What follows belongs to an exercise in optimizing a design on an open flow for small area and a short achievable clock period; a production flow would make more cautious choices. Where RTL was checked, it was by simulation tests only, not by an equivalence proof against the original. Some runs may be left out. An edit can pass the tests and still lose a function that they never use. Function not checked in runs 2 to 5: the RTL went through the layout flow alone.

<file path="flow/config.mk">
export PLATFORM = sky130hd
export DESIGN_NAME = alu16_top
export DESIGN_NICKNAME = alu16_top
export VERILOG_FILES = /design/flow/design.v
export SDC_FILE = /design/flow/constraint.sdc
export NUM_CORES = 4
export LEC_CHECK = 0
export CAP_MARGIN = 20
export CORE_MARGIN = 2
export CORE_UTILIZATION = 40
export SLEW_MARGIN = 20
</file>
<file path="flow/constraint.sdc">
create_clock -name core_clock -period 6.5 [get_ports {clk}]
set_input_delay 1.3000 -clock core_clock [delete_from_list [all_inputs] [get_ports {clk}]]
set_output_delay 1.3000 -clock core_clock [all_outputs]
set_load 0.01 [all_outputs]
</file>
<file path="flow/design.v">
module adder16_7 (
    input [5:0] alufn,
    input [15:0] a,
    input [15:0] b,
    output reg [15:0] out,
    output reg z,
    output reg n,
    output reg v
  );
  reg [15:0] sum;
  reg [15:0] xb;
  always @* begin
    xb = b ^ {5'h10{alufn[0+0-:1]}};
    case (alufn[0+1-:2])
      2'h0: begin
        sum = a + b;
      end
      2'h1: begin
        sum = a - b;
      end
      2'h2: begin
        sum = a * b;
      end
      2'h3: begin
        sum = xb + 1'h1;
      end
      default: begin
        sum = a - b;
      end
    endcase
    v = (a[15+0-:1] & xb[15+0-:1] & ~sum[15+0-:1]) | (~a[15+0-:1] & ~xb[15+0-:1] & sum[15+0-:1]);
    n = sum[15+0-:1];
    z = (~|sum);
    out = sum;
  end
endmodule
module boolean16_9 (
    input [5:0] alufn,
    input [15:0] a,
    input [15:0] b,
    output reg [15:0] out
  );
  always @* begin
    case (alufn[0+3-:4])
      4'h8: begin
        out = a & b;
      end
      4'he: begin
        out = a | b;
      end
      4'h6: begin
        out = a ^ b;
      end
      4'ha: begin
        out = a;
      end
      default: begin
        out = 16'h0000;
      end
    endcase
  end
endmodule
module compare16_10 (
    input [5:0] alufn,
    input z,
    input v,
    input n,
    output reg [15:0] out
  );
  always @* begin
    case (alufn[1+1-:2])
      2'h1: begin
        out = z;
      end
      2'h2: begin
        out = n ^ v;
      end
      2'h3: begin
        out = z | (n ^ v);
      end
      default: begin
        out = 1'h0;
      end
    endcase
  end
endmodule
module shifter16_8 (
    input [15:0] a,
    input [15:0] b,
    input [5:0] alufn,
    output reg [15:0] out
  );
  always @* begin
    case (alufn[0+1-:2])
      2'h0: begin
        out = a <<< b[0+4-:5];
      end
      2'h1: begin
        out = a >>> b[0+4-:5];
      end
      2'h3: begin
        out = $signed(a) >>> b[0+4-:5];
      end
      default: begin
        out = 1'h0;
      end
    endcase
  end
endmodule
module alu_3 (
    input [5:0] alufn,
    input [15:0] a,
    input [15:0] b,
    output reg [15:0] alu_output
  );
  wire [16-1:0] M_add_out;
  wire [1-1:0] M_add_z;
  wire [1-1:0] M_add_n;
  wire [1-1:0] M_add_v;
  reg [6-1:0] M_add_alufn;
  reg [16-1:0] M_add_a;
  reg [16-1:0] M_add_b;
  adder16_7 add (
    .alufn(M_add_alufn),
    .a(M_add_a),
    .b(M_add_b),
    .out(M_add_out),
    .z(M_add_z),
    .n(M_add_n),
    .v(M_add_v)
  );
  wire [16-1:0] M_shift_out;
  reg [16-1:0] M_shift_a;
  reg [16-1:0] M_shift_b;
  reg [6-1:0] M_shift_alufn;
  shifter16_8 shift (
    .a(M_shift_a),
    .b(M_shift_b),
    .alufn(M_shift_alufn),
    .out(M_shift_out)
  );
  wire [16-1:0] M_bool_out;
  reg [6-1:0] M_bool_alufn;
  reg [16-1:0] M_bool_a;
  reg [16-1:0] M_bool_b;
  boolean16_9 bool (
    .alufn(M_bool_alufn),
    .a(M_bool_a),
    .b(M_bool_b),
    .out(M_bool_out)
  );
  wire [16-1:0] M_comp_out;
  reg [6-1:0] M_comp_alufn;
  reg [1-1:0] M_comp_z;
  reg [1-1:0] M_comp_v;
  reg [1-1:0] M_comp_n;
  compare16_10 comp (
    .alufn(M_comp_alufn),
    .z(M_comp_z),
    .v(M_comp_v),
    .n(M_comp_n),
    .out(M_comp_out)
  );
  always @* begin
    M_add_a = a;
    M_add_b = b;
    M_add_alufn = alufn;
    if (alufn[5:4] == 2'h3) begin
      M_add_alufn[1:0] = 2'h1;
    end
    M_comp_v = M_add_v;
    M_comp_n = M_add_n;
    M_comp_z = M_add_z;
    M_comp_alufn = alufn;
    M_bool_a = a;
    M_bool_b = b;
    M_bool_alufn = alufn;
    M_shift_a = a;
    M_shift_b = b;
    M_shift_alufn = alufn;
    case (alufn[4+1-:2])
      2'h0: begin
        alu_output = M_add_out;
      end
      2'h1: begin
        alu_output = M_bool_out;
      end
      2'h2: begin
        alu_output = M_shift_out;
      end
      2'h3: begin
        alu_output = M_comp_out;
      end
      default: begin
        alu_output = 16'h0000;
      end
    endcase
  end
endmodule
module alu16_top (
    input clk,
    input [5:0] alufn,
    input [15:0] a,
    input [15:0] b,
    output reg [15:0] y
  );
  reg [5:0] alufn_q;
  reg [15:0] a_q;
  reg [15:0] b_q;
  wire [15:0] alu_out;
  alu_3 alu (
    .alufn(alufn_q),
    .a(a_q),
    .b(b_q),
    .alu_output(alu_out)
  );
  always @(posedge clk) begin
    alufn_q <= alufn;
    a_q <= a;
    b_q <= b;
    y <= alu_out;
  end
endmodule
</file>
<file path="flow/run.sh">
#!/bin/bash
# synth_recipe.tcl (not shown) runs the flow's synth.tcl, then flattens the netlist and writes it again
# the make line also repeats each setting of config.mk as NAME=value (left out here)
make -C /OpenROAD-flow-scripts/flow DESIGN_CONFIG=/design/flow/config.mk WORK_HOME=/design/flow/orfs CLKGATE_MAP_FILE= SYNTH_SCRIPT=/design/flow/synth_recipe.tcl finish
</file>
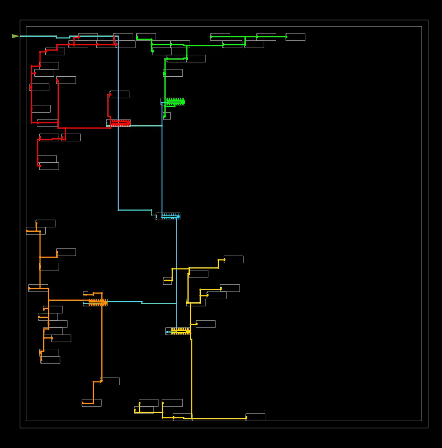
**Above:** run 1 (clock tree branches).
clk sinks: 54
Max H-tree Level: 2
Num CTS Buffers: 5
root buffer cell: clkbuf_16

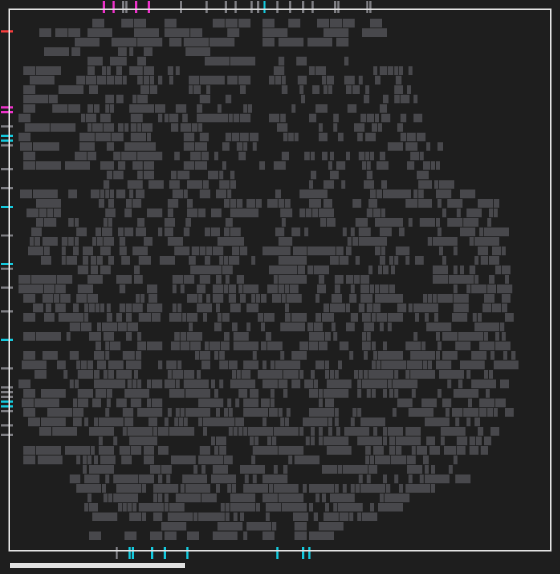
**Above:** run 1 (pin map).
Bar = 50 um. Pins as bars across the die edge, other pins in grey.
Key: clk = red [pins 1, direction input, edge left]; b = cyan [pins 16, direction input, edge 8 bottom, 7 left, 1 top]; alufn = magenta [pins 6, direction input, edge 4 top, 2 left]

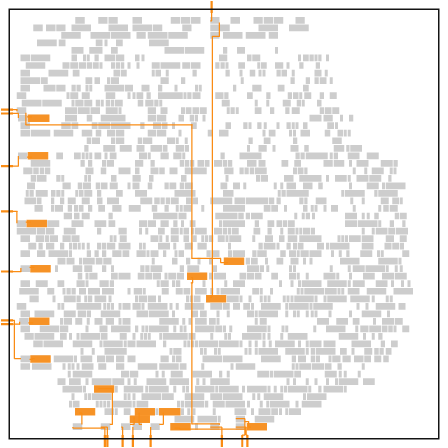
**Above:** run 1 (port wiring).
Key: b = orange [bits 16, direction input, end cells 16, buffers 16, wire 479 um]
number of port buffers: 54
I/O pins: 55

## run 1: placed cells by master, fill, tap and decap left out, types with 5 or more instances in the layout
| cell type | synthesis | routed |
|---|---|---|
| o211ai_1 | 9 | 9 |
| mux2i_1 | 13 | 13 |
| clkdlybuf4s50_1 | 0 | 54 |
| a21oi_1 | 56 | 56 |
| o21a_1 | 6 | 6 |
| a22oi_1 | 12 | 12 |
| fa_1 | 81 | 81 |
| a32oi_1 | 5 | 5 |
| a31oi_1 | 7 | 7 |
| nand2_1 | 126 | 126 |
| mux2_2 | 5 | 5 |
| nor3_1 | 18 | 18 |
| nand2b_1 | 11 | 11 |
| a221oi_1 | 6 | 6 |
| dfxtp_1 | 54 | 52 |
| a211oi_1 | 12 | 12 |
| nand3_1 | 16 | 16 |
| buf_4 | 1 | 55 |
| clkbuf_16 | 0 | 5 |
| o22ai_1 | 11 | 11 |
| o31a_1 | 5 | 5 |
| xnor2_1 | 59 | 59 |
| inv_1 | 148 | 148 |
| o21ai_0 | 67 | 67 |
| ha_1 | 98 | 98 |
| nor2_1 | 120 | 119 |
| clkinv_1 | 9 | 9 |
| o221ai_1 | 10 | 10 |
| a21o_1 | 7 | 7 |
| a222oi_1 | 8 | 8 |
| xor2_1 | 16 | 16 |
| mux4_2 | 11 | 11 |
| and3_1 | 8 | 8 |
## run 1: cell type report
type,count,area (um2)
timing repair buffer,111,993
tap,285,357
clock buffer,5,125
inverter,158,593
multi-input combinational,871,7120
sequential,54,1080
clock inverter,3,21.3
fill,2308,12100
## run 1: routing by layer
layer | global-route usage | vias up
li1 | - | 3972
met1 | 0.409 | 4209
met2 | 0.445 | 534
met3 | 0.0597 | 102
met4 | 0.146 | 0
met5 | 0 | -
## run 1: worst min path at each step
stage                           from   end  slack (ps)  depth (start not counted)
after floorplan           alufn_q[2]  y[0]         680                          3
after global placement    alufn_q[2]  y[0]         740                          3
after detailed placement  alufn_q[2]  y[0]         780                          3
after CTS                 alufn_q[2]  y[0]         800                          3
after global routing      alufn_q[2]  y[0]         880                          3
final                     alufn_q[2]  y[0]         800                          3
## run 1: registers in the layout, indices dropped and copies added, names as in the netlist
signal / cells
alufn_q: 6
b_q: 16
y: 16
a_q: 16
==> impl_metrics.ini, run 1 <==
[outcome]
status = timing/DRC/antenna clean

[timing]
setup_viol = 0
fin_worst_skew_ps = 8.07
fmax_mhz = 159
rsz0062_at_grt = false
finalWorstSetupSlack_ps = 219
tightest_slew_ps = 977
hold_viol = 0
fin_crit_ps = 6280
hold_slack_ps = 796
relSlewSlack = 0.348
drv_slew = 0

[synth]
ys_seq_elements = 54
synthTopCellsByCount = inv_1, nand2_1, nor2_1, ha_1, fa_1
yosysSeqAreaShare = 0.119
synth_top_family_by_area = adder cells
yosys.area_share.simple = 0.158
syn_avg_cell_area_um2 = 7.91
synth_top_area_frac = 0.178
synth-async-reset-ratio = 0
yosysTopAreaCell = fa_1
synth_xor_area_frac = 0.0748
muxShareOfSynthArea = 0.0478
yosys_warnings = 6
syn_inst = 1149
syn-cell-area_um2 = 9080
yosys.cell_types.count = 75
synthTopCellsByArea = fa_1, ha_1, dfxtp_1
ys.flop_type = dfxtp_1
yosys.area_share.adder = 0.313
synth.most_common_cell = inv_1
synth_compound_area_frac = 0.190

[route]
dr_wl_met2_mm = 14.9
vias_per_cell = 5.93
highest_layer = met4
routed_wl_mm = 35.2
drt-initial-drc-count = 810
post-route-drc-count = 0
met3_length_mm = 3.65
routedWlPerCell_um = 23.6
first_pass_iters = 6

[cts]
cts_tree = yes
cts_max_path_buffers = 2
clk-insertion-delay-late_ps = 310
cts_resized = 0
hold_buffers = 0
postCtsSetupRepairBufs = 0
clkSlewWorstSetupHoldPaths_ps = 80

[critical_path]
cp.depth = 20
worstPathCellList = inv_1, nor2_1, fa_1, fa_1, ha_1, fa_1, inv_1, fa_1, fa_1, inv_1, ha_1, or3_1, o21ai_0, o21ai_0, a31oi_1, xnor2_1, a222oi_1, buf_4, o22ai_1, a41o_1
cp_top_family = adder cells
cp-startpoint = a_q[4]
slowest_delay_ps = 580
timing.rr.start = a_q[4]
timing.rr.end = y[0]
path_class = flip-flop to flip-flop
crit_fanout = 9
crit_buf_inv = 4
crit_path_end = y[0]
regToRegSetupSlack_ps = 220
arrival_ps = 6490
start_kind = flip-flop
crit_path_frequent_cell = fa_1
required_ps = 6710

[die]
start_util = 0.405
die_h_um = 155
die-area_um2 = 23900
rows = 55
core_area_um2 = 22400
floorplan.die.width_um = 155

[global_routing]
grt_start_max_net_pins = 44
antenna_found_initial = 0
globalRouteTotalUtil = 0.297
grt_pass1_wl_mm = 53.3
grt_pass1_vias = 8741
grt_overflow = 0

[cells_and_area]
nets = 1419
final_area_um2 = 10300
drive_gt1_frac = 0.0824
fin_util = 0.459
num_antenna_cells = 0
fin_cells = 1487
area_delta_synth_final_pct = 13.3

[place]
post-place-ws_ps = 348
placement.cell_area_um2 = 10100
routabilityCongestion = 0.978
dp.cells = 1479
dp_hpwl_mm = 27.6

[flow_run]
maxCapViolCount = 0
==> run 2: a larger rewrite; changed files in full <==
==> flow/design.v <==
module adder16_7 (
    input [15:0] x,
    input [15:0] y,
    output [15:0] sum
  );
  assign sum = x + y;
endmodule
module boolean16_9 (
    input [5:0] alufn,
    input [15:0] a,
    input [15:0] b,
    output [15:0] out
  );
  wire f_and = alufn[3:0] == 4'h8;
  wire f_or  = alufn[3:0] == 4'he;
  wire f_xor = alufn[3:0] == 4'h6;
  wire f_a   = alufn[3:0] == 4'ha;
  assign out = ({16{f_and}} & (a & b)) | ({16{f_or}} & (a | b)) |
               ({16{f_xor}} & (a ^ b)) | ({16{f_a}} & a);
endmodule
module compare16_10 (
    input eqsel,
    input ltf,
    input ltd,
    input [15:0] d,
    output out
  );
  assign out = (eqsel & ~|d) | ltf | (ltd & d[15]);
endmodule
module shifter16_8 (
    input [4:0] s,
    output [15:0] fill
  );
  genvar i;
  generate for (i = 0; i < 16; i = i + 1) begin : g_fill
    assign fill[i] = s > i;
  end endgenerate
endmodule
module alu_3 (
    input  [5:0]  alufn,
    input  [15:0] a,
    input  [15:0] b,
    output [15:0] r0,
    output [15:0] r1
  );
  wire [1:0] grp = alufn[5:4];
  wire arith = grp == 2'b00;
  wire mul   = arith & (alufn[1:0] == 2'b10);
  wire addl  = (arith & ~alufn[1]) | (grp == 2'b11);  
  wire subl  = (arith & alufn[0]) | (grp == 2'b11);  
  wire shen  = (grp == 2'b10) & ~(alufn[1] & ~alufn[0]);
  wire rsh   = (grp == 2'b10) & alufn[0];       
  wire sra   = rsh & alufn[1];
  wire cmpl  = grp == 2'b11;
  wire [15:0] arev;
  genvar gi;
  generate for (gi = 0; gi < 16; gi = gi + 1) begin : g_rev
    assign arev[gi] = a[15 - gi];
  end endgenerate
  wire [15:0] m = rsh ? arev : a;
  wire [15:0] boolr;
  boolean16_9 bu (.alufn(alufn), .a(a), .b(b), .out(boolr));
  wire [15:0] fillm;
  shifter16_8 sh (.s(b[4:0]), .fill(fillm));
  wire [15:0] yv = subl ? ~b :
                   ((arith & ~alufn[1]) ? b :
                   ((grp == 2'b01) ? boolr :
                   ((sra & a[15]) ? fillm : 16'h0000)));
  wire [16:0] bx = {b, 1'b0};
  wire [7:0] bone, btwo, bneg, one, two, neg;
  generate for (gi = 0; gi < 8; gi = gi + 1) begin : g_booth
    assign bone[gi] = bx[2*gi+1] ^ bx[2*gi];
    assign btwo[gi] = (bx[2*gi+2] & ~bx[2*gi+1] & ~bx[2*gi]) |
                      (~bx[2*gi+2] & bx[2*gi+1] & bx[2*gi]);
    assign bneg[gi] = bx[2*gi+2];
    wire hit = shen & ~b[4] & (b[3:1] == gi);
    assign one[gi] = (mul & bone[gi]) | (hit & ~b[0]) | ((gi == 0) & addl);
    assign two[gi] = (mul & btwo[gi]) | (hit & b[0]);
    assign neg[gi] = mul & bneg[gi];
  end endgenerate
  wire [16:0] mx = {m, 1'b0};
  wire [15:0] pp0;
  generate for (gi = 0; gi < 16; gi = gi + 1) begin : g_pp0
    assign pp0[gi] = ((one[0] & mx[gi + 1]) | (two[0] & mx[gi])) ^ neg[0];
  end endgenerate
  wire [13:0] pp1;
  generate for (gi = 0; gi < 14; gi = gi + 1) begin : g_pp1
    assign pp1[gi] = ((one[1] & mx[gi + 1]) | (two[1] & mx[gi]) | yv[gi + 2]) ^ neg[1];
  end endgenerate
  wire [11:0] pp2;
  generate for (gi = 0; gi < 12; gi = gi + 1) begin : g_pp2
    assign pp2[gi] = ((one[2] & mx[gi + 1]) | (two[2] & mx[gi])) ^ neg[2];
  end endgenerate
  wire [9:0] pp3;
  generate for (gi = 0; gi < 10; gi = gi + 1) begin : g_pp3
    assign pp3[gi] = ((one[3] & mx[gi + 1]) | (two[3] & mx[gi])) ^ neg[3];
  end endgenerate
  wire [7:0] pp4;
  generate for (gi = 0; gi < 8; gi = gi + 1) begin : g_pp4
    assign pp4[gi] = ((one[4] & mx[gi + 1]) | (two[4] & mx[gi])) ^ neg[4];
  end endgenerate
  wire [5:0] pp5;
  generate for (gi = 0; gi < 6; gi = gi + 1) begin : g_pp5
    assign pp5[gi] = ((one[5] & mx[gi + 1]) | (two[5] & mx[gi])) ^ neg[5];
  end endgenerate
  wire [3:0] pp6;
  generate for (gi = 0; gi < 4; gi = gi + 1) begin : g_pp6
    assign pp6[gi] = ((one[6] & mx[gi + 1]) | (two[6] & mx[gi])) ^ neg[6];
  end endgenerate
  wire [1:0] pp7;
  generate for (gi = 0; gi < 2; gi = gi + 1) begin : g_pp7
    assign pp7[gi] = ((one[7] & mx[gi + 1]) | (two[7] & mx[gi])) ^ neg[7];
  end endgenerate
  wire e0 = neg[0] | yv[0];
  wire cin = subl;
  wire fs0 = pp0[0] ^ e0 ^ cin;
  wire fc0 = (pp0[0] & e0) | (pp0[0] & cin) | (e0 & cin);
  wire hs1 = pp0[10] ^ pp1[8];
  wire hc1 = pp0[10] & pp1[8];
  wire hs2 = pp0[11] ^ pp1[9];
  wire hc2 = pp0[11] & pp1[9];
  wire fs3 = pp0[12] ^ pp1[10] ^ pp2[8];
  wire fc3 = (pp0[12] & pp1[10]) | (pp0[12] & pp2[8]) | (pp1[10] & pp2[8]);
  wire hs4 = pp3[6] ^ pp4[4];
  wire hc4 = pp3[6] & pp4[4];
  wire fs5 = pp0[13] ^ pp1[11] ^ pp2[9];
  wire fc5 = (pp0[13] & pp1[11]) | (pp0[13] & pp2[9]) | (pp1[11] & pp2[9]);
  wire hs6 = pp3[7] ^ pp4[5];
  wire hc6 = pp3[7] & pp4[5];
  wire fs7 = pp0[14] ^ pp1[12] ^ pp2[10];
  wire fc7 = (pp0[14] & pp1[12]) | (pp0[14] & pp2[10]) | (pp1[12] & pp2[10]);
  wire fs8 = pp3[8] ^ pp4[6] ^ pp5[4];
  wire fc8 = (pp3[8] & pp4[6]) | (pp3[8] & pp5[4]) | (pp4[6] & pp5[4]);
  wire hs9 = pp6[2] ^ pp7[0];
  wire hc9 = pp6[2] & pp7[0];
  wire fs10 = pp0[15] ^ pp1[13] ^ pp2[11];
  wire fs11 = pp3[9] ^ pp4[7] ^ pp5[5];
  wire hs12 = pp6[3] ^ pp7[1];
  wire hs13 = pp0[6] ^ pp1[4];
  wire hc13 = pp0[6] & pp1[4];
  wire hs14 = pp0[7] ^ pp1[5];
  wire hc14 = pp0[7] & pp1[5];
  wire fs15 = pp0[8] ^ pp1[6] ^ pp2[4];
  wire fc15 = (pp0[8] & pp1[6]) | (pp0[8] & pp2[4]) | (pp1[6] & pp2[4]);
  wire hs16 = pp3[2] ^ pp4[0];
  wire hc16 = pp3[2] & pp4[0];
  wire fs17 = pp0[9] ^ pp1[7] ^ pp2[5];
  wire fc17 = (pp0[9] & pp1[7]) | (pp0[9] & pp2[5]) | (pp1[7] & pp2[5]);
  wire hs18 = pp3[3] ^ pp4[1];
  wire hc18 = pp3[3] & pp4[1];
  wire fs19 = pp2[6] ^ pp3[4] ^ pp4[2];
  wire fc19 = (pp2[6] & pp3[4]) | (pp2[6] & pp4[2]) | (pp3[4] & pp4[2]);
  wire fs20 = pp5[0] ^ neg[5] ^ hs1;
  wire fc20 = (pp5[0] & neg[5]) | (pp5[0] & hs1) | (neg[5] & hs1);
  wire fs21 = pp2[7] ^ pp3[5] ^ pp4[3];
  wire fc21 = (pp2[7] & pp3[5]) | (pp2[7] & pp4[3]) | (pp3[5] & pp4[3]);
  wire fs22 = pp5[1] ^ hc1 ^ hs2;
  wire fc22 = (pp5[1] & hc1) | (pp5[1] & hs2) | (hc1 & hs2);
  wire fs23 = pp5[2] ^ pp6[0] ^ neg[6];
  wire fc23 = (pp5[2] & pp6[0]) | (pp5[2] & neg[6]) | (pp6[0] & neg[6]);
  wire fs24 = hc2 ^ fs3 ^ hs4;
  wire fc24 = (hc2 & fs3) | (hc2 & hs4) | (fs3 & hs4);
  wire fs25 = pp5[3] ^ pp6[1] ^ fc3;
  wire fc25 = (pp5[3] & pp6[1]) | (pp5[3] & fc3) | (pp6[1] & fc3);
  wire fs26 = hc4 ^ fs5 ^ hs6;
  wire fc26 = (hc4 & fs5) | (hc4 & hs6) | (fs5 & hs6);
  wire fs27 = neg[7] ^ fc5 ^ hc6;
  wire fc27 = (neg[7] & fc5) | (neg[7] & hc6) | (fc5 & hc6);
  wire fs28 = fs7 ^ fs8 ^ hs9;
  wire fc28 = (fs7 & fs8) | (fs7 & hs9) | (fs8 & hs9);
  wire fs29 = fc7 ^ fc8 ^ hc9;
  wire fs30 = fs10 ^ fs11 ^ hs12;
  wire hs31 = pp0[4] ^ pp1[2];
  wire hc31 = pp0[4] & pp1[2];
  wire hs32 = pp0[5] ^ pp1[3];
  wire hc32 = pp0[5] & pp1[3];
  wire fs33 = pp2[2] ^ pp3[0] ^ neg[3];
  wire fc33 = (pp2[2] & pp3[0]) | (pp2[2] & neg[3]) | (pp3[0] & neg[3]);
  wire fs34 = pp2[3] ^ pp3[1] ^ hc13;
  wire fc34 = (pp2[3] & pp3[1]) | (pp2[3] & hc13) | (pp3[1] & hc13);
  wire fs35 = neg[4] ^ hc14 ^ fs15;
  wire fc35 = (neg[4] & hc14) | (neg[4] & fs15) | (hc14 & fs15);
  wire fs36 = fc15 ^ hc16 ^ fs17;
  wire fc36 = (fc15 & hc16) | (fc15 & fs17) | (hc16 & fs17);
  wire fs37 = fc17 ^ hc18 ^ fs19;
  wire fc37 = (fc17 & hc18) | (fc17 & fs19) | (hc18 & fs19);
  wire fs38 = fc19 ^ fc20 ^ fs21;
  wire fc38 = (fc19 & fc20) | (fc19 & fs21) | (fc20 & fs21);
  wire fs39 = fc21 ^ fc22 ^ fs23;
  wire fc39 = (fc21 & fc22) | (fc21 & fs23) | (fc22 & fs23);
  wire fs40 = fc23 ^ fc24 ^ fs25;
  wire fc40 = (fc23 & fc24) | (fc23 & fs25) | (fc24 & fs25);
  wire fs41 = fc25 ^ fc26 ^ fs27;
  wire fc41 = (fc25 & fc26) | (fc25 & fs27) | (fc26 & fs27);
  wire fs42 = fc27 ^ fc28 ^ fs29;
  wire hs43 = pp0[1] ^ yv[1];
  wire hc43 = pp0[1] & yv[1];
  wire fs44 = pp0[2] ^ pp1[0] ^ neg[1];
  wire fc44 = (pp0[2] & pp1[0]) | (pp0[2] & neg[1]) | (pp1[0] & neg[1]);
  wire hs45 = pp0[3] ^ pp1[1];
  wire hc45 = pp0[3] & pp1[1];
  wire fs46 = pp2[0] ^ neg[2] ^ hs31;
  wire fc46 = (pp2[0] & neg[2]) | (pp2[0] & hs31) | (neg[2] & hs31);
  wire fs47 = pp2[1] ^ hc31 ^ hs32;
  wire fc47 = (pp2[1] & hc31) | (pp2[1] & hs32) | (hc31 & hs32);
  wire fs48 = hs13 ^ hc32 ^ fs33;
  wire fc48 = (hs13 & hc32) | (hs13 & fs33) | (hc32 & fs33);
  wire fs49 = hs14 ^ fc33 ^ fs34;
  wire fc49 = (hs14 & fc33) | (hs14 & fs34) | (fc33 & fs34);
  wire fs50 = hs16 ^ fc34 ^ fs35;
  wire fc50 = (hs16 & fc34) | (hs16 & fs35) | (fc34 & fs35);
  wire fs51 = hs18 ^ fc35 ^ fs36;
  wire fc51 = (hs18 & fc35) | (hs18 & fs36) | (fc35 & fs36);
  wire fs52 = fs20 ^ fc36 ^ fs37;
  wire fc52 = (fs20 & fc36) | (fs20 & fs37) | (fc36 & fs37);
  wire fs53 = fs22 ^ fc37 ^ fs38;
  wire fc53 = (fs22 & fc37) | (fs22 & fs38) | (fc37 & fs38);
  wire fs54 = fs24 ^ fc38 ^ fs39;
  wire fc54 = (fs24 & fc38) | (fs24 & fs39) | (fc38 & fs39);
  wire fs55 = fs26 ^ fc39 ^ fs40;
  wire fc55 = (fs26 & fc39) | (fs26 & fs40) | (fc39 & fs40);
  wire fs56 = fs28 ^ fc40 ^ fs41;
  wire fc56 = (fs28 & fc40) | (fs28 & fs41) | (fc40 & fs41);
  wire fs57 = fs30 ^ fc41 ^ fs42;
  assign r0 = {fc56, fc55, fc54, fc53, fc52, fc51, fc50, fc49, fc48, fc47, fc46, hc45, fc44, hc43, fc0, fs0};
  assign r1 = {fs57, fs56, fs55, fs54, fs53, fs52, fs51, fs50, fs49, fs48, fs47, fs46, hs45, fs44, hs43, 1'b0};
endmodule
module alu16_top (
    input clk,
    input [5:0] alufn,
    input [15:0] a,
    input [15:0] b,
    output reg [15:0] y
  );
  wire [15:0] r0, r1;
  alu_3 alu (.alufn(alufn), .a(a), .b(b), .r0(r0), .r1(r1));
  wire [1:0] grp = alufn[5:4];
  reg [15:0] r0_q;
  reg [15:1] r1_q;   
  reg sel_sum_q, sel_rev_q, eqsel_q, ltf_q, ltd_q;
  always @(posedge clk) begin
    r0_q <= r0;
    r1_q <= r1[15:1];
    sel_sum_q <= ~grp[1] | (~grp[0] & ~alufn[0]);
    sel_rev_q <= (grp == 2'b10) & alufn[0];
    eqsel_q <= (grp == 2'b11) & alufn[1];
    ltf_q <= (grp == 2'b11) & alufn[2] & a[15] & ~b[15];
    ltd_q <= (grp == 2'b11) & alufn[2] & ~(a[15] ^ b[15]);
  end
  wire [15:0] sum;
  adder16_7 add (.x(r0_q), .y({r1_q, 1'b0}), .sum(sum));
  wire cmp;
  compare16_10 comp (.eqsel(eqsel_q), .ltf(ltf_q), .ltd(ltd_q), .d(sum), .out(cmp));
  wire [15:0] rv = r0_q | {r1_q, 1'b0};
  wire [15:0] rrev;
  genvar i;
  generate for (i = 0; i < 16; i = i + 1) begin : g_rev
    assign rrev[i] = rv[15 - i];
  end endgenerate
  wire [15:0] res = ({16{sel_sum_q}} & sum) | ({16{sel_rev_q}} & rrev) |
                    {15'd0, cmp};
  always @(posedge clk) begin
    y <= res;
  end
endmodule
==> flow/config.mk <==
export PLATFORM = sky130hd
export DESIGN_NAME = alu16_top
export DESIGN_NICKNAME = alu16_top
export VERILOG_FILES = /design/flow/design.v
export SDC_FILE = /design/flow/constraint.sdc
export NUM_CORES = 4
export LEC_CHECK = 0
export ABC_CLOCK_PERIOD_IN_PS = 3500
export CAP_MARGIN = 20
export CORE_MARGIN = 2
export CORE_UTILIZATION = 70
export SLEW_MARGIN = 20
==> run 2 against run 1 <==
  * Global-route usage is 12 points higher
  * Non-clock buffer count is 17 lower
  * Largest cell class unchanged
  * First-iteration DRC count is 26% higher
  * Clock-buffer cell count stayed put
==> impl_metrics.ini, run 2 <==
[outcome]
status = timing/DRC/antenna clean

[global_routing]
met3_usage = 0.0894
grt_pass1_wl_mm = 35.7
grt_overflow = 0
grt_pass1_vias = 6788
top_usage_layer = met2
grtUsageMet2 = 0.659

[critical_path]
worstPathCellList = clkdlybuf4s50_1, nor4bb_2, buf_4, a22oi_1, o21ai_0, a21oi_1, o211ai_1, o21ai_0, o221ai_1, xor2_1, fa_1, fa_1, xnor2_1, xnor2_1, xnor2_1, xnor2_1, xnor2_1, xnor3_1, xnor2_1, xnor2_1
crit_path_frequent_cell = xnor2_1
crit_fanout = 13
crit_buf_inv = 2
required_ps = 6700
slowest_delay_ps = 640

[cells_and_area]
nets = 1066
final_cell_mix = inv_1, ha_1, xnor2_1
num_antenna_cells = 0
reg.largest.list = r0_q: 16 flops, y: 16 flops, r1_q: 15 flops
drive_gt1_frac = 0.0735
layout_commonest_cell = inv_1
area_delta_synth_final_pct = 12.8

[synth]
synth_top_area_frac = 0.150
yosysSeqAreaShare = 0.150
yosys_warnings = 1
syn_avg_cell_area_um2 = 8.05
synthTopCellsByCount = inv_1, ha_1, xnor2_1, nand2_1, a21oi_1
synthTopCellsByArea = dfxtp_1, ha_1, fa_1
syn-cell-area_um2 = 6940

[cts]
hold_buffers = 0
clk-insertion-delay-late_ps = 310
ctsRootBufferMaster = clkbuf_8
cts_max_path_buffers = 2
numCtsBuffers = 5
cts_resized = 0
clkSinkCount = 52

[timing]
rsz0062_at_grt = false
hold_slack_ps = 485
finalWorstSetupSlack_ps = 210
fin_crit_ps = 6290
tightest_slew_ps = 898

[place]
dp_hpwl_mm = 17.5
post-place-ws_ps = 258

[route]
met3_length_mm = 2.78

[die]
rows = 36
## run 2: changes by cell type after synthesis, moves of 16 or more
cell and delta:
a22oi_1 +43, fa_1 -47, ha_1 -16, inv_1 -44, nand2_1 -64, nor2_1 -84, xor2_1 +19
## run 2: layout make-up
class / count / area (um2) / share of cell area
Sequential cell: 52 / 1040 / 0.133
Inverter: 106 / 398 / 0.0508
Timing Repair Buffer: 94 / 841 / 0.107
Clock inverter: 3 / 18.8 / 0.00240
Multi-Input combinational cell: 652 / 5300 / 0.677
Tap cell: 133 / 166 / 0.0212
Clock buffer: 5 / 68.8 / 0.00878
## run 2: final timing paths
| path | start | endpoint | slack, ps | cells past startpoint |
|---|---|---|---|---|
| worst max-delay path | alufn[0] | r1_q[15] | 210 | 20 |
| worst min-delay path | sel_rev_q | y[15] | 480 | 1 |
| worst max register to register | r1_q[1] | y[0] | 3490 | 10 |
| worst min register to register | sel_rev_q | y[15] | 480 | 1 |
## run 2: through the flow
stage          cell area [um2]  cells  utilization
6_report                  7840   1045        0.809
5_1_grt                   7840   1045        0.809
4_1_cts                   7840   1045        0.809
3_5_place_dp              7750   1037        0.800
3_3_place_gp              7750   1037        0.800
2_1_floorplan             6940    863            -
## run 2: kinds of logic after synthesis
kind of cell,count (synthesis),synth area share
AO/OA/AOI/OAI,270,0.263
XOR/XNOR,99,0.127
adder cells (fa/ha/maj),116,0.246
buffers and inverters,159,0.0892
flip-flops,52,0.150
multiplexers,5,0.00739
AND/OR/NAND/NOR,162,0.118
## run 2: worst register-to-register path, cell delays in order (launching register included)
cell,delay (ps)
dfxtp_1,320
ha_1,260
fa_1,490
a21oi_1,310
o211ai_1,170
nor2_1,170
xnor2_1,100
or4_1,530
nor4_1,230
nand4_1,160
o21ai_0,180
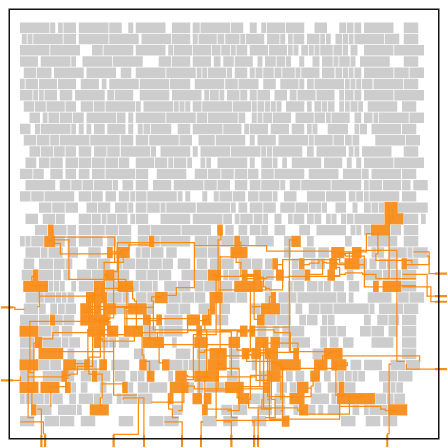
**Above:** run 2 (port wiring).
Key: b = orange [bits 16, direction input, end cells 131, buffers 23, wire 1,930 um]

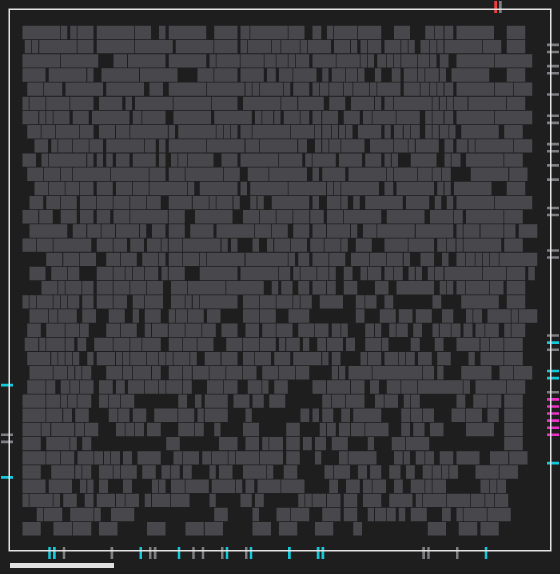
**Above:** run 2 (pin map).
Bar = 20 um. Pins as bars across the die edge, other pins in grey.
Key: alufn = magenta [pins 6, direction input, edge right]; clk = red [pins 1, direction input, edge top]; b = cyan [pins 16, direction input, edge 10 bottom, 4 right, 2 left]

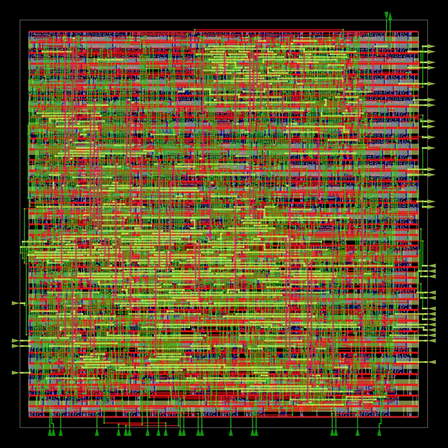
**Above:** run 2 (signal routing as the flow saved it).
Top Layer Used: met4
gr usage total: 0.413
Avg WL per Cell: 21.4 um

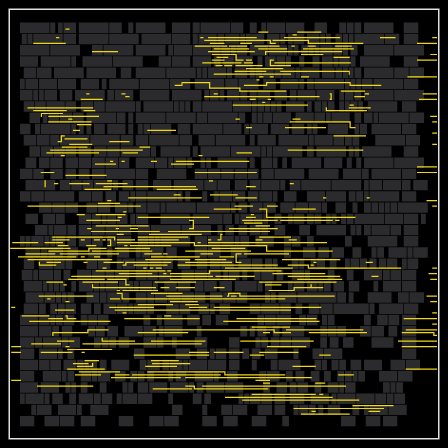
**Above:** run 2 (M3 wires).
The wires run mostly horizontal. The layer holds 12% of the routed length.

==> run 3, diff against run 2 <==
--- a/flow/config.mk
+++ b/flow/config.mk
@@ -6,7 +6,6 @@
 export NUM_CORES = 4
 export LEC_CHECK = 0
-export ABC_CLOCK_PERIOD_IN_PS = 3500
 export CAP_MARGIN = 20
 export CORE_MARGIN = 2
-export CORE_UTILIZATION = 70
+export CORE_UTILIZATION = 40
 export SLEW_MARGIN = 20
==> run 3 against run 2 <==
  * Final cell count is 9.6% higher
  * Worst hold slack worse by 31 ps
  * Largest cell class unchanged
  * Critical path type unchanged
  * Highest routed layer unchanged
  * Synthesized cell count is the same
==> impl_metrics.ini, run 3 <==
[timing]
hold_slack_ps = 454
period_share = 0.920
fin_worst_skew_ps = 6.49
fin_tns_setup_ps = 0
hold_viol = 0
fin_crit_ps = 5980
relSlewSlack = 0.302
rsz0062_at_grt = false
fmax_mhz = 167
tightest_slew_ps = 1040

[route]
vias_per_cell = 5.65
first_pass_iters = 5
drt-initial-drc-count = 569
post-route-drc-count = 0
routedWlPerCell_um = 18.1
ant_nets = 0

[cts]
postCtsSetupRepairBufs = 0
ctsRootBufferMaster = clkbuf_16
clkSlewWorstSetupHoldPaths_ps = 70
cts_max_path_buffers = 2
clk-insertion-delay-late_ps = 290
clkSinkCount = 52
cts_tree = yes
hold_buffers = 0
numCtsBuffers = 5
cts_resized = 0

[synth]
ys_seq_elements = 52
synthTopCellsByCount = inv_1, ha_1, xnor2_1, nand2_1, a21oi_1
synth_edf_count = 0
yosysSeqAreaShare = 0.150
syn_inst = 863
synth.most_common_cell = inv_1
synth_top_area_frac = 0.150
synthTopCellsByArea = dfxtp_1, ha_1, fa_1
syn-cell-area_um2 = 6940
syn_avg_cell_area_um2 = 8.05
syn_nets = 1018
yosys.cell_types.count = 69
yosys_warnings = 1
yosysTopAreaCell = dfxtp_1
ys.flop_type = dfxtp_1

[critical_path]
crit_path_frequent_cell = xnor2_1
arrival_ps = 6150
cp_top_family = XOR/XNOR gates
slowest_delay_ps = 680
crit_fanout = 16
crit_slowest_cell = clkdlybuf4s50_1
required_ps = 6680
crit_buf_inv = 2
worstPathCellList = clkdlybuf4s50_1, nor2b_2, nor3b_2, a221oi_4, o22ai_1, xnor2_1, fa_1, inv_1, fa_1, fa_1, xnor2_1, xnor2_1, xnor2_1, xnor2_1, xnor3_1, xnor2_1, xnor2_1

[cells_and_area]
nets = 1074
layout_commonest_cell = inv_1
num_antenna_cells = 0
reg.largest.list = r0_q: 16 flops, y: 16 flops, r1_q: 15 flops
fillers = 1730
drive_gt1_frac = 0.0815
area_delta_synth_final_pct = 16.3
fin_util = 0.472
final_cell_mix = inv_1, ha_1, xnor2_1

[global_routing]
grt_pass1_vias = 6274
globalRouteTotalUtil = 0.231
grt_pass1_wl_mm = 33.3
antenna_found_initial = 0
grt_overflow = 0

[outcome]
status = timing/DRC/antenna clean

[die]
die-area_um2 = 18400
core_area_um2 = 17100
die_h_um = 136
num_io_pins = 55
rows = 48
floorplan.die.width_um = 136

[place]
dp_hpwl_mm = 17.1
io_buffers = 54

[flow_run]
maxCapViolCount = 0

[min_path]
worstHoldPathType = flip-flop to flip-flop
-- run 3: cell counts after synthesis --
No cell type changed its count.
-- run 3: layout make-up --
cell class	instances	area, um2	share of cell area
Clock inverter	3	27.5	0.00341
Clock buffer	5	125	0.0155
Inverter	106	398	0.0493
Sequential cell	52	1040	0.129
Multi-Input combinational cell	652	5300	0.656
Tap cell	225	282	0.0349
Timing Repair Buffer	102	901	0.112
-- run 3: tightest hold or removal path, delay by kind of cell, from the launching register on --
family / cells / cell delay (ps)
AOI/OAI and AO/OA: 2 / 110
DFF: 1 / 320
-- run 3: per-stage QoR --
step	setup WS (ps)	std cells	instance area, um2
after global routing	233	1145	8080
after global placement	354	1137	7920
final	523	1145	8080
after detailed placement	249	1137	7920
after floorplan	856	863	6940
after CTS	543	1145	8080
-- run 3: worst paths after layout --
| kind | start | to | slack (ps) | cells past startpoint |
|---|---|---|---|---|
| worst min register to register | ltd_q | y[0] | 450 | 2 |
| worst min-delay path | ltd_q | y[0] | 450 | 2 |
| worst max-delay path | alufn[1] | r1_q[15] | 520 | 17 |
| worst max register to register | r1_q[1] | y[0] | 3440 | 10 |
-- run 3: cells by family after synthesis --
kind of cell / share of synthesized area
adders and majority gates: 0.246
and+or+nand+nor: 0.118
xor gates and xnor gates: 0.127
DFF: 0.150
muxes: 0.00739
buffers and inverters: 0.0892
AOI/OAI and AO/OA: 0.263
-- run 3: layer usage --
layer | wire, um | up-vias | GRT usage
li1 | - | 3115 | -
met4 | 884 | 0 | 0.105
met5 | 0 | - | 0
met3 | 1250 | 60 | 0.0172
met2 | 9410 | 256 | 0.374
met1 | 9160 | 3038 | 0.313
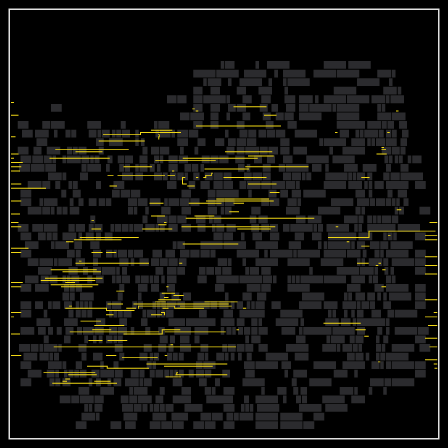
**Above:** run 3 (M3 wires).
The layer holds 6.1% of the routed length. The layer carries 1,250 um of wire.
GRT met3 Usage: 0.0172
final WL: 20.7 mm
via count: 6,469

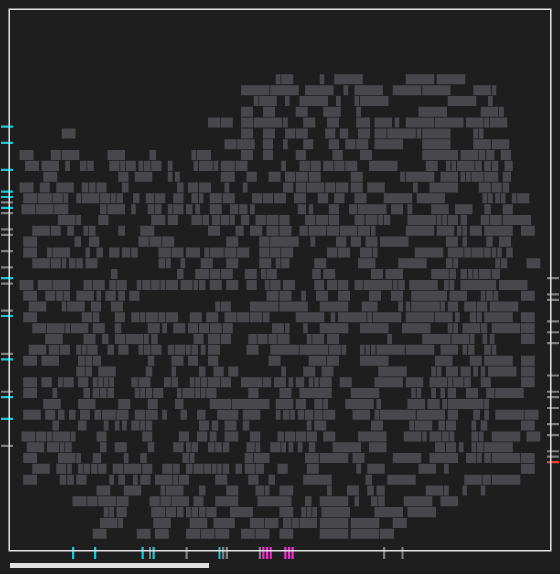
**Above:** run 3 (pin map).
Bar = 50 um. Pins as bars across the die edge, other pins in grey.
Key: clk = red [pins 1, direction input, edge right]; b = cyan [pins 16, direction input, edge 11 left, 5 bottom]; alufn = magenta [pins 6, direction input, edge bottom]

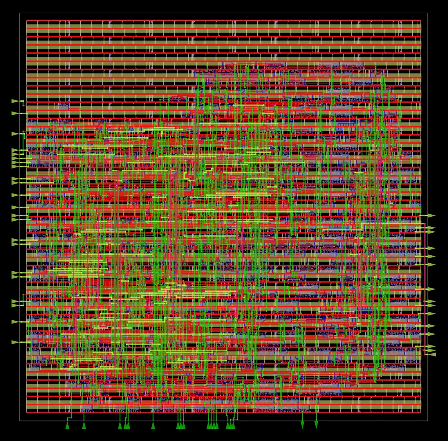
**Above:** run 3 (signal routing as the flow saved it).
WL met1: 9.16 mm
met2 wire len: 9.41 mm

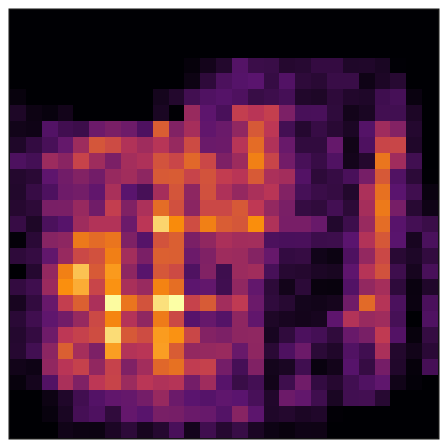
**Above:** run 3 (wiring heat map).
The die is cut into 27 by 27 equal tiles; black is low, pale yellow is high, scaled to the fullest tile. Values are wire area over tile area, all layers added.
14% of the tiles are over half the peak. The emptiest ninth of the die: top left. 22% of the tiles are nearly empty. The densest ninth of the die: middle.

==> run 4: a larger rewrite; changed files in full <==
==> flow/design.v <==
module fa1 (input a, input b, input ci, output s, output co);
  assign s = a ^ b ^ ci;
  assign co = (a & b) | (a & ci) | (b & ci);
endmodule
module ha1 (input a, input b, output s, output co);
  assign s = a ^ b;
  assign co = a & b;
endmodule
module adder16_7 (
    input [15:0] x,
    input [15:0] y,
    output [15:0] sum
  );
  wire [15:0] p = x ^ y;
  wire [15:0] g[0:4];
  wire [15:0] q[0:4];
  assign g[0] = x & y;
  assign q[0] = p;
  genvar l, i;
  generate for (l = 0; l < 4; l = l + 1) begin : g_lvl
    for (i = 0; i < 16; i = i + 1) begin : g_bit
      if ((i >> l) & 1) begin : g_op
        localparam integer J = ((i >> l) << l) - 1;
        assign g[l + 1][i] = g[l][i] | (q[l][i] & g[l][J]);
        assign q[l + 1][i] = q[l][i] & q[l][J];
      end else begin : g_pass
        assign g[l + 1][i] = g[l][i];
        assign q[l + 1][i] = q[l][i];
      end
    end
  end endgenerate
  assign sum = p ^ {g[4][14:0], 1'b0};
endmodule
module boolean16_9 (
    input [5:0] alufn,
    input [15:0] a,
    input [15:0] b,
    output [15:0] out
  );
  wire f_and = alufn[3:0] == 4'h8;
  wire f_or  = alufn[3:0] == 4'he;
  wire f_xor = alufn[3:0] == 4'h6;
  wire f_a   = alufn[3:0] == 4'ha;
  assign out = ({16{f_and}} & (a & b)) | ({16{f_or}} & (a | b)) |
               ({16{f_xor}} & (a ^ b)) | ({16{f_a}} & a);
endmodule
module compare16_10 (
    input eqsel,
    input ltf,
    input ltd,
    input [15:0] d,
    output out
  );
  assign out = (eqsel & ~|d) | ltf | (ltd & d[15]);
endmodule
module shifter16_8 (
    input [4:0] s,
    output [15:0] fill
  );
  assign fill = s[4] ? 16'hffff : ~(16'hffff << s[3:0]);
endmodule
module bpp (input one, input two, input neg, input m1, input m0, output p);
  assign p = ((one & m1) | (two & m0)) ^ neg;
endmodule
module bppi (input one, input two, input neg, input m1, input m0, input inj, output p);
  assign p = ((one & m1) | (two & m0) | inj) ^ neg;
endmodule
module benc (input b2, input b1, input b0, input mul, input f1, input f2,
             output one, output two, output neg);
  assign one = (mul & (b1 ^ b0)) | f1;
  assign two = (mul & ((b2 & ~b1 & ~b0) | (~b2 & b1 & b0))) | f2;
  assign neg = mul & b2;
endmodule
module alu_3 (
    input  [5:0]  alufn,
    input  [15:0] a,
    input  [15:0] b,
    output [30:0] cs
  );
  wire [1:0] grp = alufn[5:4];
  wire arith = grp == 2'b00;
  wire mul   = arith & (alufn[1:0] == 2'b10);
  wire addl  = (arith & ~alufn[1]) | (grp == 2'b11);  
  wire subl  = (arith & alufn[0]) | (grp == 2'b11);   
  wire shen  = (grp == 2'b10) & ~(alufn[1] & ~alufn[0]);
  wire rsh   = (grp == 2'b10) & alufn[0];             
  wire sra   = rsh & alufn[1];
  wire [15:0] m;
  genvar gi;
  generate for (gi = 0; gi < 16; gi = gi + 1) begin : g_m
    assign m[gi] = rsh ? a[15 - gi] : a[gi];
  end endgenerate
  wire [15:0] boolr;
  boolean16_9 bu (.alufn(alufn), .a(a), .b(b), .out(boolr));
  wire [15:0] fillm;
  shifter16_8 sh (.s(b[4:0]), .fill(fillm));
  wire [15:0] yv = subl ? ~b :
                   ((arith & ~alufn[1]) ? b :
                   ((grp == 2'b01) ? boolr :
                   ((sra & a[15]) ? fillm : 16'h0000)));
  wire [16:0] bx = {b, 1'b0};
  wire [7:0] one, two, neg;
  generate for (gi = 0; gi < 8; gi = gi + 1) begin : g_booth
    wire hit = shen & ~b[4] & (b[3:1] == gi);
    benc u_enc (.b2(bx[2*gi+2]), .b1(bx[2*gi+1]), .b0(bx[2*gi]), .mul(mul),
                .f1((hit & ~b[0]) | ((gi == 0) & addl)), .f2(hit & b[0]),
                .one(one[gi]), .two(two[gi]), .neg(neg[gi]));
  end endgenerate
  wire [16:0] mx = {m, 1'b0};
  wire [15:0] pp0;
  generate for (gi = 0; gi < 16; gi = gi + 1) begin : g_pp0
    bpp u_pp (.one(one[0]), .two(two[0]), .neg(neg[0]), .m1(mx[gi + 1]), .m0(mx[gi]), .p(pp0[gi]));
  end endgenerate
  wire [13:0] pp1;
  generate for (gi = 0; gi < 14; gi = gi + 1) begin : g_pp1
    bppi u_pp (.one(one[1]), .two(two[1]), .neg(neg[1]), .m1(mx[gi + 1]), .m0(mx[gi]), .inj(yv[gi + 2]), .p(pp1[gi]));
  end endgenerate
  wire [11:0] pp2;
  generate for (gi = 0; gi < 12; gi = gi + 1) begin : g_pp2
    bpp u_pp (.one(one[2]), .two(two[2]), .neg(neg[2]), .m1(mx[gi + 1]), .m0(mx[gi]), .p(pp2[gi]));
  end endgenerate
  wire [9:0] pp3;
  generate for (gi = 0; gi < 10; gi = gi + 1) begin : g_pp3
    bpp u_pp (.one(one[3]), .two(two[3]), .neg(neg[3]), .m1(mx[gi + 1]), .m0(mx[gi]), .p(pp3[gi]));
  end endgenerate
  wire [7:0] pp4;
  generate for (gi = 0; gi < 8; gi = gi + 1) begin : g_pp4
    bpp u_pp (.one(one[4]), .two(two[4]), .neg(neg[4]), .m1(mx[gi + 1]), .m0(mx[gi]), .p(pp4[gi]));
  end endgenerate
  wire [5:0] pp5;
  generate for (gi = 0; gi < 6; gi = gi + 1) begin : g_pp5
    bpp u_pp (.one(one[5]), .two(two[5]), .neg(neg[5]), .m1(mx[gi + 1]), .m0(mx[gi]), .p(pp5[gi]));
  end endgenerate
  wire [3:0] pp6;
  generate for (gi = 0; gi < 4; gi = gi + 1) begin : g_pp6
    bpp u_pp (.one(one[6]), .two(two[6]), .neg(neg[6]), .m1(mx[gi + 1]), .m0(mx[gi]), .p(pp6[gi]));
  end endgenerate
  wire [1:0] pp7;
  generate for (gi = 0; gi < 2; gi = gi + 1) begin : g_pp7
    bpp u_pp (.one(one[7]), .two(two[7]), .neg(neg[7]), .m1(mx[gi + 1]), .m0(mx[gi]), .p(pp7[gi]));
  end endgenerate
  wire e0 = neg[0] | yv[0];
  wire cin = subl;
  wire s1, c2;
  fa1 u_s1 (.a(pp0[0]), .b(e0), .ci(cin), .s(s1), .co(c2));
  wire s3, c4;
  ha1 u_s3 (.a(pp0[10]), .b(pp1[8]), .s(s3), .co(c4));
  wire s5, c6;
  ha1 u_s5 (.a(pp0[11]), .b(pp1[9]), .s(s5), .co(c6));
  wire s7, c8;
  fa1 u_s7 (.a(pp0[12]), .b(pp1[10]), .ci(pp2[8]), .s(s7), .co(c8));
  wire s9, c10;
  ha1 u_s9 (.a(pp3[6]), .b(pp4[4]), .s(s9), .co(c10));
  wire s11, c12;
  fa1 u_s11 (.a(pp0[13]), .b(pp1[11]), .ci(pp2[9]), .s(s11), .co(c12));
  wire s13, c14;
  ha1 u_s13 (.a(pp3[7]), .b(pp4[5]), .s(s13), .co(c14));
  wire s15, c16;
  fa1 u_s15 (.a(pp0[14]), .b(pp1[12]), .ci(pp2[10]), .s(s15), .co(c16));
  wire s17, c18;
  fa1 u_s17 (.a(pp3[8]), .b(pp4[6]), .ci(pp5[4]), .s(s17), .co(c18));
  wire s19, c20;
  ha1 u_s19 (.a(pp6[2]), .b(pp7[0]), .s(s19), .co(c20));
  wire s21;
  fa1 u_s21 (.a(pp0[15]), .b(pp1[13]), .ci(pp2[11]), .s(s21), .co());
  wire s22;
  fa1 u_s22 (.a(pp3[9]), .b(pp4[7]), .ci(pp5[5]), .s(s22), .co());
  wire s23 = pp6[3] ^ pp7[1];
  wire s24, c25;
  ha1 u_s24 (.a(pp0[6]), .b(pp1[4]), .s(s24), .co(c25));
  wire s26, c27;
  ha1 u_s26 (.a(pp0[7]), .b(pp1[5]), .s(s26), .co(c27));
  wire s28, c29;
  fa1 u_s28 (.a(pp0[8]), .b(pp1[6]), .ci(pp2[4]), .s(s28), .co(c29));
  wire s30, c31;
  ha1 u_s30 (.a(pp3[2]), .b(pp4[0]), .s(s30), .co(c31));
  wire s32, c33;
  fa1 u_s32 (.a(pp0[9]), .b(pp1[7]), .ci(pp2[5]), .s(s32), .co(c33));
  wire s34, c35;
  ha1 u_s34 (.a(pp3[3]), .b(pp4[1]), .s(s34), .co(c35));
  wire s36, c37;
  fa1 u_s36 (.a(pp2[6]), .b(pp3[4]), .ci(pp4[2]), .s(s36), .co(c37));
  wire s38, c39;
  fa1 u_s38 (.a(pp5[0]), .b(neg[5]), .ci(s3), .s(s38), .co(c39));
  wire s40, c41;
  fa1 u_s40 (.a(pp2[7]), .b(pp3[5]), .ci(pp4[3]), .s(s40), .co(c41));
  wire s42, c43;
  fa1 u_s42 (.a(pp5[1]), .b(c4), .ci(s5), .s(s42), .co(c43));
  wire s44, c45;
  fa1 u_s44 (.a(pp5[2]), .b(pp6[0]), .ci(neg[6]), .s(s44), .co(c45));
  wire s46, c47;
  fa1 u_s46 (.a(c6), .b(s7), .ci(s9), .s(s46), .co(c47));
  wire s48, c49;
  fa1 u_s48 (.a(pp5[3]), .b(pp6[1]), .ci(c8), .s(s48), .co(c49));
  wire s50, c51;
  fa1 u_s50 (.a(c10), .b(s11), .ci(s13), .s(s50), .co(c51));
  wire s52, c53;
  fa1 u_s52 (.a(neg[7]), .b(c12), .ci(c14), .s(s52), .co(c53));
  wire s54, c55;
  fa1 u_s54 (.a(s15), .b(s17), .ci(s19), .s(s54), .co(c55));
  wire s56;
  fa1 u_s56 (.a(c16), .b(c18), .ci(c20), .s(s56), .co());
  wire s57;
  fa1 u_s57 (.a(s21), .b(s22), .ci(s23), .s(s57), .co());
  wire s58, c59;
  ha1 u_s58 (.a(pp0[4]), .b(pp1[2]), .s(s58), .co(c59));
  wire s60, c61;
  ha1 u_s60 (.a(pp0[5]), .b(pp1[3]), .s(s60), .co(c61));
  wire s62, c63;
  fa1 u_s62 (.a(pp2[2]), .b(pp3[0]), .ci(neg[3]), .s(s62), .co(c63));
  wire s64, c65;
  fa1 u_s64 (.a(pp2[3]), .b(pp3[1]), .ci(c25), .s(s64), .co(c65));
  wire s66, c67;
  fa1 u_s66 (.a(neg[4]), .b(c27), .ci(s28), .s(s66), .co(c67));
  wire s68, c69;
  fa1 u_s68 (.a(c29), .b(c31), .ci(s32), .s(s68), .co(c69));
  wire s70, c71;
  fa1 u_s70 (.a(c33), .b(c35), .ci(s36), .s(s70), .co(c71));
  wire s72, c73;
  fa1 u_s72 (.a(c37), .b(c39), .ci(s40), .s(s72), .co(c73));
  wire s74, c75;
  fa1 u_s74 (.a(c41), .b(c43), .ci(s44), .s(s74), .co(c75));
  wire s76, c77;
  fa1 u_s76 (.a(c45), .b(c47), .ci(s48), .s(s76), .co(c77));
  wire s78, c79;
  fa1 u_s78 (.a(c49), .b(c51), .ci(s52), .s(s78), .co(c79));
  wire s80;
  fa1 u_s80 (.a(c53), .b(c55), .ci(s56), .s(s80), .co());
  wire s81, c82;
  ha1 u_s81 (.a(pp0[1]), .b(yv[1]), .s(s81), .co(c82));
  wire s83, c84;
  fa1 u_s83 (.a(pp0[2]), .b(pp1[0]), .ci(neg[1]), .s(s83), .co(c84));
  wire s85, c86;
  ha1 u_s85 (.a(pp0[3]), .b(pp1[1]), .s(s85), .co(c86));
  wire s87, c88;
  fa1 u_s87 (.a(pp2[0]), .b(neg[2]), .ci(s58), .s(s87), .co(c88));
  wire s89, c90;
  fa1 u_s89 (.a(pp2[1]), .b(c59), .ci(s60), .s(s89), .co(c90));
  wire s91, c92;
  fa1 u_s91 (.a(s24), .b(c61), .ci(s62), .s(s91), .co(c92));
  wire s93, c94;
  fa1 u_s93 (.a(s26), .b(c63), .ci(s64), .s(s93), .co(c94));
  wire s95, c96;
  fa1 u_s95 (.a(s30), .b(c65), .ci(s66), .s(s95), .co(c96));
  wire s97, c98;
  fa1 u_s97 (.a(s34), .b(c67), .ci(s68), .s(s97), .co(c98));
  wire s99, c100;
  fa1 u_s99 (.a(s38), .b(c69), .ci(s70), .s(s99), .co(c100));
  wire s101, c102;
  fa1 u_s101 (.a(s42), .b(c71), .ci(s72), .s(s101), .co(c102));
  wire s103, c104;
  fa1 u_s103 (.a(s46), .b(c73), .ci(s74), .s(s103), .co(c104));
  wire s105, c106;
  fa1 u_s105 (.a(s50), .b(c75), .ci(s76), .s(s105), .co(c106));
  wire s107, c108;
  fa1 u_s107 (.a(s54), .b(c77), .ci(s78), .s(s107), .co(c108));
  wire s109;
  fa1 u_s109 (.a(s57), .b(c79), .ci(s80), .s(s109), .co());
  assign cs = {s109, c108, s107, c106, s105, c104, s103, c102, s101, c100, s99, c98, s97, c96, s95, c94, s93, c92, s91, c90, s89, c88, s87, c86, s85, c84, s83, c82, s81, c2, s1};
endmodule
module alu16_top (
    input clk,
    input [5:0] alufn,
    input [15:0] a,
    input [15:0] b,
    output reg [15:0] y
  );
  wire [30:0] cs;
  alu_3 alu (.alufn(alufn), .a(a), .b(b), .cs(cs));
  wire [1:0] grp = alufn[5:4];
  reg [30:0] cs_q;
  reg sel_sum_q, sel_rev_q, eqsel_q, ltf_q, ltd_q;
  always @(posedge clk) begin
    cs_q <= cs;
    sel_sum_q <= ~grp[1] | (~grp[0] & ~alufn[0]);    
    sel_rev_q <= (grp == 2'b10) & alufn[0];           
    eqsel_q <= (grp == 2'b11) & alufn[1];
    ltf_q <= (grp == 2'b11) & alufn[2] & a[15] & ~b[15];
    ltd_q <= (grp == 2'b11) & alufn[2] & ~(a[15] ^ b[15]);
  end
  wire [15:0] sx = {cs_q[29], cs_q[27], cs_q[25], cs_q[23], cs_q[21], cs_q[19], cs_q[17], cs_q[15], cs_q[13], cs_q[11], cs_q[9], cs_q[7], cs_q[5], cs_q[3], cs_q[1], cs_q[0]};
  wire [15:0] sy = {cs_q[30], cs_q[28], cs_q[26], cs_q[24], cs_q[22], cs_q[20], cs_q[18], cs_q[16], cs_q[14], cs_q[12], cs_q[10], cs_q[8], cs_q[6], cs_q[4], cs_q[2], 1'b0};
  wire [15:0] sum;
  adder16_7 add (.x(sx), .y(sy), .sum(sum));
  wire cmp;
  compare16_10 comp (.eqsel(eqsel_q), .ltf(ltf_q), .ltd(ltd_q), .d(sum), .out(cmp));
  wire [15:0] rv;
  assign rv[15] = cs_q[0];
  assign rv[14] = cs_q[1] | cs_q[2];
  assign rv[13] = cs_q[3] | cs_q[4];
  assign rv[12] = cs_q[5] | cs_q[6];
  assign rv[11] = cs_q[7] | cs_q[8];
  assign rv[10] = cs_q[9] | cs_q[10];
  assign rv[9] = cs_q[11] | cs_q[12];
  assign rv[8] = cs_q[13] | cs_q[14];
  assign rv[7] = cs_q[15] | cs_q[16];
  assign rv[6] = cs_q[17] | cs_q[18];
  assign rv[5] = cs_q[19] | cs_q[20];
  assign rv[4] = cs_q[21] | cs_q[22];
  assign rv[3] = cs_q[23] | cs_q[24];
  assign rv[2] = cs_q[25] | cs_q[26];
  assign rv[1] = cs_q[27] | cs_q[28];
  assign rv[0] = cs_q[29] | cs_q[30];
  wire [15:0] res = ({16{sel_sum_q}} & sum) | ({16{sel_rev_q}} & rv) |
                    {15'd0, cmp};
  always @(posedge clk) begin
    y <= res;
  end
endmodule
==> flow/config.mk <==
export PLATFORM = sky130hd
export DESIGN_NAME = alu16_top
export DESIGN_NICKNAME = alu16_top
export VERILOG_FILES = /design/flow/design.v
export SDC_FILE = /design/flow/constraint.sdc
export NUM_CORES = 4
export LEC_CHECK = 0
export CAP_MARGIN = 20
export CORE_MARGIN = 2
export CORE_UTILIZATION = 55
export SETUP_SLACK_MARGIN = 3.2
export SLEW_MARGIN = 20
==> run 4 against run 3 <==
  * Final cell count is 7.9% lower
  * Clock skew is 0.89 ps higher
  * Design area is 9.6% higher
  * Die area is 31% lower
  * Core utilization is 30 points higher
==> impl_metrics.ini, run 4 <==
[outcome]
status = timing/DRC/antenna clean

[synth]
syn_inst = 796
synth_edf_count = 0
syn-cell-area_um2 = 6510
yosys.cell_types.count = 60
yosysTopAreaCell = dfxtp_1
syn_avg_cell_area_um2 = 8.18
synth_top_area_frac = 0.160
synth_xor_area_frac = 0.134
synth.most_common_cell = inv_1
yosysSeqAreaShare = 0.160
synthTopCellsByArea = dfxtp_1, ha_1, fa_1
ys.flop_type = dfxtp_1
synthTopCellsByCount = inv_1, ha_1, o22ai_1, nand2_1, xnor2_1
synth_compound_area_frac = 0.233
yosys.area_share.simple = 0.119

[route]
routed_wl_mm = 22.8
vias = 6681
vias_per_cell = 6.34
first_pass_iters = 9
drt-initial-drc-count = 957
routedWlPerCell_um = 21.6

[cells_and_area]
final_area_um2 = 8850
reg.largest.list = cs_q: 31 flops, y: 16 flops
layout_commonest_cell = inv_1
num_antenna_cells = 0
drive_gt1_frac = 0.278
fin_util = 0.772
fillers = 820
area_delta_synth_final_pct = 35.8
nets = 1064
fin_cells = 1054

[timing]
period_share = 0.754
fin_crit_ps = 4900
fin_worst_skew_ps = 7.38
rsz0062_at_grt = true
hold_slack_ps = 507
fin_tns_setup_ps = 0
hold_viol = 0
finalWorstSetupSlack_ps = 1600

[place]
dp.cells = 984
post-place-ws_ps = 394

[global_routing]
antenna_found_initial = 0
globalRouteTotalUtil = 0.347
grtUsageMet1 = 0.472
grt_overflow = 0
grtUsageMet2 = 0.547
grt_pass1_vias = 6440
top_usage_layer = met2
grt_pass1_wl_mm = 34.9

[die]
num_io_pins = 55
rows = 39

[cts]
numCtsBuffers = 5
cts_tree = yes
clkSlewWorstSetupHoldPaths_ps = 70
ctsRootBufferMaster = clkbuf_16
cts_max_path_buffers = 2

[critical_path]
arrival_ps = 5080
crit_fanout = 5
-- run 4: cell types whose count changed in the layout (fill, tap and decap cells not counted), sizes merged, moves of 8 or more --
cell / delta
buf: +66
o22ai: +45
a22oi: -33
clkdlybuf4s50: -30
a21oi: -18
a22o: -14
o21ai: -14
dlygate4sd2: +11
nand3: -8
-- run 4: critical path, stage by stage --
cell      delay, ps
buf_12          110
nor3_1          740
a221o_1         300
o21ai_2          60
o221ai_2         90
xnor2_2         110
fa_2            350
inv_2            70
fa_2            460
fa_2            420
xnor2_2         160
xnor2_2         140
xnor2_1         210
xnor2_1         160
xnor2_1         150
xnor3_1         250
-- run 4: final timing paths --
check / start / end / slack [ps] / cells past startpoint
hold / removal: cs_q[0] / y[15] / 510 / 2
setup / recovery: alufn[1] / cs_q[30] / 1600 / 16
setup reg to reg: cs_q[8] / y[0] / 3050 / 15
hold reg to reg: cs_q[0] / y[15] / 510 / 2
-- run 4: layout make-up --
type | instances | area (um2) | area share
Inverter | 98 | 370 | 0.0419
Multi-Input combinational cell | 599 | 5610 | 0.634
Sequential cell | 52 | 1050 | 0.118
Clock buffer | 5 | 125 | 0.0141
Clock inverter | 3 | 27.5 | 0.00311
Timing Repair Buffer | 154 | 1490 | 0.168
Tap cell | 143 | 179 | 0.0202
-- run 4: routing by layer --
metal	wire length [um]	up-vias	share of wire
met2	10300	380	0.45
met5	0	-	0
met3	2400	75	0.11
li1	-	3024	-
met4	792	0	0.035
met1	9250	3202	0.41
-- run 4: what timing repair did --
action,in CTS,in global routing
setup endpoints to repair,32,32
setup buffers,45,14
cloned,2,1
resized for setup,198,59
pin swaps,69,42
-- run 4: cell families (layout without fill, tap and decap cells) --
kind of cell	Yosys count	after routing
DFF	52	52
AOI/OAI and AO/OA	228	228
muxes	5	5
buffers and inverters	145	260
and+or+nand+nor	153	153
xor gates and xnor gates	98	98
adders and majority gates	115	115
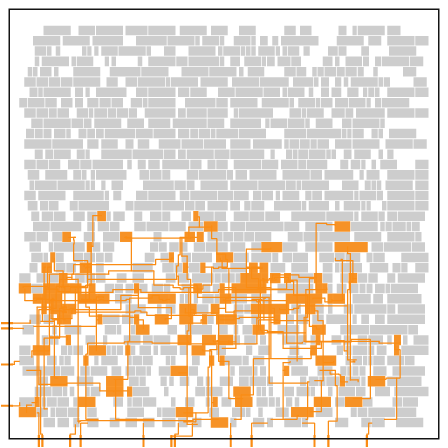
**Above:** run 4 (port wiring).
Key: b = orange [bits 16, direction input, end cells 112, buffers 26, wire 2,100 um]

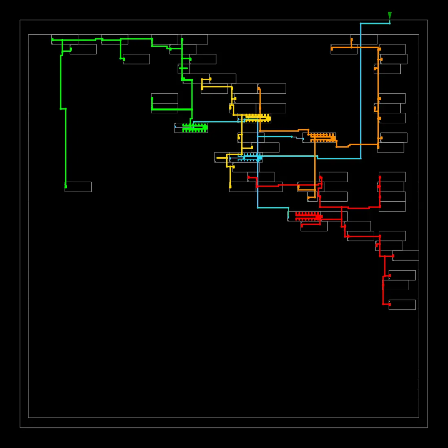
**Above:** run 4 (clock tree branches).
clk sinks: 52
seq_cells: 52

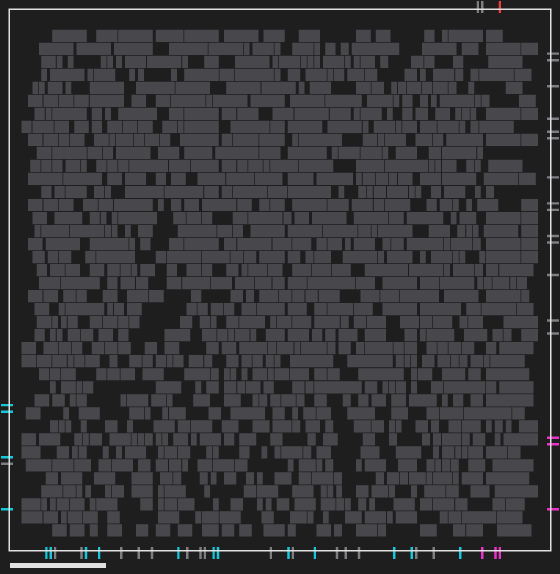
**Above:** run 4 (pin map).
Bar = 20 um. Pins as bars across the die edge, other pins in grey.
Key: b = cyan [pins 16, direction input, edge 12 bottom, 4 left]; alufn = magenta [pins 6, direction input, edge 3 bottom, 3 right]; clk = red [pins 1, direction input, edge top]
All pins by edge: 30 bottom, 17 right, 5 left, 3 top.
Die W: 113 um
Die Y: 113 um

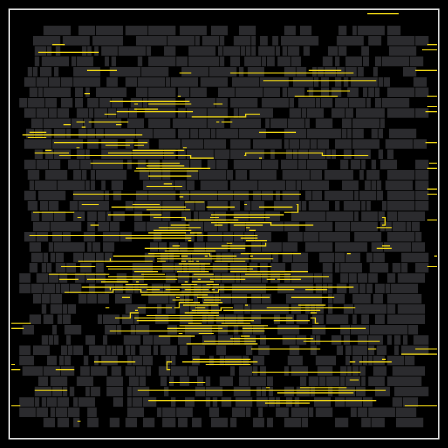
**Above:** run 4 (M3 wires).
The layer holds 11% of the routed length. 159 nets have wire on it. The layer carries 2,400 um of wire. The longest straight run is 71.3 um.

==> run 5, diff against run 4 <==
--- a/flow/config.mk
+++ b/flow/config.mk
@@ -9,4 +9,4 @@
 export CORE_MARGIN = 2
 export CORE_UTILIZATION = 55
-export SETUP_SLACK_MARGIN = 3.2
+export SETUP_SLACK_MARGIN = 2.5
 export SLEW_MARGIN = 20
==> run 5 against run 4 <==
  * First-iteration DRC count down 12%
  * Design area is 2.7% lower
  * Non-clock buffer count down 12
  * Critical path depth is 2 higher
  * Largest cell class unchanged
==> impl_metrics.ini, run 5 <==
[outcome]
status = timing/DRC/antenna clean

[cells_and_area]
drive_gt1_frac = 0.253
nets = 1052
num_antenna_cells = 0
fin_cells = 1042
layout_commonest_cell = inv_1
regMostFlops = cs_q
reg.largest.list = cs_q: 31 flops, y: 16 flops
final_area_um2 = 8610
fin_util = 0.751
area_delta_synth_final_pct = 32.2

[route]
ant_nets = 0
vias_per_cell = 6.23
drt-initial-drc-count = 846
first_pass_iters = 8

[critical_path]
crit_fanout = 9
cp-startpoint = b[5]
crit_slowest_cell = fa_1
end_kind = flip-flop
path_class = input port to flip-flop
slowest_delay_ps = 440
crit_path_end = cs_q[30]
required_ps = 6680
worstRegToRegCells = 15
timing.rr.end = y[0]
crit_path_frequent_cell = xnor2_1
arrival_ps = 5000
timing.rr.start = cs_q[8]
start_kind = input port
worstPathCellList = dlygate4sd2_1, buf_4, nand2b_1, o21ai_0, a32oi_1, buf_4, o22ai_1, xnor2_1, ha_1, inv_1, fa_1, fa_2, xnor2_2, xnor2_1, xnor2_1, xnor2_1, xnor2_1, xnor3_1
regToRegSetupSlack_ps = 2730

[global_routing]
grt_pass1_wl_mm = 34.3
grt_start_max_net_pins = 35
globalRouteTotalUtil = 0.343
antenna_found_initial = 0
grt_pass1_vias = 6397
grt_overflow = 0

[cts]
clkSinkCount = 52
numCtsBuffers = 5
hold_buffers = 0
cts_max_path_buffers = 2
cts_tree = yes
ctsRootBufferMaster = clkbuf_16
clkSlewWorstSetupHoldPaths_ps = 70

[die]
start_util = 0.568
floorplan.die.width_um = 113
rows = 39
num_io_pins = 55
die-area_um2 = 12700
die_h_um = 113

[place]
placement.cell_area_um2 = 7540
dp.cells = 988
post-place-ws_ps = 317
routabilityCongestion = 0.966

[timing]
period_share = 0.743
rsz0062_at_grt = true
hold_slack_ps = 485
fin_tns_setup_ps = 0
fin_worst_skew_ps = 4.70
relSlewSlack = 0.615
fmax_mhz = 207
setup_viol = 0
fin_crit_ps = 4830
finalWorstSetupSlack_ps = 1670
hold_viol = 0
drv_slew = 0

[synth]
syn-cell-area_um2 = 6510
synth_xor_area_frac = 0.134
synth_top_area_frac = 0.160
yosys.cell_types.count = 60
yosys.area_share.simple = 0.119
synthTopCellsByCount = inv_1, ha_1, o22ai_1, nand2_1, xnor2_1
muxShareOfSynthArea = 0.00768
syn_inst = 796
synth_compound_area_frac = 0.233
synth_edf_count = 0
yosys_warnings = 2
yosysTopAreaCell = dfxtp_1
ys_seq_elements = 52
yosys.area_share.adder = 0.262
synth.most_common_cell = inv_1
ys.flop_type = dfxtp_1
yosysSeqAreaShare = 0.160
syn_avg_cell_area_um2 = 8.18
syn_nets = 950
synthTopCellsByArea = dfxtp_1, ha_1, fa_1

[min_path]
worstHoldPathType = flip-flop to flip-flop
-- run 5: final cells by class --
cell class,count,area (um2)
Clock buffer,5,125
Fill cell,866,2860
Timing Repair Buffer,142,1350
Clock inverter,3,25.0
Inverter,98,370
Sequential cell,52,1040
Multi-Input combinational cell,599,5530
Tap cell,143,179
-- run 5: worst min-delay path by stage --
stage | from | cells past startpoint | slack [ps] | to
6_report | cs_q[0] | 2 | 480 | y[15]
5_1_grt | cs_q[0] | 2 | 520 | y[15]
4_1_cts | cs_q[0] | 2 | 490 | y[15]
3_5_place_dp | cs_q[0] | 2 | 470 | y[15]
3_3_place_gp | cs_q[0] | 2 | 470 | y[15]
2_1_floorplan | sel_rev_q | 2 | 440 | y[15]
-- run 5: worst max-delay path: cells and delay by family --
kind / cells / cell delay [ps]
buffers and inverters: 4 / 900
adders and majority gates: 3 / 1030
and+or+nand+nor: 1 / 130
xor gates and xnor gates: 7 / 1120
AOI/OAI and AO/OA: 3 / 500
-- run 5: kinds of logic (layout without fill, tap and decap cells) --
group / Yosys count / after routing
xor gates and xnor gates: 98 / 98
buffers and inverters: 145 / 248
AOI/OAI and AO/OA: 228 / 228
adders and majority gates: 115 / 115
and+or+nand+nor: 153 / 153
muxes: 5 / 5
DFF: 52 / 52
-- run 5: per-layer routing --
| metal | track usage | part of all wire | vias up |
|---|---|---|---|
| met2 | 0.543 | 0.45 | 316 |
| li1 | - | - | 2998 |
| met5 | 0 | 0 | - |
| met1 | 0.476 | 0.42 | 3107 |
| met3 | 0.0648 | 0.093 | 69 |
| met4 | 0.109 | 0.033 | 0 |
-- run 5: what timing repair did --
action                                  4_1_cts  5_1_grt
gates cloned                                  2        0
hold endpoints to repair                      0        0
buffers inserted                             37        7
resized for setup                           194       31
pin swaps                                    52       14
endpoints found under the setup margin       26       18
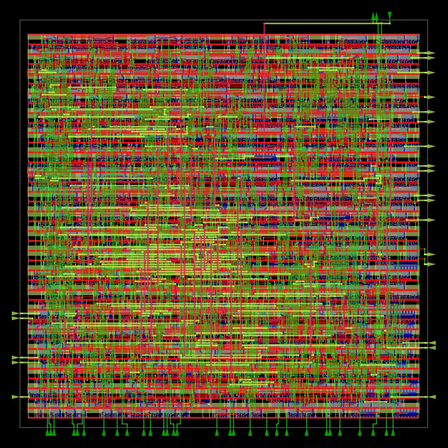
**Above:** run 5 (signal routing as the flow saved it).
final WL: 21.9 mm
Avg WL per Cell: 21.0 um
WL met1: 9.28 mm
via count: 6,490

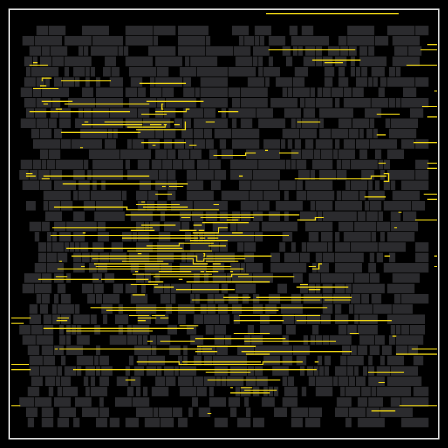
**Above:** run 5 (M3 wires).
131 nets have wire on it. The layer holds 9.3% of the routed length.

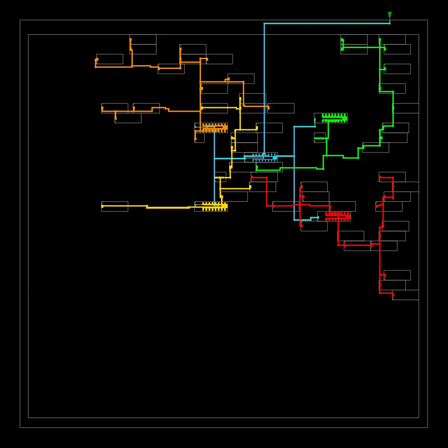
**Above:** run 5 (clock tree branches).

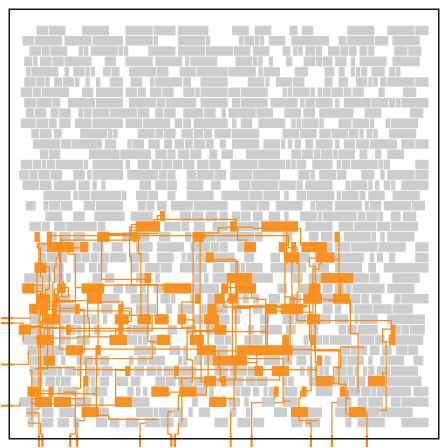
**Above:** run 5 (port wiring).
Key: b = orange [bits 16, direction input, end cells 112, buffers 29, wire 2,230 um]

## Run 6: files that changed since run 5, shown whole
==> flow/design.v <==
module fa1 (input a, input b, input ci, output s, output co);
  assign s = a ^ b ^ ci;
  assign co = (a & b) | (a & ci) | (b & ci);
endmodule
module ha1 (input a, input b, output s, output co);
  assign s = a ^ b;
  assign co = a & b;
endmodule
module adder16_7 (
    input [15:0] x,
    input [15:0] y,
    output [15:0] sum
  );
  wire [15:0] p = x ^ y;
  wire [15:0] g[0:4];
  wire [15:0] q[0:4];
  assign g[0] = x & y;
  assign q[0] = p;
  genvar l, i;
  generate for (l = 0; l < 4; l = l + 1) begin : g_lvl
    for (i = 0; i < 16; i = i + 1) begin : g_bit
      if ((i >> l) & 1) begin : g_op
        localparam integer J = ((i >> l) << l) - 1;
        assign g[l + 1][i] = g[l][i] | (q[l][i] & g[l][J]);
        assign q[l + 1][i] = q[l][i] & q[l][J];
      end else begin : g_pass
        assign g[l + 1][i] = g[l][i];
        assign q[l + 1][i] = q[l][i];
      end
    end
  end endgenerate
  assign sum = p ^ {g[4][14:0], 1'b0};
endmodule
module boolean16_9 (
    input [5:0] alufn,
    input [15:0] a,
    input [15:0] b,
    output [15:0] out
  );
  wire f_and = alufn[3:0] == 4'h8;
  wire f_or  = alufn[3:0] == 4'he;
  wire f_xor = alufn[3:0] == 4'h6;
  wire f_a   = alufn[3:0] == 4'ha;
  assign out = ({16{f_and}} & (a & b)) | ({16{f_or}} & (a | b)) |
               ({16{f_xor}} & (a ^ b)) | ({16{f_a}} & a);
endmodule
module compare16_10 (
    input eq,
    input ltf,
    input ltd,
    input d15,
    output out
  );
  assign out = eq | ltf | (ltd & d15);
endmodule
module shifter16_8 (
    input [4:0] s,
    output [15:0] fill
  );
  assign fill = s[4] ? 16'hffff : ~(16'hffff << s[3:0]);
endmodule
module bpp (input one, input two, input neg, input m1, input m0, output p);
  assign p = ((one & m1) | (two & m0)) ^ neg;
endmodule
module bppi (input one, input two, input neg, input m1, input m0, input inj, output p);
  assign p = ((one & m1) | (two & m0) | inj) ^ neg;
endmodule
module benc (input b2, input b1, input b0, input mul, input f1, input f2,
             output one, output two, output neg);
  assign one = (mul & (b1 ^ b0)) | f1;
  assign two = (mul & ((b2 & ~b1 & ~b0) | (~b2 & b1 & b0))) | f2;
  assign neg = mul & b2;
endmodule
module alu_3 (
    input  [5:0]  alufn,
    input  [15:0] a,
    input  [15:0] b,
    output [57:0] cs
  );
  wire [1:0] grp = alufn[5:4];
  wire arith = grp == 2'b00;
  wire mul   = arith & (alufn[1:0] == 2'b10);
  wire addl  = (arith & ~alufn[1]) | (grp == 2'b11);  
  wire subl  = (arith & alufn[0]) | (grp == 2'b11);   
  wire shen  = (grp == 2'b10) & ~(alufn[1] & ~alufn[0]);
  wire rsh   = (grp == 2'b10) & alufn[0];             
  wire sra   = rsh & alufn[1];
  wire [15:0] m;
  genvar gi;
  generate for (gi = 0; gi < 16; gi = gi + 1) begin : g_m
    assign m[gi] = rsh ? a[15 - gi] : a[gi];
  end endgenerate
  wire [15:0] boolr;
  boolean16_9 bu (.alufn(alufn), .a(a), .b(b), .out(boolr));
  wire [15:0] fillm;
  shifter16_8 sh (.s(b[4:0]), .fill(fillm));
  wire [15:0] yv = subl ? ~b :
                   ((arith & ~alufn[1]) ? b :
                   ((grp == 2'b01) ? boolr :
                   ((sra & a[15]) ? fillm : 16'h0000)));
  wire [16:0] bx = {b, 1'b0};
  wire [7:0] one, two, neg;
  generate for (gi = 0; gi < 8; gi = gi + 1) begin : g_booth
    wire hit = shen & ~b[4] & (b[3:1] == gi);
    benc u_enc (.b2(bx[2*gi+2]), .b1(bx[2*gi+1]), .b0(bx[2*gi]), .mul(mul),
                .f1((hit & ~b[0]) | ((gi == 0) & addl)), .f2(hit & b[0]),
                .one(one[gi]), .two(two[gi]), .neg(neg[gi]));
  end endgenerate
  wire [16:0] mx = {m, 1'b0};
  wire [15:0] pp0;
  generate for (gi = 0; gi < 16; gi = gi + 1) begin : g_pp0
    bpp u_pp (.one(one[0]), .two(two[0]), .neg(neg[0]), .m1(mx[gi + 1]), .m0(mx[gi]), .p(pp0[gi]));
  end endgenerate
  wire [13:0] pp1;
  generate for (gi = 0; gi < 14; gi = gi + 1) begin : g_pp1
    bppi u_pp (.one(one[1]), .two(two[1]), .neg(neg[1]), .m1(mx[gi + 1]), .m0(mx[gi]), .inj(yv[gi + 2]), .p(pp1[gi]));
  end endgenerate
  wire [11:0] pp2;
  generate for (gi = 0; gi < 12; gi = gi + 1) begin : g_pp2
    bpp u_pp (.one(one[2]), .two(two[2]), .neg(neg[2]), .m1(mx[gi + 1]), .m0(mx[gi]), .p(pp2[gi]));
  end endgenerate
  wire [9:0] pp3;
  generate for (gi = 0; gi < 10; gi = gi + 1) begin : g_pp3
    bpp u_pp (.one(one[3]), .two(two[3]), .neg(neg[3]), .m1(mx[gi + 1]), .m0(mx[gi]), .p(pp3[gi]));
  end endgenerate
  wire [7:0] pp4;
  generate for (gi = 0; gi < 8; gi = gi + 1) begin : g_pp4
    bpp u_pp (.one(one[4]), .two(two[4]), .neg(neg[4]), .m1(mx[gi + 1]), .m0(mx[gi]), .p(pp4[gi]));
  end endgenerate
  wire [5:0] pp5;
  generate for (gi = 0; gi < 6; gi = gi + 1) begin : g_pp5
    bpp u_pp (.one(one[5]), .two(two[5]), .neg(neg[5]), .m1(mx[gi + 1]), .m0(mx[gi]), .p(pp5[gi]));
  end endgenerate
  wire [3:0] pp6;
  generate for (gi = 0; gi < 4; gi = gi + 1) begin : g_pp6
    bpp u_pp (.one(one[6]), .two(two[6]), .neg(neg[6]), .m1(mx[gi + 1]), .m0(mx[gi]), .p(pp6[gi]));
  end endgenerate
  wire [1:0] pp7;
  generate for (gi = 0; gi < 2; gi = gi + 1) begin : g_pp7
    bpp u_pp (.one(one[7]), .two(two[7]), .neg(neg[7]), .m1(mx[gi + 1]), .m0(mx[gi]), .p(pp7[gi]));
  end endgenerate
  wire e0 = neg[0] | yv[0];
  wire cin = subl;
  wire s1, c2;
  fa1 u_s1 (.a(e0), .b(cin), .ci(pp0[0]), .s(s1), .co(c2));
  wire s3, c4;
  fa1 u_s3 (.a(neg[1]), .b(pp0[2]), .ci(pp1[0]), .s(s3), .co(c4));
  wire s5, c6;
  fa1 u_s5 (.a(neg[2]), .b(pp0[4]), .ci(pp1[2]), .s(s5), .co(c6));
  wire s7, c8;
  fa1 u_s7 (.a(pp0[5]), .b(pp1[3]), .ci(pp2[1]), .s(s7), .co(c8));
  wire s9, c10;
  fa1 u_s9 (.a(neg[3]), .b(pp0[6]), .ci(pp1[4]), .s(s9), .co(c10));
  wire s11, c12;
  fa1 u_s11 (.a(pp0[7]), .b(pp1[5]), .ci(pp2[3]), .s(s11), .co(c12));
  wire s13, c14;
  fa1 u_s13 (.a(neg[4]), .b(pp0[8]), .ci(pp1[6]), .s(s13), .co(c14));
  wire s15, c16;
  fa1 u_s15 (.a(pp2[4]), .b(pp3[2]), .ci(pp4[0]), .s(s15), .co(c16));
  wire s17, c18;
  fa1 u_s17 (.a(pp0[9]), .b(pp1[7]), .ci(pp2[5]), .s(s17), .co(c18));
  wire s19, c20;
  fa1 u_s19 (.a(neg[5]), .b(pp0[10]), .ci(pp1[8]), .s(s19), .co(c20));
  wire s21, c22;
  fa1 u_s21 (.a(pp2[6]), .b(pp3[4]), .ci(pp4[2]), .s(s21), .co(c22));
  wire s23, c24;
  fa1 u_s23 (.a(pp0[11]), .b(pp1[9]), .ci(pp2[7]), .s(s23), .co(c24));
  wire s25, c26;
  fa1 u_s25 (.a(pp3[5]), .b(pp4[3]), .ci(pp5[1]), .s(s25), .co(c26));
  wire s27, c28;
  fa1 u_s27 (.a(neg[6]), .b(pp0[12]), .ci(pp1[10]), .s(s27), .co(c28));
  wire s29, c30;
  fa1 u_s29 (.a(pp2[8]), .b(pp3[6]), .ci(pp4[4]), .s(s29), .co(c30));
  wire s31, c32;
  fa1 u_s31 (.a(pp0[13]), .b(pp1[11]), .ci(pp2[9]), .s(s31), .co(c32));
  wire s33, c34;
  fa1 u_s33 (.a(pp3[7]), .b(pp4[5]), .ci(pp5[3]), .s(s33), .co(c34));
  wire s35, c36;
  fa1 u_s35 (.a(neg[7]), .b(pp0[14]), .ci(pp1[12]), .s(s35), .co(c36));
  wire s37, c38;
  fa1 u_s37 (.a(pp2[10]), .b(pp3[8]), .ci(pp4[6]), .s(s37), .co(c38));
  wire s39, c40;
  fa1 u_s39 (.a(pp5[4]), .b(pp6[2]), .ci(pp7[0]), .s(s39), .co(c40));
  wire s41;
  fa1 u_s41 (.a(pp0[15]), .b(pp1[13]), .ci(pp2[11]), .s(s41), .co());
  wire s42;
  fa1 u_s42 (.a(pp3[9]), .b(pp4[7]), .ci(pp5[5]), .s(s42), .co());
  assign cs = {pp7[1], pp6[3], s42, s41, c40, c38, c36, s39, s37, s35, c34, c32, pp6[1], s33, s31, c30, c28, pp6[0], pp5[2], s29, s27, c26, c24, s25, s23, c22, c20, pp5[0], s21, s19, c18, pp4[1], pp3[3], s17, c16, c14, s15, s13, c12, pp3[1], s11, c10, pp3[0], pp2[2], s9, c8, s7, c6, pp2[0], s5, pp1[1], pp0[3], c4, s3, pp0[1], yv[1], c2, s1};
endmodule
module alu16_top (
    input clk,
    input [5:0] alufn,
    input [15:0] a,
    input [15:0] b,
    output reg [15:0] y
  );
  wire [57:0] cs;
  alu_3 alu (.alufn(alufn), .a(a), .b(b), .cs(cs));
  wire [1:0] grp = alufn[5:4];
  reg [57:0] cs_q;
  reg sel_sum_q, sel_rev_q, eqsel_q, ltf_q, ltd_q;
  always @(posedge clk) begin
    cs_q <= cs;
    sel_sum_q <= ~grp[1] | (~grp[0] & ~alufn[0]);    
    sel_rev_q <= (grp == 2'b10) & alufn[0];           
    eqsel_q <= (grp == 2'b11) & alufn[1] & (a == b);
    ltf_q <= (grp == 2'b11) & alufn[2] & a[15] & ~b[15];
    ltd_q <= (grp == 2'b11) & alufn[2] & ~(a[15] ^ b[15]);
  end
  wire s43 = cs_q[51] ^ cs_q[52];
  wire s44, c45;
  ha1 u_s44 (.a(cs_q[22]), .b(cs_q[23]), .s(s44), .co(c45));
  wire s46, c47;
  ha1 u_s46 (.a(cs_q[27]), .b(cs_q[28]), .s(s46), .co(c47));
  wire s48, c49;
  ha1 u_s48 (.a(cs_q[31]), .b(cs_q[32]), .s(s48), .co(c49));
  wire s50, c51;
  fa1 u_s50 (.a(cs_q[35]), .b(cs_q[36]), .ci(cs_q[37]), .s(s50), .co(c51));
  wire s52, c53;
  ha1 u_s52 (.a(cs_q[38]), .b(cs_q[39]), .s(s52), .co(c53));
  wire s54, c55;
  fa1 u_s54 (.a(cs_q[41]), .b(cs_q[42]), .ci(cs_q[43]), .s(s54), .co(c55));
  wire s56, c57;
  ha1 u_s56 (.a(cs_q[44]), .b(cs_q[45]), .s(s56), .co(c57));
  wire s58, c59;
  fa1 u_s58 (.a(cs_q[46]), .b(cs_q[47]), .ci(cs_q[48]), .s(s58), .co(c59));
  wire s60, c61;
  ha1 u_s60 (.a(cs_q[49]), .b(cs_q[50]), .s(s60), .co(c61));
  wire s62;
  fa1 u_s62 (.a(cs_q[53]), .b(cs_q[54]), .ci(cs_q[55]), .s(s62), .co());
  wire s63;
  fa1 u_s63 (.a(cs_q[56]), .b(cs_q[57]), .ci(s43), .s(s63), .co());
  wire s64, c65;
  ha1 u_s64 (.a(cs_q[12]), .b(cs_q[13]), .s(s64), .co(c65));
  wire s66, c67;
  ha1 u_s66 (.a(cs_q[16]), .b(cs_q[17]), .s(s66), .co(c67));
  wire s68, c69;
  ha1 u_s68 (.a(cs_q[19]), .b(cs_q[20]), .s(s68), .co(c69));
  wire s70, c71;
  fa1 u_s70 (.a(cs_q[24]), .b(cs_q[25]), .ci(cs_q[26]), .s(s70), .co(c71));
  wire s72, c73;
  fa1 u_s72 (.a(cs_q[29]), .b(cs_q[30]), .ci(c45), .s(s72), .co(c73));
  wire s74, c75;
  fa1 u_s74 (.a(cs_q[33]), .b(cs_q[34]), .ci(c47), .s(s74), .co(c75));
  wire s76, c77;
  fa1 u_s76 (.a(cs_q[40]), .b(c49), .ci(s52), .s(s76), .co(c77));
  wire s78, c79;
  fa1 u_s78 (.a(c53), .b(s56), .ci(c51), .s(s78), .co(c79));
  wire s80, c81;
  fa1 u_s80 (.a(c57), .b(s60), .ci(c55), .s(s80), .co(c81));
  wire s82;
  fa1 u_s82 (.a(c61), .b(c59), .ci(s62), .s(s82), .co());
  wire s83, c84;
  ha1 u_s83 (.a(cs_q[1]), .b(cs_q[2]), .s(s83), .co(c84));
  wire s85, c86;
  ha1 u_s85 (.a(cs_q[5]), .b(cs_q[6]), .s(s85), .co(c86));
  wire s87, c88;
  ha1 u_s87 (.a(cs_q[8]), .b(cs_q[9]), .s(s87), .co(c88));
  wire s89, c90;
  ha1 u_s89 (.a(cs_q[10]), .b(cs_q[11]), .s(s89), .co(c90));
  wire s91, c92;
  fa1 u_s91 (.a(cs_q[14]), .b(cs_q[15]), .ci(s64), .s(s91), .co(c92));
  wire s93, c94;
  fa1 u_s93 (.a(cs_q[18]), .b(c65), .ci(s66), .s(s93), .co(c94));
  wire s95, c96;
  fa1 u_s95 (.a(cs_q[21]), .b(c67), .ci(s68), .s(s95), .co(c96));
  wire s97, c98;
  fa1 u_s97 (.a(s44), .b(c69), .ci(s70), .s(s97), .co(c98));
  wire s99, c100;
  fa1 u_s99 (.a(s46), .b(c71), .ci(s72), .s(s99), .co(c100));
  wire s101, c102;
  fa1 u_s101 (.a(s48), .b(c73), .ci(s74), .s(s101), .co(c102));
  wire s103, c104;
  fa1 u_s103 (.a(s50), .b(c75), .ci(s76), .s(s103), .co(c104));
  wire s105, c106;
  fa1 u_s105 (.a(s54), .b(c77), .ci(s78), .s(s105), .co(c106));
  wire s107, c108;
  fa1 u_s107 (.a(s58), .b(c79), .ci(s80), .s(s107), .co(c108));
  wire s109;
  fa1 u_s109 (.a(s63), .b(c81), .ci(s82), .s(s109), .co());
  wire [15:0] sx = {c108, c106, c104, c102, c100, c98, c96, c94, c92, c90, c88, c86, cs_q[7], cs_q[4], cs_q[3], cs_q[0]};
  wire [15:0] sy = {s109, s107, s105, s103, s101, s99, s97, s95, s93, s91, s89, s87, s85, c84, s83, 1'b0};
  wire [15:0] sum;
  adder16_7 add (.x(sx), .y(sy), .sum(sum));
  wire cmp;
  compare16_10 comp (.eq(eqsel_q), .ltf(ltf_q), .ltd(ltd_q), .d15(sum[15]), .out(cmp));
  wire [15:0] rv;
  assign rv[15] = cs_q[0];
  assign rv[14] = cs_q[1] | cs_q[2] | cs_q[3];
  assign rv[13] = cs_q[4];
  assign rv[12] = cs_q[5] | cs_q[6] | cs_q[7];
  assign rv[11] = cs_q[8] | cs_q[9];
  assign rv[10] = cs_q[10] | cs_q[11];
  assign rv[9] = cs_q[12] | cs_q[13] | cs_q[14] | cs_q[15];
  assign rv[8] = cs_q[16] | cs_q[17] | cs_q[18];
  assign rv[7] = cs_q[19] | cs_q[20] | cs_q[21];
  assign rv[6] = cs_q[22] | cs_q[23] | cs_q[24] | cs_q[25] | cs_q[26];
  assign rv[5] = cs_q[27] | cs_q[28] | cs_q[29] | cs_q[30];
  assign rv[4] = cs_q[31] | cs_q[32] | cs_q[33] | cs_q[34];
  assign rv[3] = cs_q[35] | cs_q[36] | cs_q[37] | cs_q[38] | cs_q[39] | cs_q[40];
  assign rv[2] = cs_q[41] | cs_q[42] | cs_q[43] | cs_q[44] | cs_q[45];
  assign rv[1] = cs_q[46] | cs_q[47] | cs_q[48] | cs_q[49] | cs_q[50];
  assign rv[0] = cs_q[51] | cs_q[52] | cs_q[53] | cs_q[54] | cs_q[55] | cs_q[56] | cs_q[57];
  wire [15:0] res = ({16{sel_sum_q}} & sum) | ({16{sel_rev_q}} & rv) |
                    {15'd0, cmp};
  always @(posedge clk) begin
    y <= res;
  end
endmodule
==> flow/config.mk <==
export PLATFORM = sky130hd
export DESIGN_NAME = alu16_top
export DESIGN_NICKNAME = alu16_top
export VERILOG_FILES = /design/flow/design.v
export SDC_FILE = /design/flow/constraint.sdc
export NUM_CORES = 4
export LEC_CHECK = 0
export CAP_MARGIN = 20
export CORE_MARGIN = 2
export CORE_UTILIZATION = 55
export SETUP_SLACK_MARGIN = 3.0
export SLEW_MARGIN = 20
==> run 6 against run 5 <==
  * Design area increased by 5.4%
  * Via count up 6.1%
  * Core utilization decreased by 7.1 points
  * Final cell count is 4.7% higher
  * Synthesized cell count is 7.0% higher
  * Global-route usage down 0.27 points
  * Highest routed layer unchanged
==> impl_metrics.ini, run 6 <==
[timing]
setup_viol = 0
rsz0062_at_grt = true
fmax_mhz = 284
period_share = 0.542
hold_viol = 0
fin_worst_skew_ps = 10.4
drv_slew = 0
finalWorstSetupSlack_ps = 2980
relSlewSlack = 0.375
fin_tns_setup_ps = 0
fin_crit_ps = 3520

[die]
die_h_um = 121
rows = 42
die-area_um2 = 14700
num_io_pins = 55
floorplan.die.width_um = 121

[synth]
syn_inst = 852
yosys_warnings = 2
synthTopCellsByArea = dfxtp_1, ha_1, fa_1
ys.flop_type = dfxtp_1
syn_avg_cell_area_um2 = 8.89
yosysTopAreaCell = dfxtp_1
syn_nets = 1010
synth.most_common_cell = inv_1
synth_top_area_frac = 0.209
syn-cell-area_um2 = 7570
yosys.cell_types.count = 81

[min_path]
min-delay-start = ltd_q
worstHoldPathType = flip-flop to flip-flop

[cells_and_area]
num_antenna_cells = 0
area_delta_synth_final_pct = 19.8
nets = 1069
layout_commonest_cell = inv_1
final_area_um2 = 9070
regMostFlops = cs_q
drive_gt1_frac = 0.184
fillers = 1080

[route]
vias_per_cell = 6.31
wl_met1_mm = 9.79
highest_layer = met4
ant_nets = 0
dr_wl_met2_mm = 12.0
routedWlPerCell_um = 22.8

[cts]
clkSlewWorstSetupHoldPaths_ps = 60
hold_buffers = 0
ctsRootBufferMaster = clkbuf_16
cts_max_path_buffers = 2
cts_tree = yes

[global_routing]
grtUsageMet2 = 0.583
grt_pass1_wl_mm = 38.2
grtUsageMet1 = 0.410
grt_pass1_vias = 6925
globalRouteTotalUtil = 0.340
met3_usage = 0.0484
grt_overflow = 0
top_usage_layer = met2
antenna_found_initial = 0
grt_start_max_net_pins = 25

[place]
io_buffers = 54
post-place-ws_ps = 1380
routabilityCongestion = 1.03
placement.cell_area_um2 = 8150

[critical_path]
arrival_ps = 3730
path_class = input port to flip-flop
crit_fanout = 15
timing.rr.start = cs_q[28]
end_kind = flip-flop
cp-startpoint = alufn[1]
start_kind = input port

[outcome]
status = timing/DRC/antenna clean
==> run 6: cell count changes after synthesis, sizes merged, moves of 11 or more <==
cell,before,now
o221ai,6,19
xnor2,60,79
clkbuf,41,14
a21oi,40,23
o22ai,67,53
buf,6,33
inv,98,112
dfxtp,52,79
xor2,37,21
a21boi,0,11
a22oi,22,41
==> run 6: cell families (layout without fill, tap and decap cells) <==
logic type | after synthesis | count (layout) | synth area share
AO/OA/AOI/OAI | 236 | 238 | 0.235
XOR/XNOR | 100 | 100 | 0.116
adder cells (fa/ha/maj) | 119 | 119 | 0.236
buffers and inverters | 161 | 222 | 0.0884
flip-flops | 79 | 79 | 0.209
multiplexers | 5 | 5 | 0.00694
AND/OR/NAND/NOR | 152 | 152 | 0.109
==> run 6: path summary, 6_finish.rpt <==
path / to / slack (ps) / cells past startpoint
max: cs_q[43] / 2980 / 11
min: y[0] / 480 / 1
max reg2reg: y[0] / 3120 / 12
min reg2reg: y[0] / 480 / 1
==> run 6: layout make-up <==
type                            instances  area (um2)  share of cell area
Clock inverter                          3        90.1             0.00993
Timing Repair Buffer                   93         810              0.0892
Multi-Input combinational cell        614        5670               0.625
Inverter                              114         444              0.0490
Sequential cell                        79        1590               0.175
Tap cell                              176         220              0.0243
Clock buffer                           12         256              0.0283
==> run 6: worst max-delay path: stages <==
cell	delay [ps]
clkbuf_4	200
nor4b_4	160
buf_4	170
and2_1	150
buf_4	210
a31oi_1	380
o32ai_4	210
buf_4	180
a22oi_1	170
xnor2_1	160
fa_1	430
==> run 6: metrics by stage <==
stage | util | cells | hold WS [ps]
finish | 0.680 | 1091 | 482
global route | 0.680 | 1091 | 509
CTS | 0.671 | 1086 | 477
detailed placement | 0.610 | 1042 | 457
global placement | 0.610 | 1042 | 451
floorplan | - | 852 | 432
==> run 6: timing repair <==
item                       4_1_cts  5_1_grt
gates cloned                     1        1
buffers inserted                28        4
resized for setup              128       54
pin swaps                       12       18
setup endpoints to repair       61       35
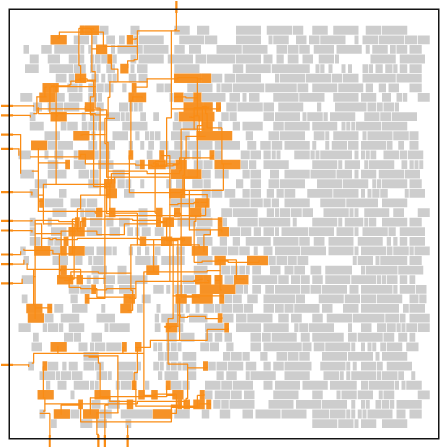
**Above:** run 6 (port wiring).
Key: b = orange [bits 16, direction input, end cells 113, buffers 17, wire 2,240 um]

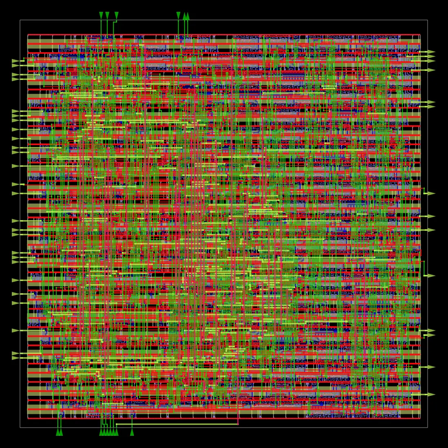
**Above:** run 6 (signal routing as the flow saved it).
via count: 6,883
met3 wire len: 1.61 mm
final WL: 24.8 mm

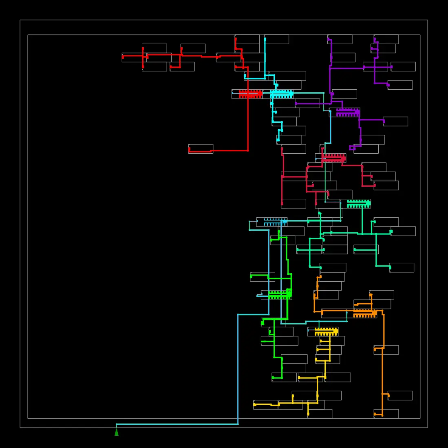
**Above:** run 6 (clock tree branches).
clk sinks: 79
Num CTS Buffers: 9
Max H-tree Level: 3

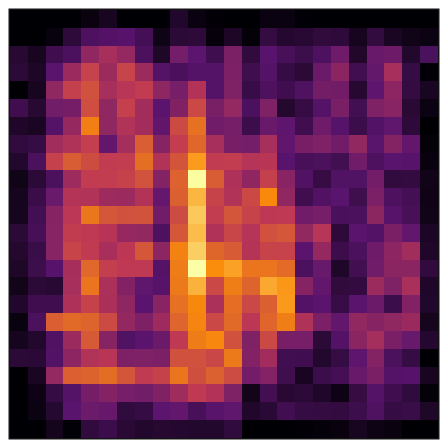
**Above:** run 6 (wiring heat map).
The die is cut into 24 by 24 equal tiles; black is low, pale yellow is high, scaled to the fullest tile. Values are wire area over tile area, all layers added.
The fullest tile reaches 0.92. 7.1% of the tiles are nearly empty. 21% of the tiles are over half the peak. The mean over all tiles is 0.28. The densest ninth of the die: middle.

==> run 7, diff against run 6 <==
==> flow/flow/run.sh (new file) <==
#!/bin/bash
# Standard layout with half-adder cells kept out of synthesis (abc maps
# half adders to plain gates); every tool's output goes to a log here.
set -e
cat >> "$FLOW_CONFIG" <<'EOC'
export DONT_USE_CELLS += sky130_fd_sc_hd__ha_1 sky130_fd_sc_hd__ha_2 sky130_fd_sc_hd__ha_4
EOC
bash standard.sh > standard.log 2>&1
==> flow/standard.sh (new file) <==
#!/bin/bash
# synth_recipe.tcl (not shown) runs the flow's synth.tcl, then flattens the netlist and writes it again
# the make line also repeats each setting of config.mk as NAME=value (left out here)
make -C /OpenROAD-flow-scripts/flow DESIGN_CONFIG=/design/flow/config.mk WORK_HOME=/design/flow/orfs CLKGATE_MAP_FILE= SYNTH_SCRIPT=/design/flow/synth_recipe.tcl "${@:-finish}"
--- a/flow/config.mk
+++ b/flow/config.mk
@@ -11,2 +11,3 @@
 export SETUP_SLACK_MARGIN = 3.0
 export SLEW_MARGIN = 20
+export DONT_USE_CELLS += sky130_fd_sc_hd__ha_1 sky130_fd_sc_hd__ha_2 sky130_fd_sc_hd__ha_4
removed: flow/run.sh
==> run 7 against run 6 <==
  * Still clean
  * Synthesized cell count down 5.9%
  * Sequential share of layout area is 1.9 points higher
  * Synthesized area is 12% lower
  * Maximum frequency increased by 2.7%
  * Critical path type unchanged
  * Largest cell class unchanged
==> impl_metrics.ini, run 7 <==
[cells_and_area]
largest_register_ffs = 58
area_delta_synth_final_pct = 23.3
regMostFlops = cs_q
fin_util = 0.687
nets = 934
fillers = 988
layout_commonest_cell = xnor2_1
num_antenna_cells = 0
drive_gt1_frac = 0.140

[timing]
fin_worst_skew_ps = 6.08
fin_crit_ps = 3430
hold_viol = 0
drv_slew = 0
fin_tns_setup_ps = 0
rsz0062_at_grt = false
setup_viol = 0
finalWorstSetupSlack_ps = 3070
fmax_mhz = 292
relSlewSlack = 0.510
period_share = 0.528

[die]
num_io_pins = 55
die_h_um = 114
die-area_um2 = 13000
rows = 40
core_area_um2 = 11900
floorplan.die.width_um = 114

[critical_path]
worstPathCellList = clkdlybuf4s15_2, and2_4, a21oi_2, buf_6, inv_4, a2111oi_2, a21oi_1, nor2_1, xor2_1, fa_1
path_class = input port to flip-flop
slowest_delay_ps = 450
start_kind = input port
crit_slowest_cell = fa_1
end_kind = flip-flop
timing.rr.start = cs_q[24]
arrival_ps = 3640
regToRegSetupSlack_ps = 3220
timing.rr.end = y[15]
worstRegToRegCells = 10

[global_routing]
grt_pass1_vias = 6101
grt_start_max_net_pins = 27
antenna_found_initial = 0
grt_pass1_wl_mm = 31.8
grt_overflow = 0

[synth]
syn_avg_cell_area_um2 = 8.27
yosys_warnings = 2
syn_inst = 802
yosys.cell_types.count = 64
syn-cell-area_um2 = 6640
synth_top_area_frac = 0.238
ys.flop_type = dfxtp_1
yosysTopAreaCell = dfxtp_1
synthTopCellsByArea = dfxtp_1, xnor2_1, fa_1

[cts]
ctsRootBufferMaster = clkbuf_16
clkSinkCount = 79
hold_buffers = 0
clkSlewWorstSetupHoldPaths_ps = 60
htree_levels = 3
cts_max_path_buffers = 2
numCtsBuffers = 9
cts_tree = yes

[place]
post-place-ws_ps = 1640
routabilityCongestion = 0.902
io_buffers = 54

[outcome]
status = timing/DRC/antenna clean

[min_path]
worstHoldEndpoint = y[7]
hold_path_depth = 2
worstHoldPathType = flip-flop to flip-flop
-- run 7: worst max-delay path by stage --
| stage | start | to | slack [ps] |
|---|---|---|---|
| 5_1_grt | b[6] | cs_q[13] | 2960 |
| 4_1_cts | b[9] | cs_q[50] | 3010 |
| 3_3_place_gp | alufn[1] | cs_q[43] | 1710 |
| 3_5_place_dp | alufn[1] | cs_q[43] | 1640 |
| 2_1_floorplan | alufn[4] | cs_q[24] | 3010 |
| 6_report | alufn[5] | cs_q[11] | 3070 |
-- run 7: logic make-up after synthesis --
kind of cell               synth area share
xor gates and xnor gates              0.182
and+or+nand+nor                       0.129
AOI/OAI and AO/OA                     0.236
buffers and inverters                0.0635
muxes                                0.0272
DFF                                   0.238
adders and majority gates             0.124
-- run 7: cell type report --
type                    instances  area (um2)  share of cell area
multi-input cells             615        4960               0.606
inverters                      54         210              0.0257
clock buffers                  11         243              0.0297
flip-flops and latches         79        1580               0.193
repair buffers                 96         896               0.110
well taps                     147         184              0.0225
clock inverters                 5         104              0.0127
-- run 7: timing repair --
item                       4_1_cts  5_1_grt
setup endpoints to repair       57       34
resized for setup               91       42
pin swaps                        7       20
gates cloned                     2        1
setup buffers                   16       12
-- run 7: critical path, delay by kind of cell --
kind / cells / cell delay, ps
AO/OA/AOI/OAI: 3 / 670
adder cells (fa/ha/maj): 1 / 450
XOR/XNOR: 1 / 210
buffers and inverters: 3 / 590
AND/OR/NAND/NOR: 2 / 400
-- run 7: metrics by stage --
step | instance area, um2 | cells
floorplan | 6660 | 802
global placement | 7250 | 959
detailed placement | 7260 | 960
CTS | 8020 | 994
global route | 8180 | 1007
finish | 8180 | 1007
-- run 7: layer usage --
metal,up-vias,GRT usage,routed length [um]
met5,-,0,0
met4,0,0.150,948
met3,71,0.0399,1340
met2,300,0.546,9760
met1,2973,0.386,8190
li1,2923,-,-
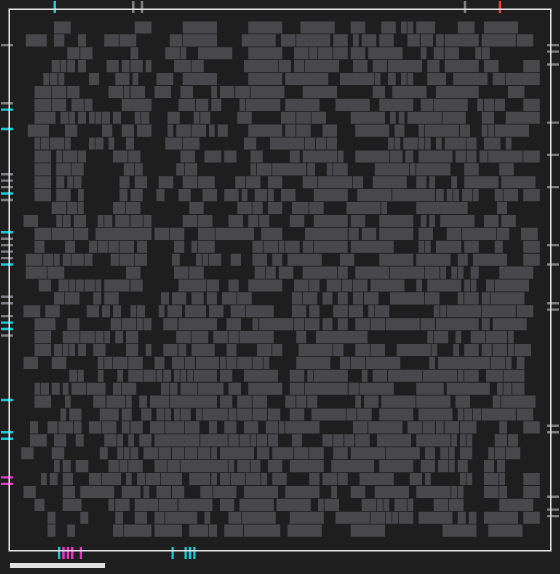
**Above:** run 7 (pin map).
Bar = 20 um. Pins as bars across the die edge, other pins in grey.
Key: alufn = magenta [pins 6, direction input, edge 4 bottom, 2 left]; b = cyan [pins 16, direction input, edge 10 left, 5 bottom, 1 top]; clk = red [pins 1, direction input, edge top]
All pins by edge: 26 left, 15 right, 9 bottom, 5 top.

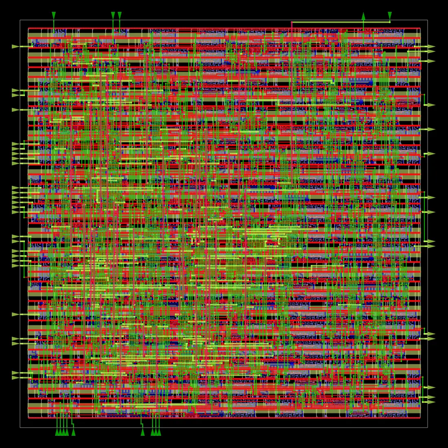
**Above:** run 7 (signal routing as the flow saved it).
final WL: 20.2 mm
met3 wire len: 1.34 mm
via count: 6,267

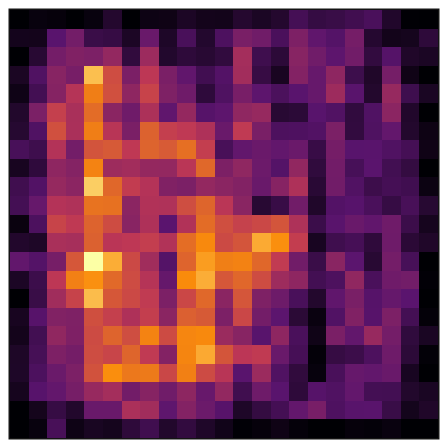
**Above:** run 7 (wiring heat map).
The die is cut into 23 by 23 equal tiles; black is low, pale yellow is high, scaled to the fullest tile. Values are wire area over tile area, all layers added.
The densest ninth of the die: middle. The mean over all tiles is 0.26. The emptiest ninth of the die: bottom right. 5.5% of the tiles are nearly empty. The fullest tile reaches 0.85. 19% of the tiles are over half the peak.
gr usage total: 0.314
Avg WL per Cell: 20.1 um

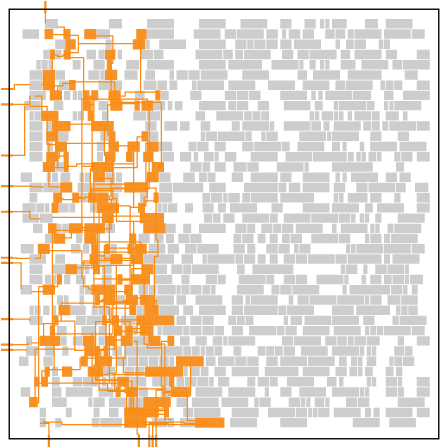
**Above:** run 7 (port wiring).
Key: b = orange [bits 16, direction input, end cells 148, buffers 16, wire 2,010 um]

==> run 8, diff against run 7 <==
==> flow/flow/run.sh (replaced) <==
#!/bin/bash
# Standard layout (standard.sh) with two changes to its settings:
# half-adder cells are kept out of synthesis (abc maps half adders to plain
# gates), and the port buffers are the smallest buffer cell.  The tools'
# output goes to standard.log here.
set -e
cat >> "$FLOW_CONFIG" <<'EOC'
export DONT_USE_CELLS += sky130_fd_sc_hd__ha_1 sky130_fd_sc_hd__ha_2 sky130_fd_sc_hd__ha_4
EOC
bash standard.sh > standard.log 2>&1
--- a/flow/config.mk
+++ b/flow/config.mk
@@ -9,4 +9,5 @@
 export CORE_MARGIN = 2
 export CORE_UTILIZATION = 55
+export CTS_BUF_LIST = sky130_fd_sc_hd__clkbuf_4 sky130_fd_sc_hd__clkbuf_8
 export SETUP_SLACK_MARGIN = 3.0
 export SLEW_MARGIN = 20
==> run 8 against run 7 <==
  * Still clean
  * Sequential share of layout area grew 0.25 points
  * Final cell count is the same
  * Synthesized area is the same
  * Synthesized cell count is the same
  * Highest routed layer unchanged
==> impl_metrics.ini, run 8 <==
[critical_path]
path_class = input port to flip-flop
crit_buf_inv = 2
crit_path_frequent_cell = o221ai_1
end_kind = flip-flop
worstPathCellList = clkdlybuf4s50_1, inv_1, a21o_1, a32oi_1, o221ai_1, o21ai_0, o221ai_1, xnor2_1, fa_1
cp_top_family = compound AO/OA/AOI/OAI gates
start_kind = input port
crit_slowest_cell = clkdlybuf4s50_1
required_ps = 6740
arrival_ps = 3650
slowest_delay_ps = 630
crit_fanout = 6

[cells_and_area]
num_antenna_cells = 0
fillers = 1014
final_area_um2 = 8070
reg.largest.list = cs_q: 58 flops, y: 16 flops
fin_cells = 1007
layout_commonest_cell = xnor2_1
largest_register_ffs = 58
nets = 934
area_delta_synth_final_pct = 21.6
regMostFlops = cs_q
drive_gt1_frac = 0.140

[synth]
yosys_warnings = 2
yosysTopAreaCell = dfxtp_1
syn_avg_cell_area_um2 = 8.27
synth_top_area_frac = 0.238
ys.flop_type = dfxtp_1
synth.most_common_cell = xnor2_1
syn_inst = 802
yosys.area_share.simple = 0.129
yosys.area_share.adder = 0.124
synth_top_family_by_area = compound AO/OA/AOI/OAI gates
synth_edf_count = 0
ys_seq_elements = 79
syn-cell-area_um2 = 6640
synth_xor_area_frac = 0.182
yosys.cell_types.count = 64
muxShareOfSynthArea = 0.0272
synthTopCellsByArea = dfxtp_1, xnor2_1, fa_1
synth_compound_area_frac = 0.236

[outcome]
status = timing/DRC/antenna clean

[place]
post-place-ws_ps = 1640
placement.cell_area_um2 = 7260
io_buffers = 54
dp.cells = 960
routabilityCongestion = 0.902

[route]
routedWlPerCell_um = 20.0
post-route-drc-count = 0
drt-initial-drc-count = 496

[global_routing]
globalRouteTotalUtil = 0.310
grt_start_max_net_pins = 27
antenna_found_initial = 0
grt_overflow = 0
grt_pass1_vias = 6038
grt_pass1_wl_mm = 31.5

[cts]
htree_levels = 3
cts_tree = yes
clkSlewWorstSetupHoldPaths_ps = 80
cts_max_path_buffers = 2
hold_buffers = 0
numCtsBuffers = 9
clkSinkCount = 79
clk-insertion-delay-late_ps = 350

[timing]
fin_tns_setup_ps = 0
fin_worst_skew_ps = 7.71
relSlewSlack = 0.470
hold_viol = 0
rsz0062_at_grt = true
period_share = 0.526
fmax_mhz = 293
setup_viol = 0
finalWorstSetupSlack_ps = 3080
fin_crit_ps = 3420
drv_slew = 0

[die]
num_io_pins = 55
die_h_um = 114
die-area_um2 = 13000
core_area_um2 = 11900
floorplan.die.width_um = 114
rows = 40

[flow_run]
maxCapViolCount = 0

[min_path]
worstHoldPathType = flip-flop to flip-flop
-- run 8: final cells by class --
| class | count | area [um2] | share of cell area |
|---|---|---|---|
| Sequential cell | 79 | 1580 | 0.196 |
| Multi-Input combinational cell | 615 | 4960 | 0.615 |
| Inverter | 54 | 213 | 0.0264 |
| Timing Repair Buffer | 96 | 882 | 0.109 |
| Clock inverter | 5 | 104 | 0.0129 |
| Tap cell | 147 | 184 | 0.0228 |
| Clock buffer | 11 | 145 | 0.0180 |
-- run 8: repair_timing --
item	4_1_cts	5_1_grt
setup buffers	12	15
gates resized for setup	87	46
gates cloned	2	2
setup endpoints to repair	57	33
pin swaps	4	20
hold endpoints to repair	0	0
-- run 8: path summary, 6_finish.rpt --
path,cells past startpoint,slack (ps),startpoint,to
worst min-delay path,2,500,cs_q[30],y[5]
worst min register to register,2,500,cs_q[30],y[5]
worst max register to register,10,3220,cs_q[24],y[15]
worst max-delay path,9,3080,b[10],cs_q[28]
-- run 8: worst reg2reg max path, stage by stage, from the launching register on --
cell and delay (ps):
dfxtp_1 380, fa_1 440, fa_1 570, nor2_1 60
o21ai_0 270, a31oi_1 100, a311o_1 400, a311oi_2 340
o31ai_2 160, a2111o_1 380, o211ai_1 100
-- run 8: cells by family (layout without fill, tap and decap cells) --
kind of cell,count (synthesis),after routing
DFF,79,79
adders and majority gates,42,42
AOI/OAI and AO/OA,237,239
muxes,18,18
xor gates and xnor gates,137,137
and+or+nand+nor,179,179
buffers and inverters,110,166
-- run 8: routing by layer --
metal,global-route usage,share of wire
met5,0,0
met4,0.146,0.044
met2,0.535,0.48
met3,0.0313,0.066
met1,0.392,0.41
-- run 8: per-stage QoR --
| step | util |
|---|---|
| after floorplan | - |
| after global placement | 0.609 |
| after detailed placement | 0.609 |
| after CTS | 0.660 |
| after global routing | 0.678 |
| final | 0.678 |
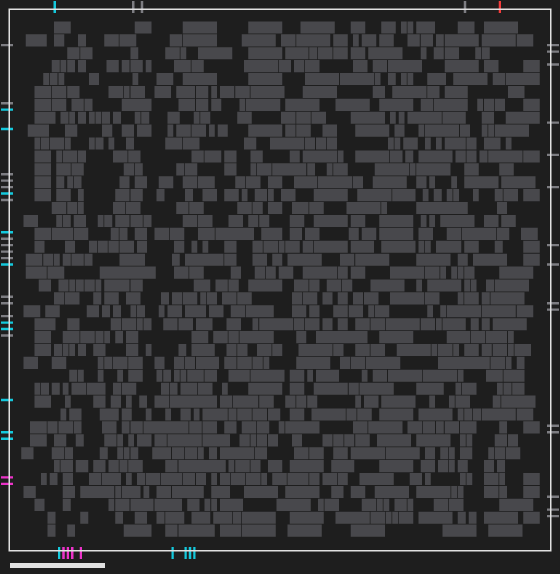
**Above:** run 8 (pin map).
Bar = 20 um. Pins as bars across the die edge, other pins in grey.
Key: alufn = magenta [pins 6, direction input, edge 4 bottom, 2 left]; b = cyan [pins 16, direction input, edge 10 left, 5 bottom, 1 top]; clk = red [pins 1, direction input, edge top]

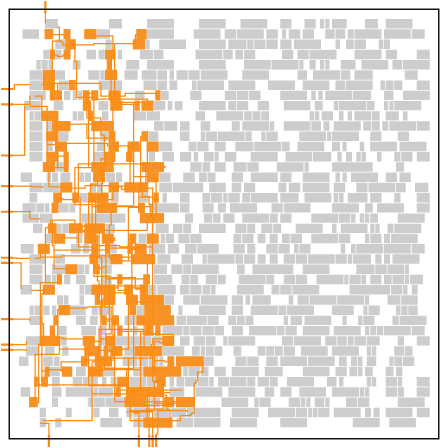
**Above:** run 8 (port wiring).
Key: b = orange [bits 16, direction input, end cells 148, buffers 16, wire 2,040 um]

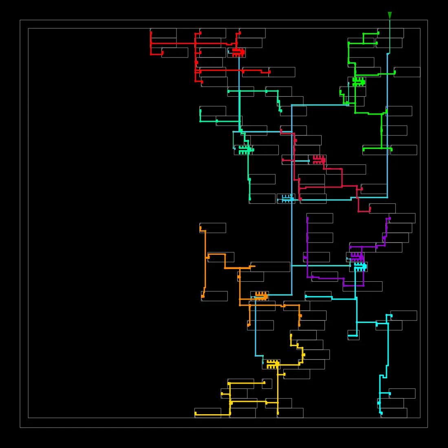
**Above:** run 8 (clock tree branches).
root buffer cell: clkbuf_8
seq_cells: 79

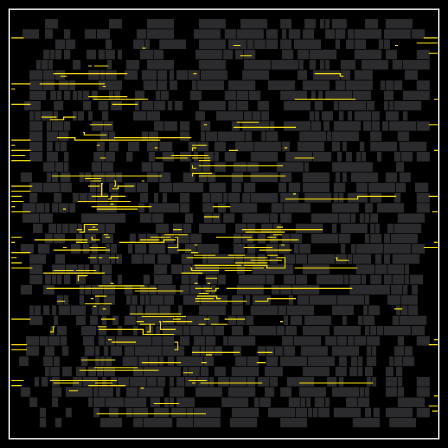
**Above:** run 8 (M3 wires).
The longest straight run is 33.1 um. 137 nets have wire on it. The layer holds 6.6% of the routed length. The layer carries 1,320 um of wire. The wires run mostly horizontal.
GRT met3 Usage: 0.0313
via count: 6,311
final WL: 20.1 mm


==> screenshots <==
Wiring heat map.
(a)
The die is cut into 21 by 21 equal tiles; black is low, pale yellow is high, scaled to the fullest tile. Values are wire area over tile area, all layers added.
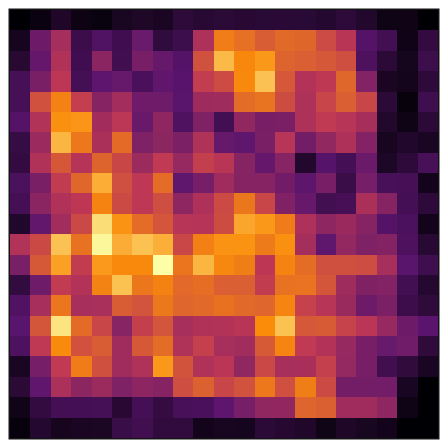
(b)
The die is cut into 23 by 23 equal tiles; black is low, pale yellow is high, scaled to the fullest tile. Values are wire area over tile area, all layers added.
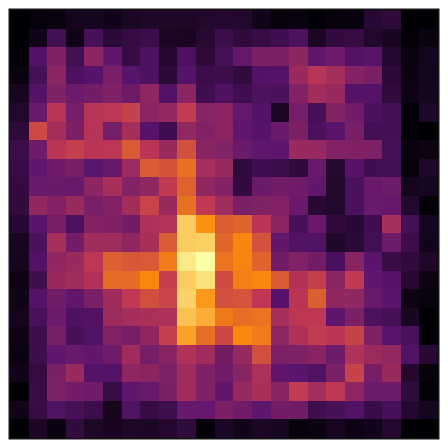
(c)
The die is cut into 31 by 31 equal tiles; black is low, pale yellow is high, scaled to the fullest tile. Values are wire area over tile area, all layers added.
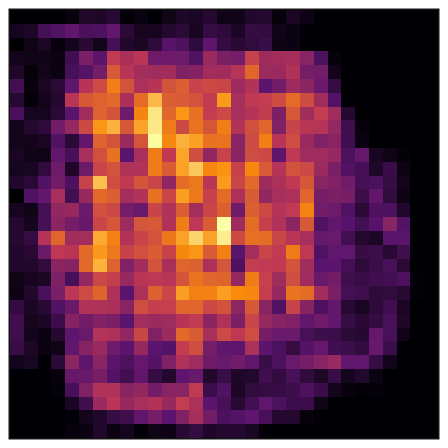
(d)
The die is cut into 23 by 23 equal tiles; black is low, pale yellow is high, scaled to the fullest tile. Values are wire area over tile area, all layers added.
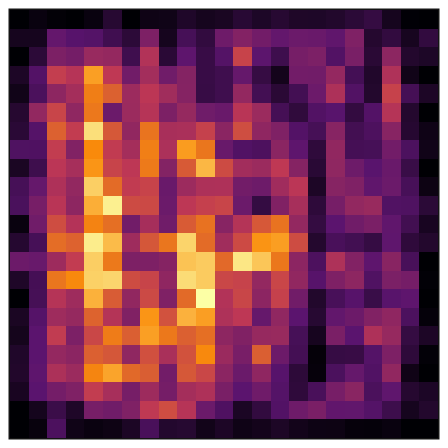
For run 8, see (d).
For run 4, see (b).
For run 2, see (a).
For run 1, see (c).

Key to (d):
The fullest tile reaches 0.77. 4.7% of the tiles are nearly empty. The emptiest ninth of the die: bottom right. 21% of the tiles are over half the peak. The mean over all tiles is 0.26.


==> notes/layouts.md <==
Pictures saved along the way, in no particular order.

Signal routing as the flow saved it.
panel A
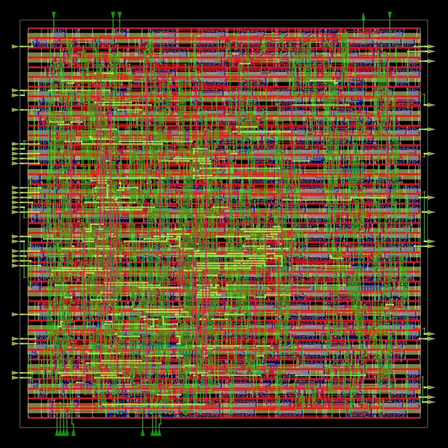
panel B
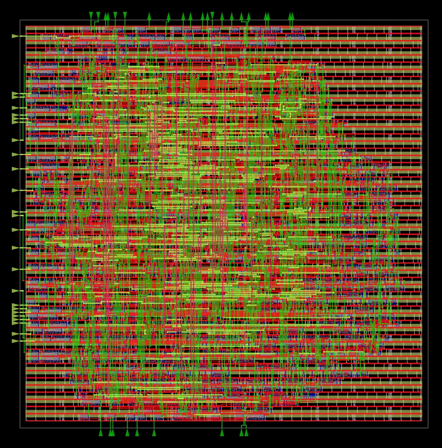
panel C
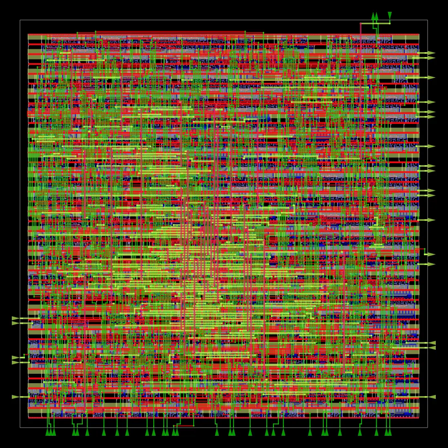
| picture | from |
|---|---|
| panel C | run 4 |
| panel B | run 1 |
| panel A | run 8 |

what the ideal ports hide:
In the flow no input, the clock included, has a driving cell. The finished layouts below were timed again as built, in two steps. Step 1: set_driving_cell puts a clkbuf_16 on clk and a buf_2 on each other input, an assumption about the parent block. Step 2, shift: input delay + t, output delay - t, t = (earliest + latest rising clock arrival at the registers) / 2. This alone moves slack from input paths to output paths. a / b / c = ideal / step 1 / step 2; a / b = the first two.
| run | shift t [ns] | slack for setup (ns) | worst setup path at the end | clock arrival spread, ns | worst slew at a driven data input, ns |
|---|---|---|---|---|---|
| run 1 | 0.353 | 0.219 / 0.219 / 0.219 | register to register | 0.009 / 0.008 | 0.05 |
| run 2 | 0.333 | 0.210 / 0.211 / -0.122 | input to register | 0.009 / 0.008 | 0.05 |
| run 3 | 0.321 | 0.523 / 0.531 / 0.211 | input to register | 0.006 / 0.007 | 0.05 |
| run 4 | 0.324 | 1.596 / 1.537 / 1.213 | input to register | 0.011 / 0.010 | 0.14 |
| run 5 | 0.326 | 1.672 / 1.682 / 1.357 | input to register | 0.006 / 0.007 | 0.14 |
| run 6 | 0.368 | 2.977 / 2.996 / 2.628 | input to register | 0.011 / 0.010 | 0.05 |
| run 7 | 0.368 | 3.070 / 3.083 / 2.715 | input to register | 0.007 / 0.006 | 0.04 |
| run 8 | 0.381 | 3.083 / 3.089 / 2.708 | input to register | 0.008 / 0.008 | 0.04 |
Met with ideal ports but missed after step 2: setup timing in run 2. For run 4, which loses most, drivers alone change the setup slack by -0.059 ns; drivers and shift together by -0.383 ns.
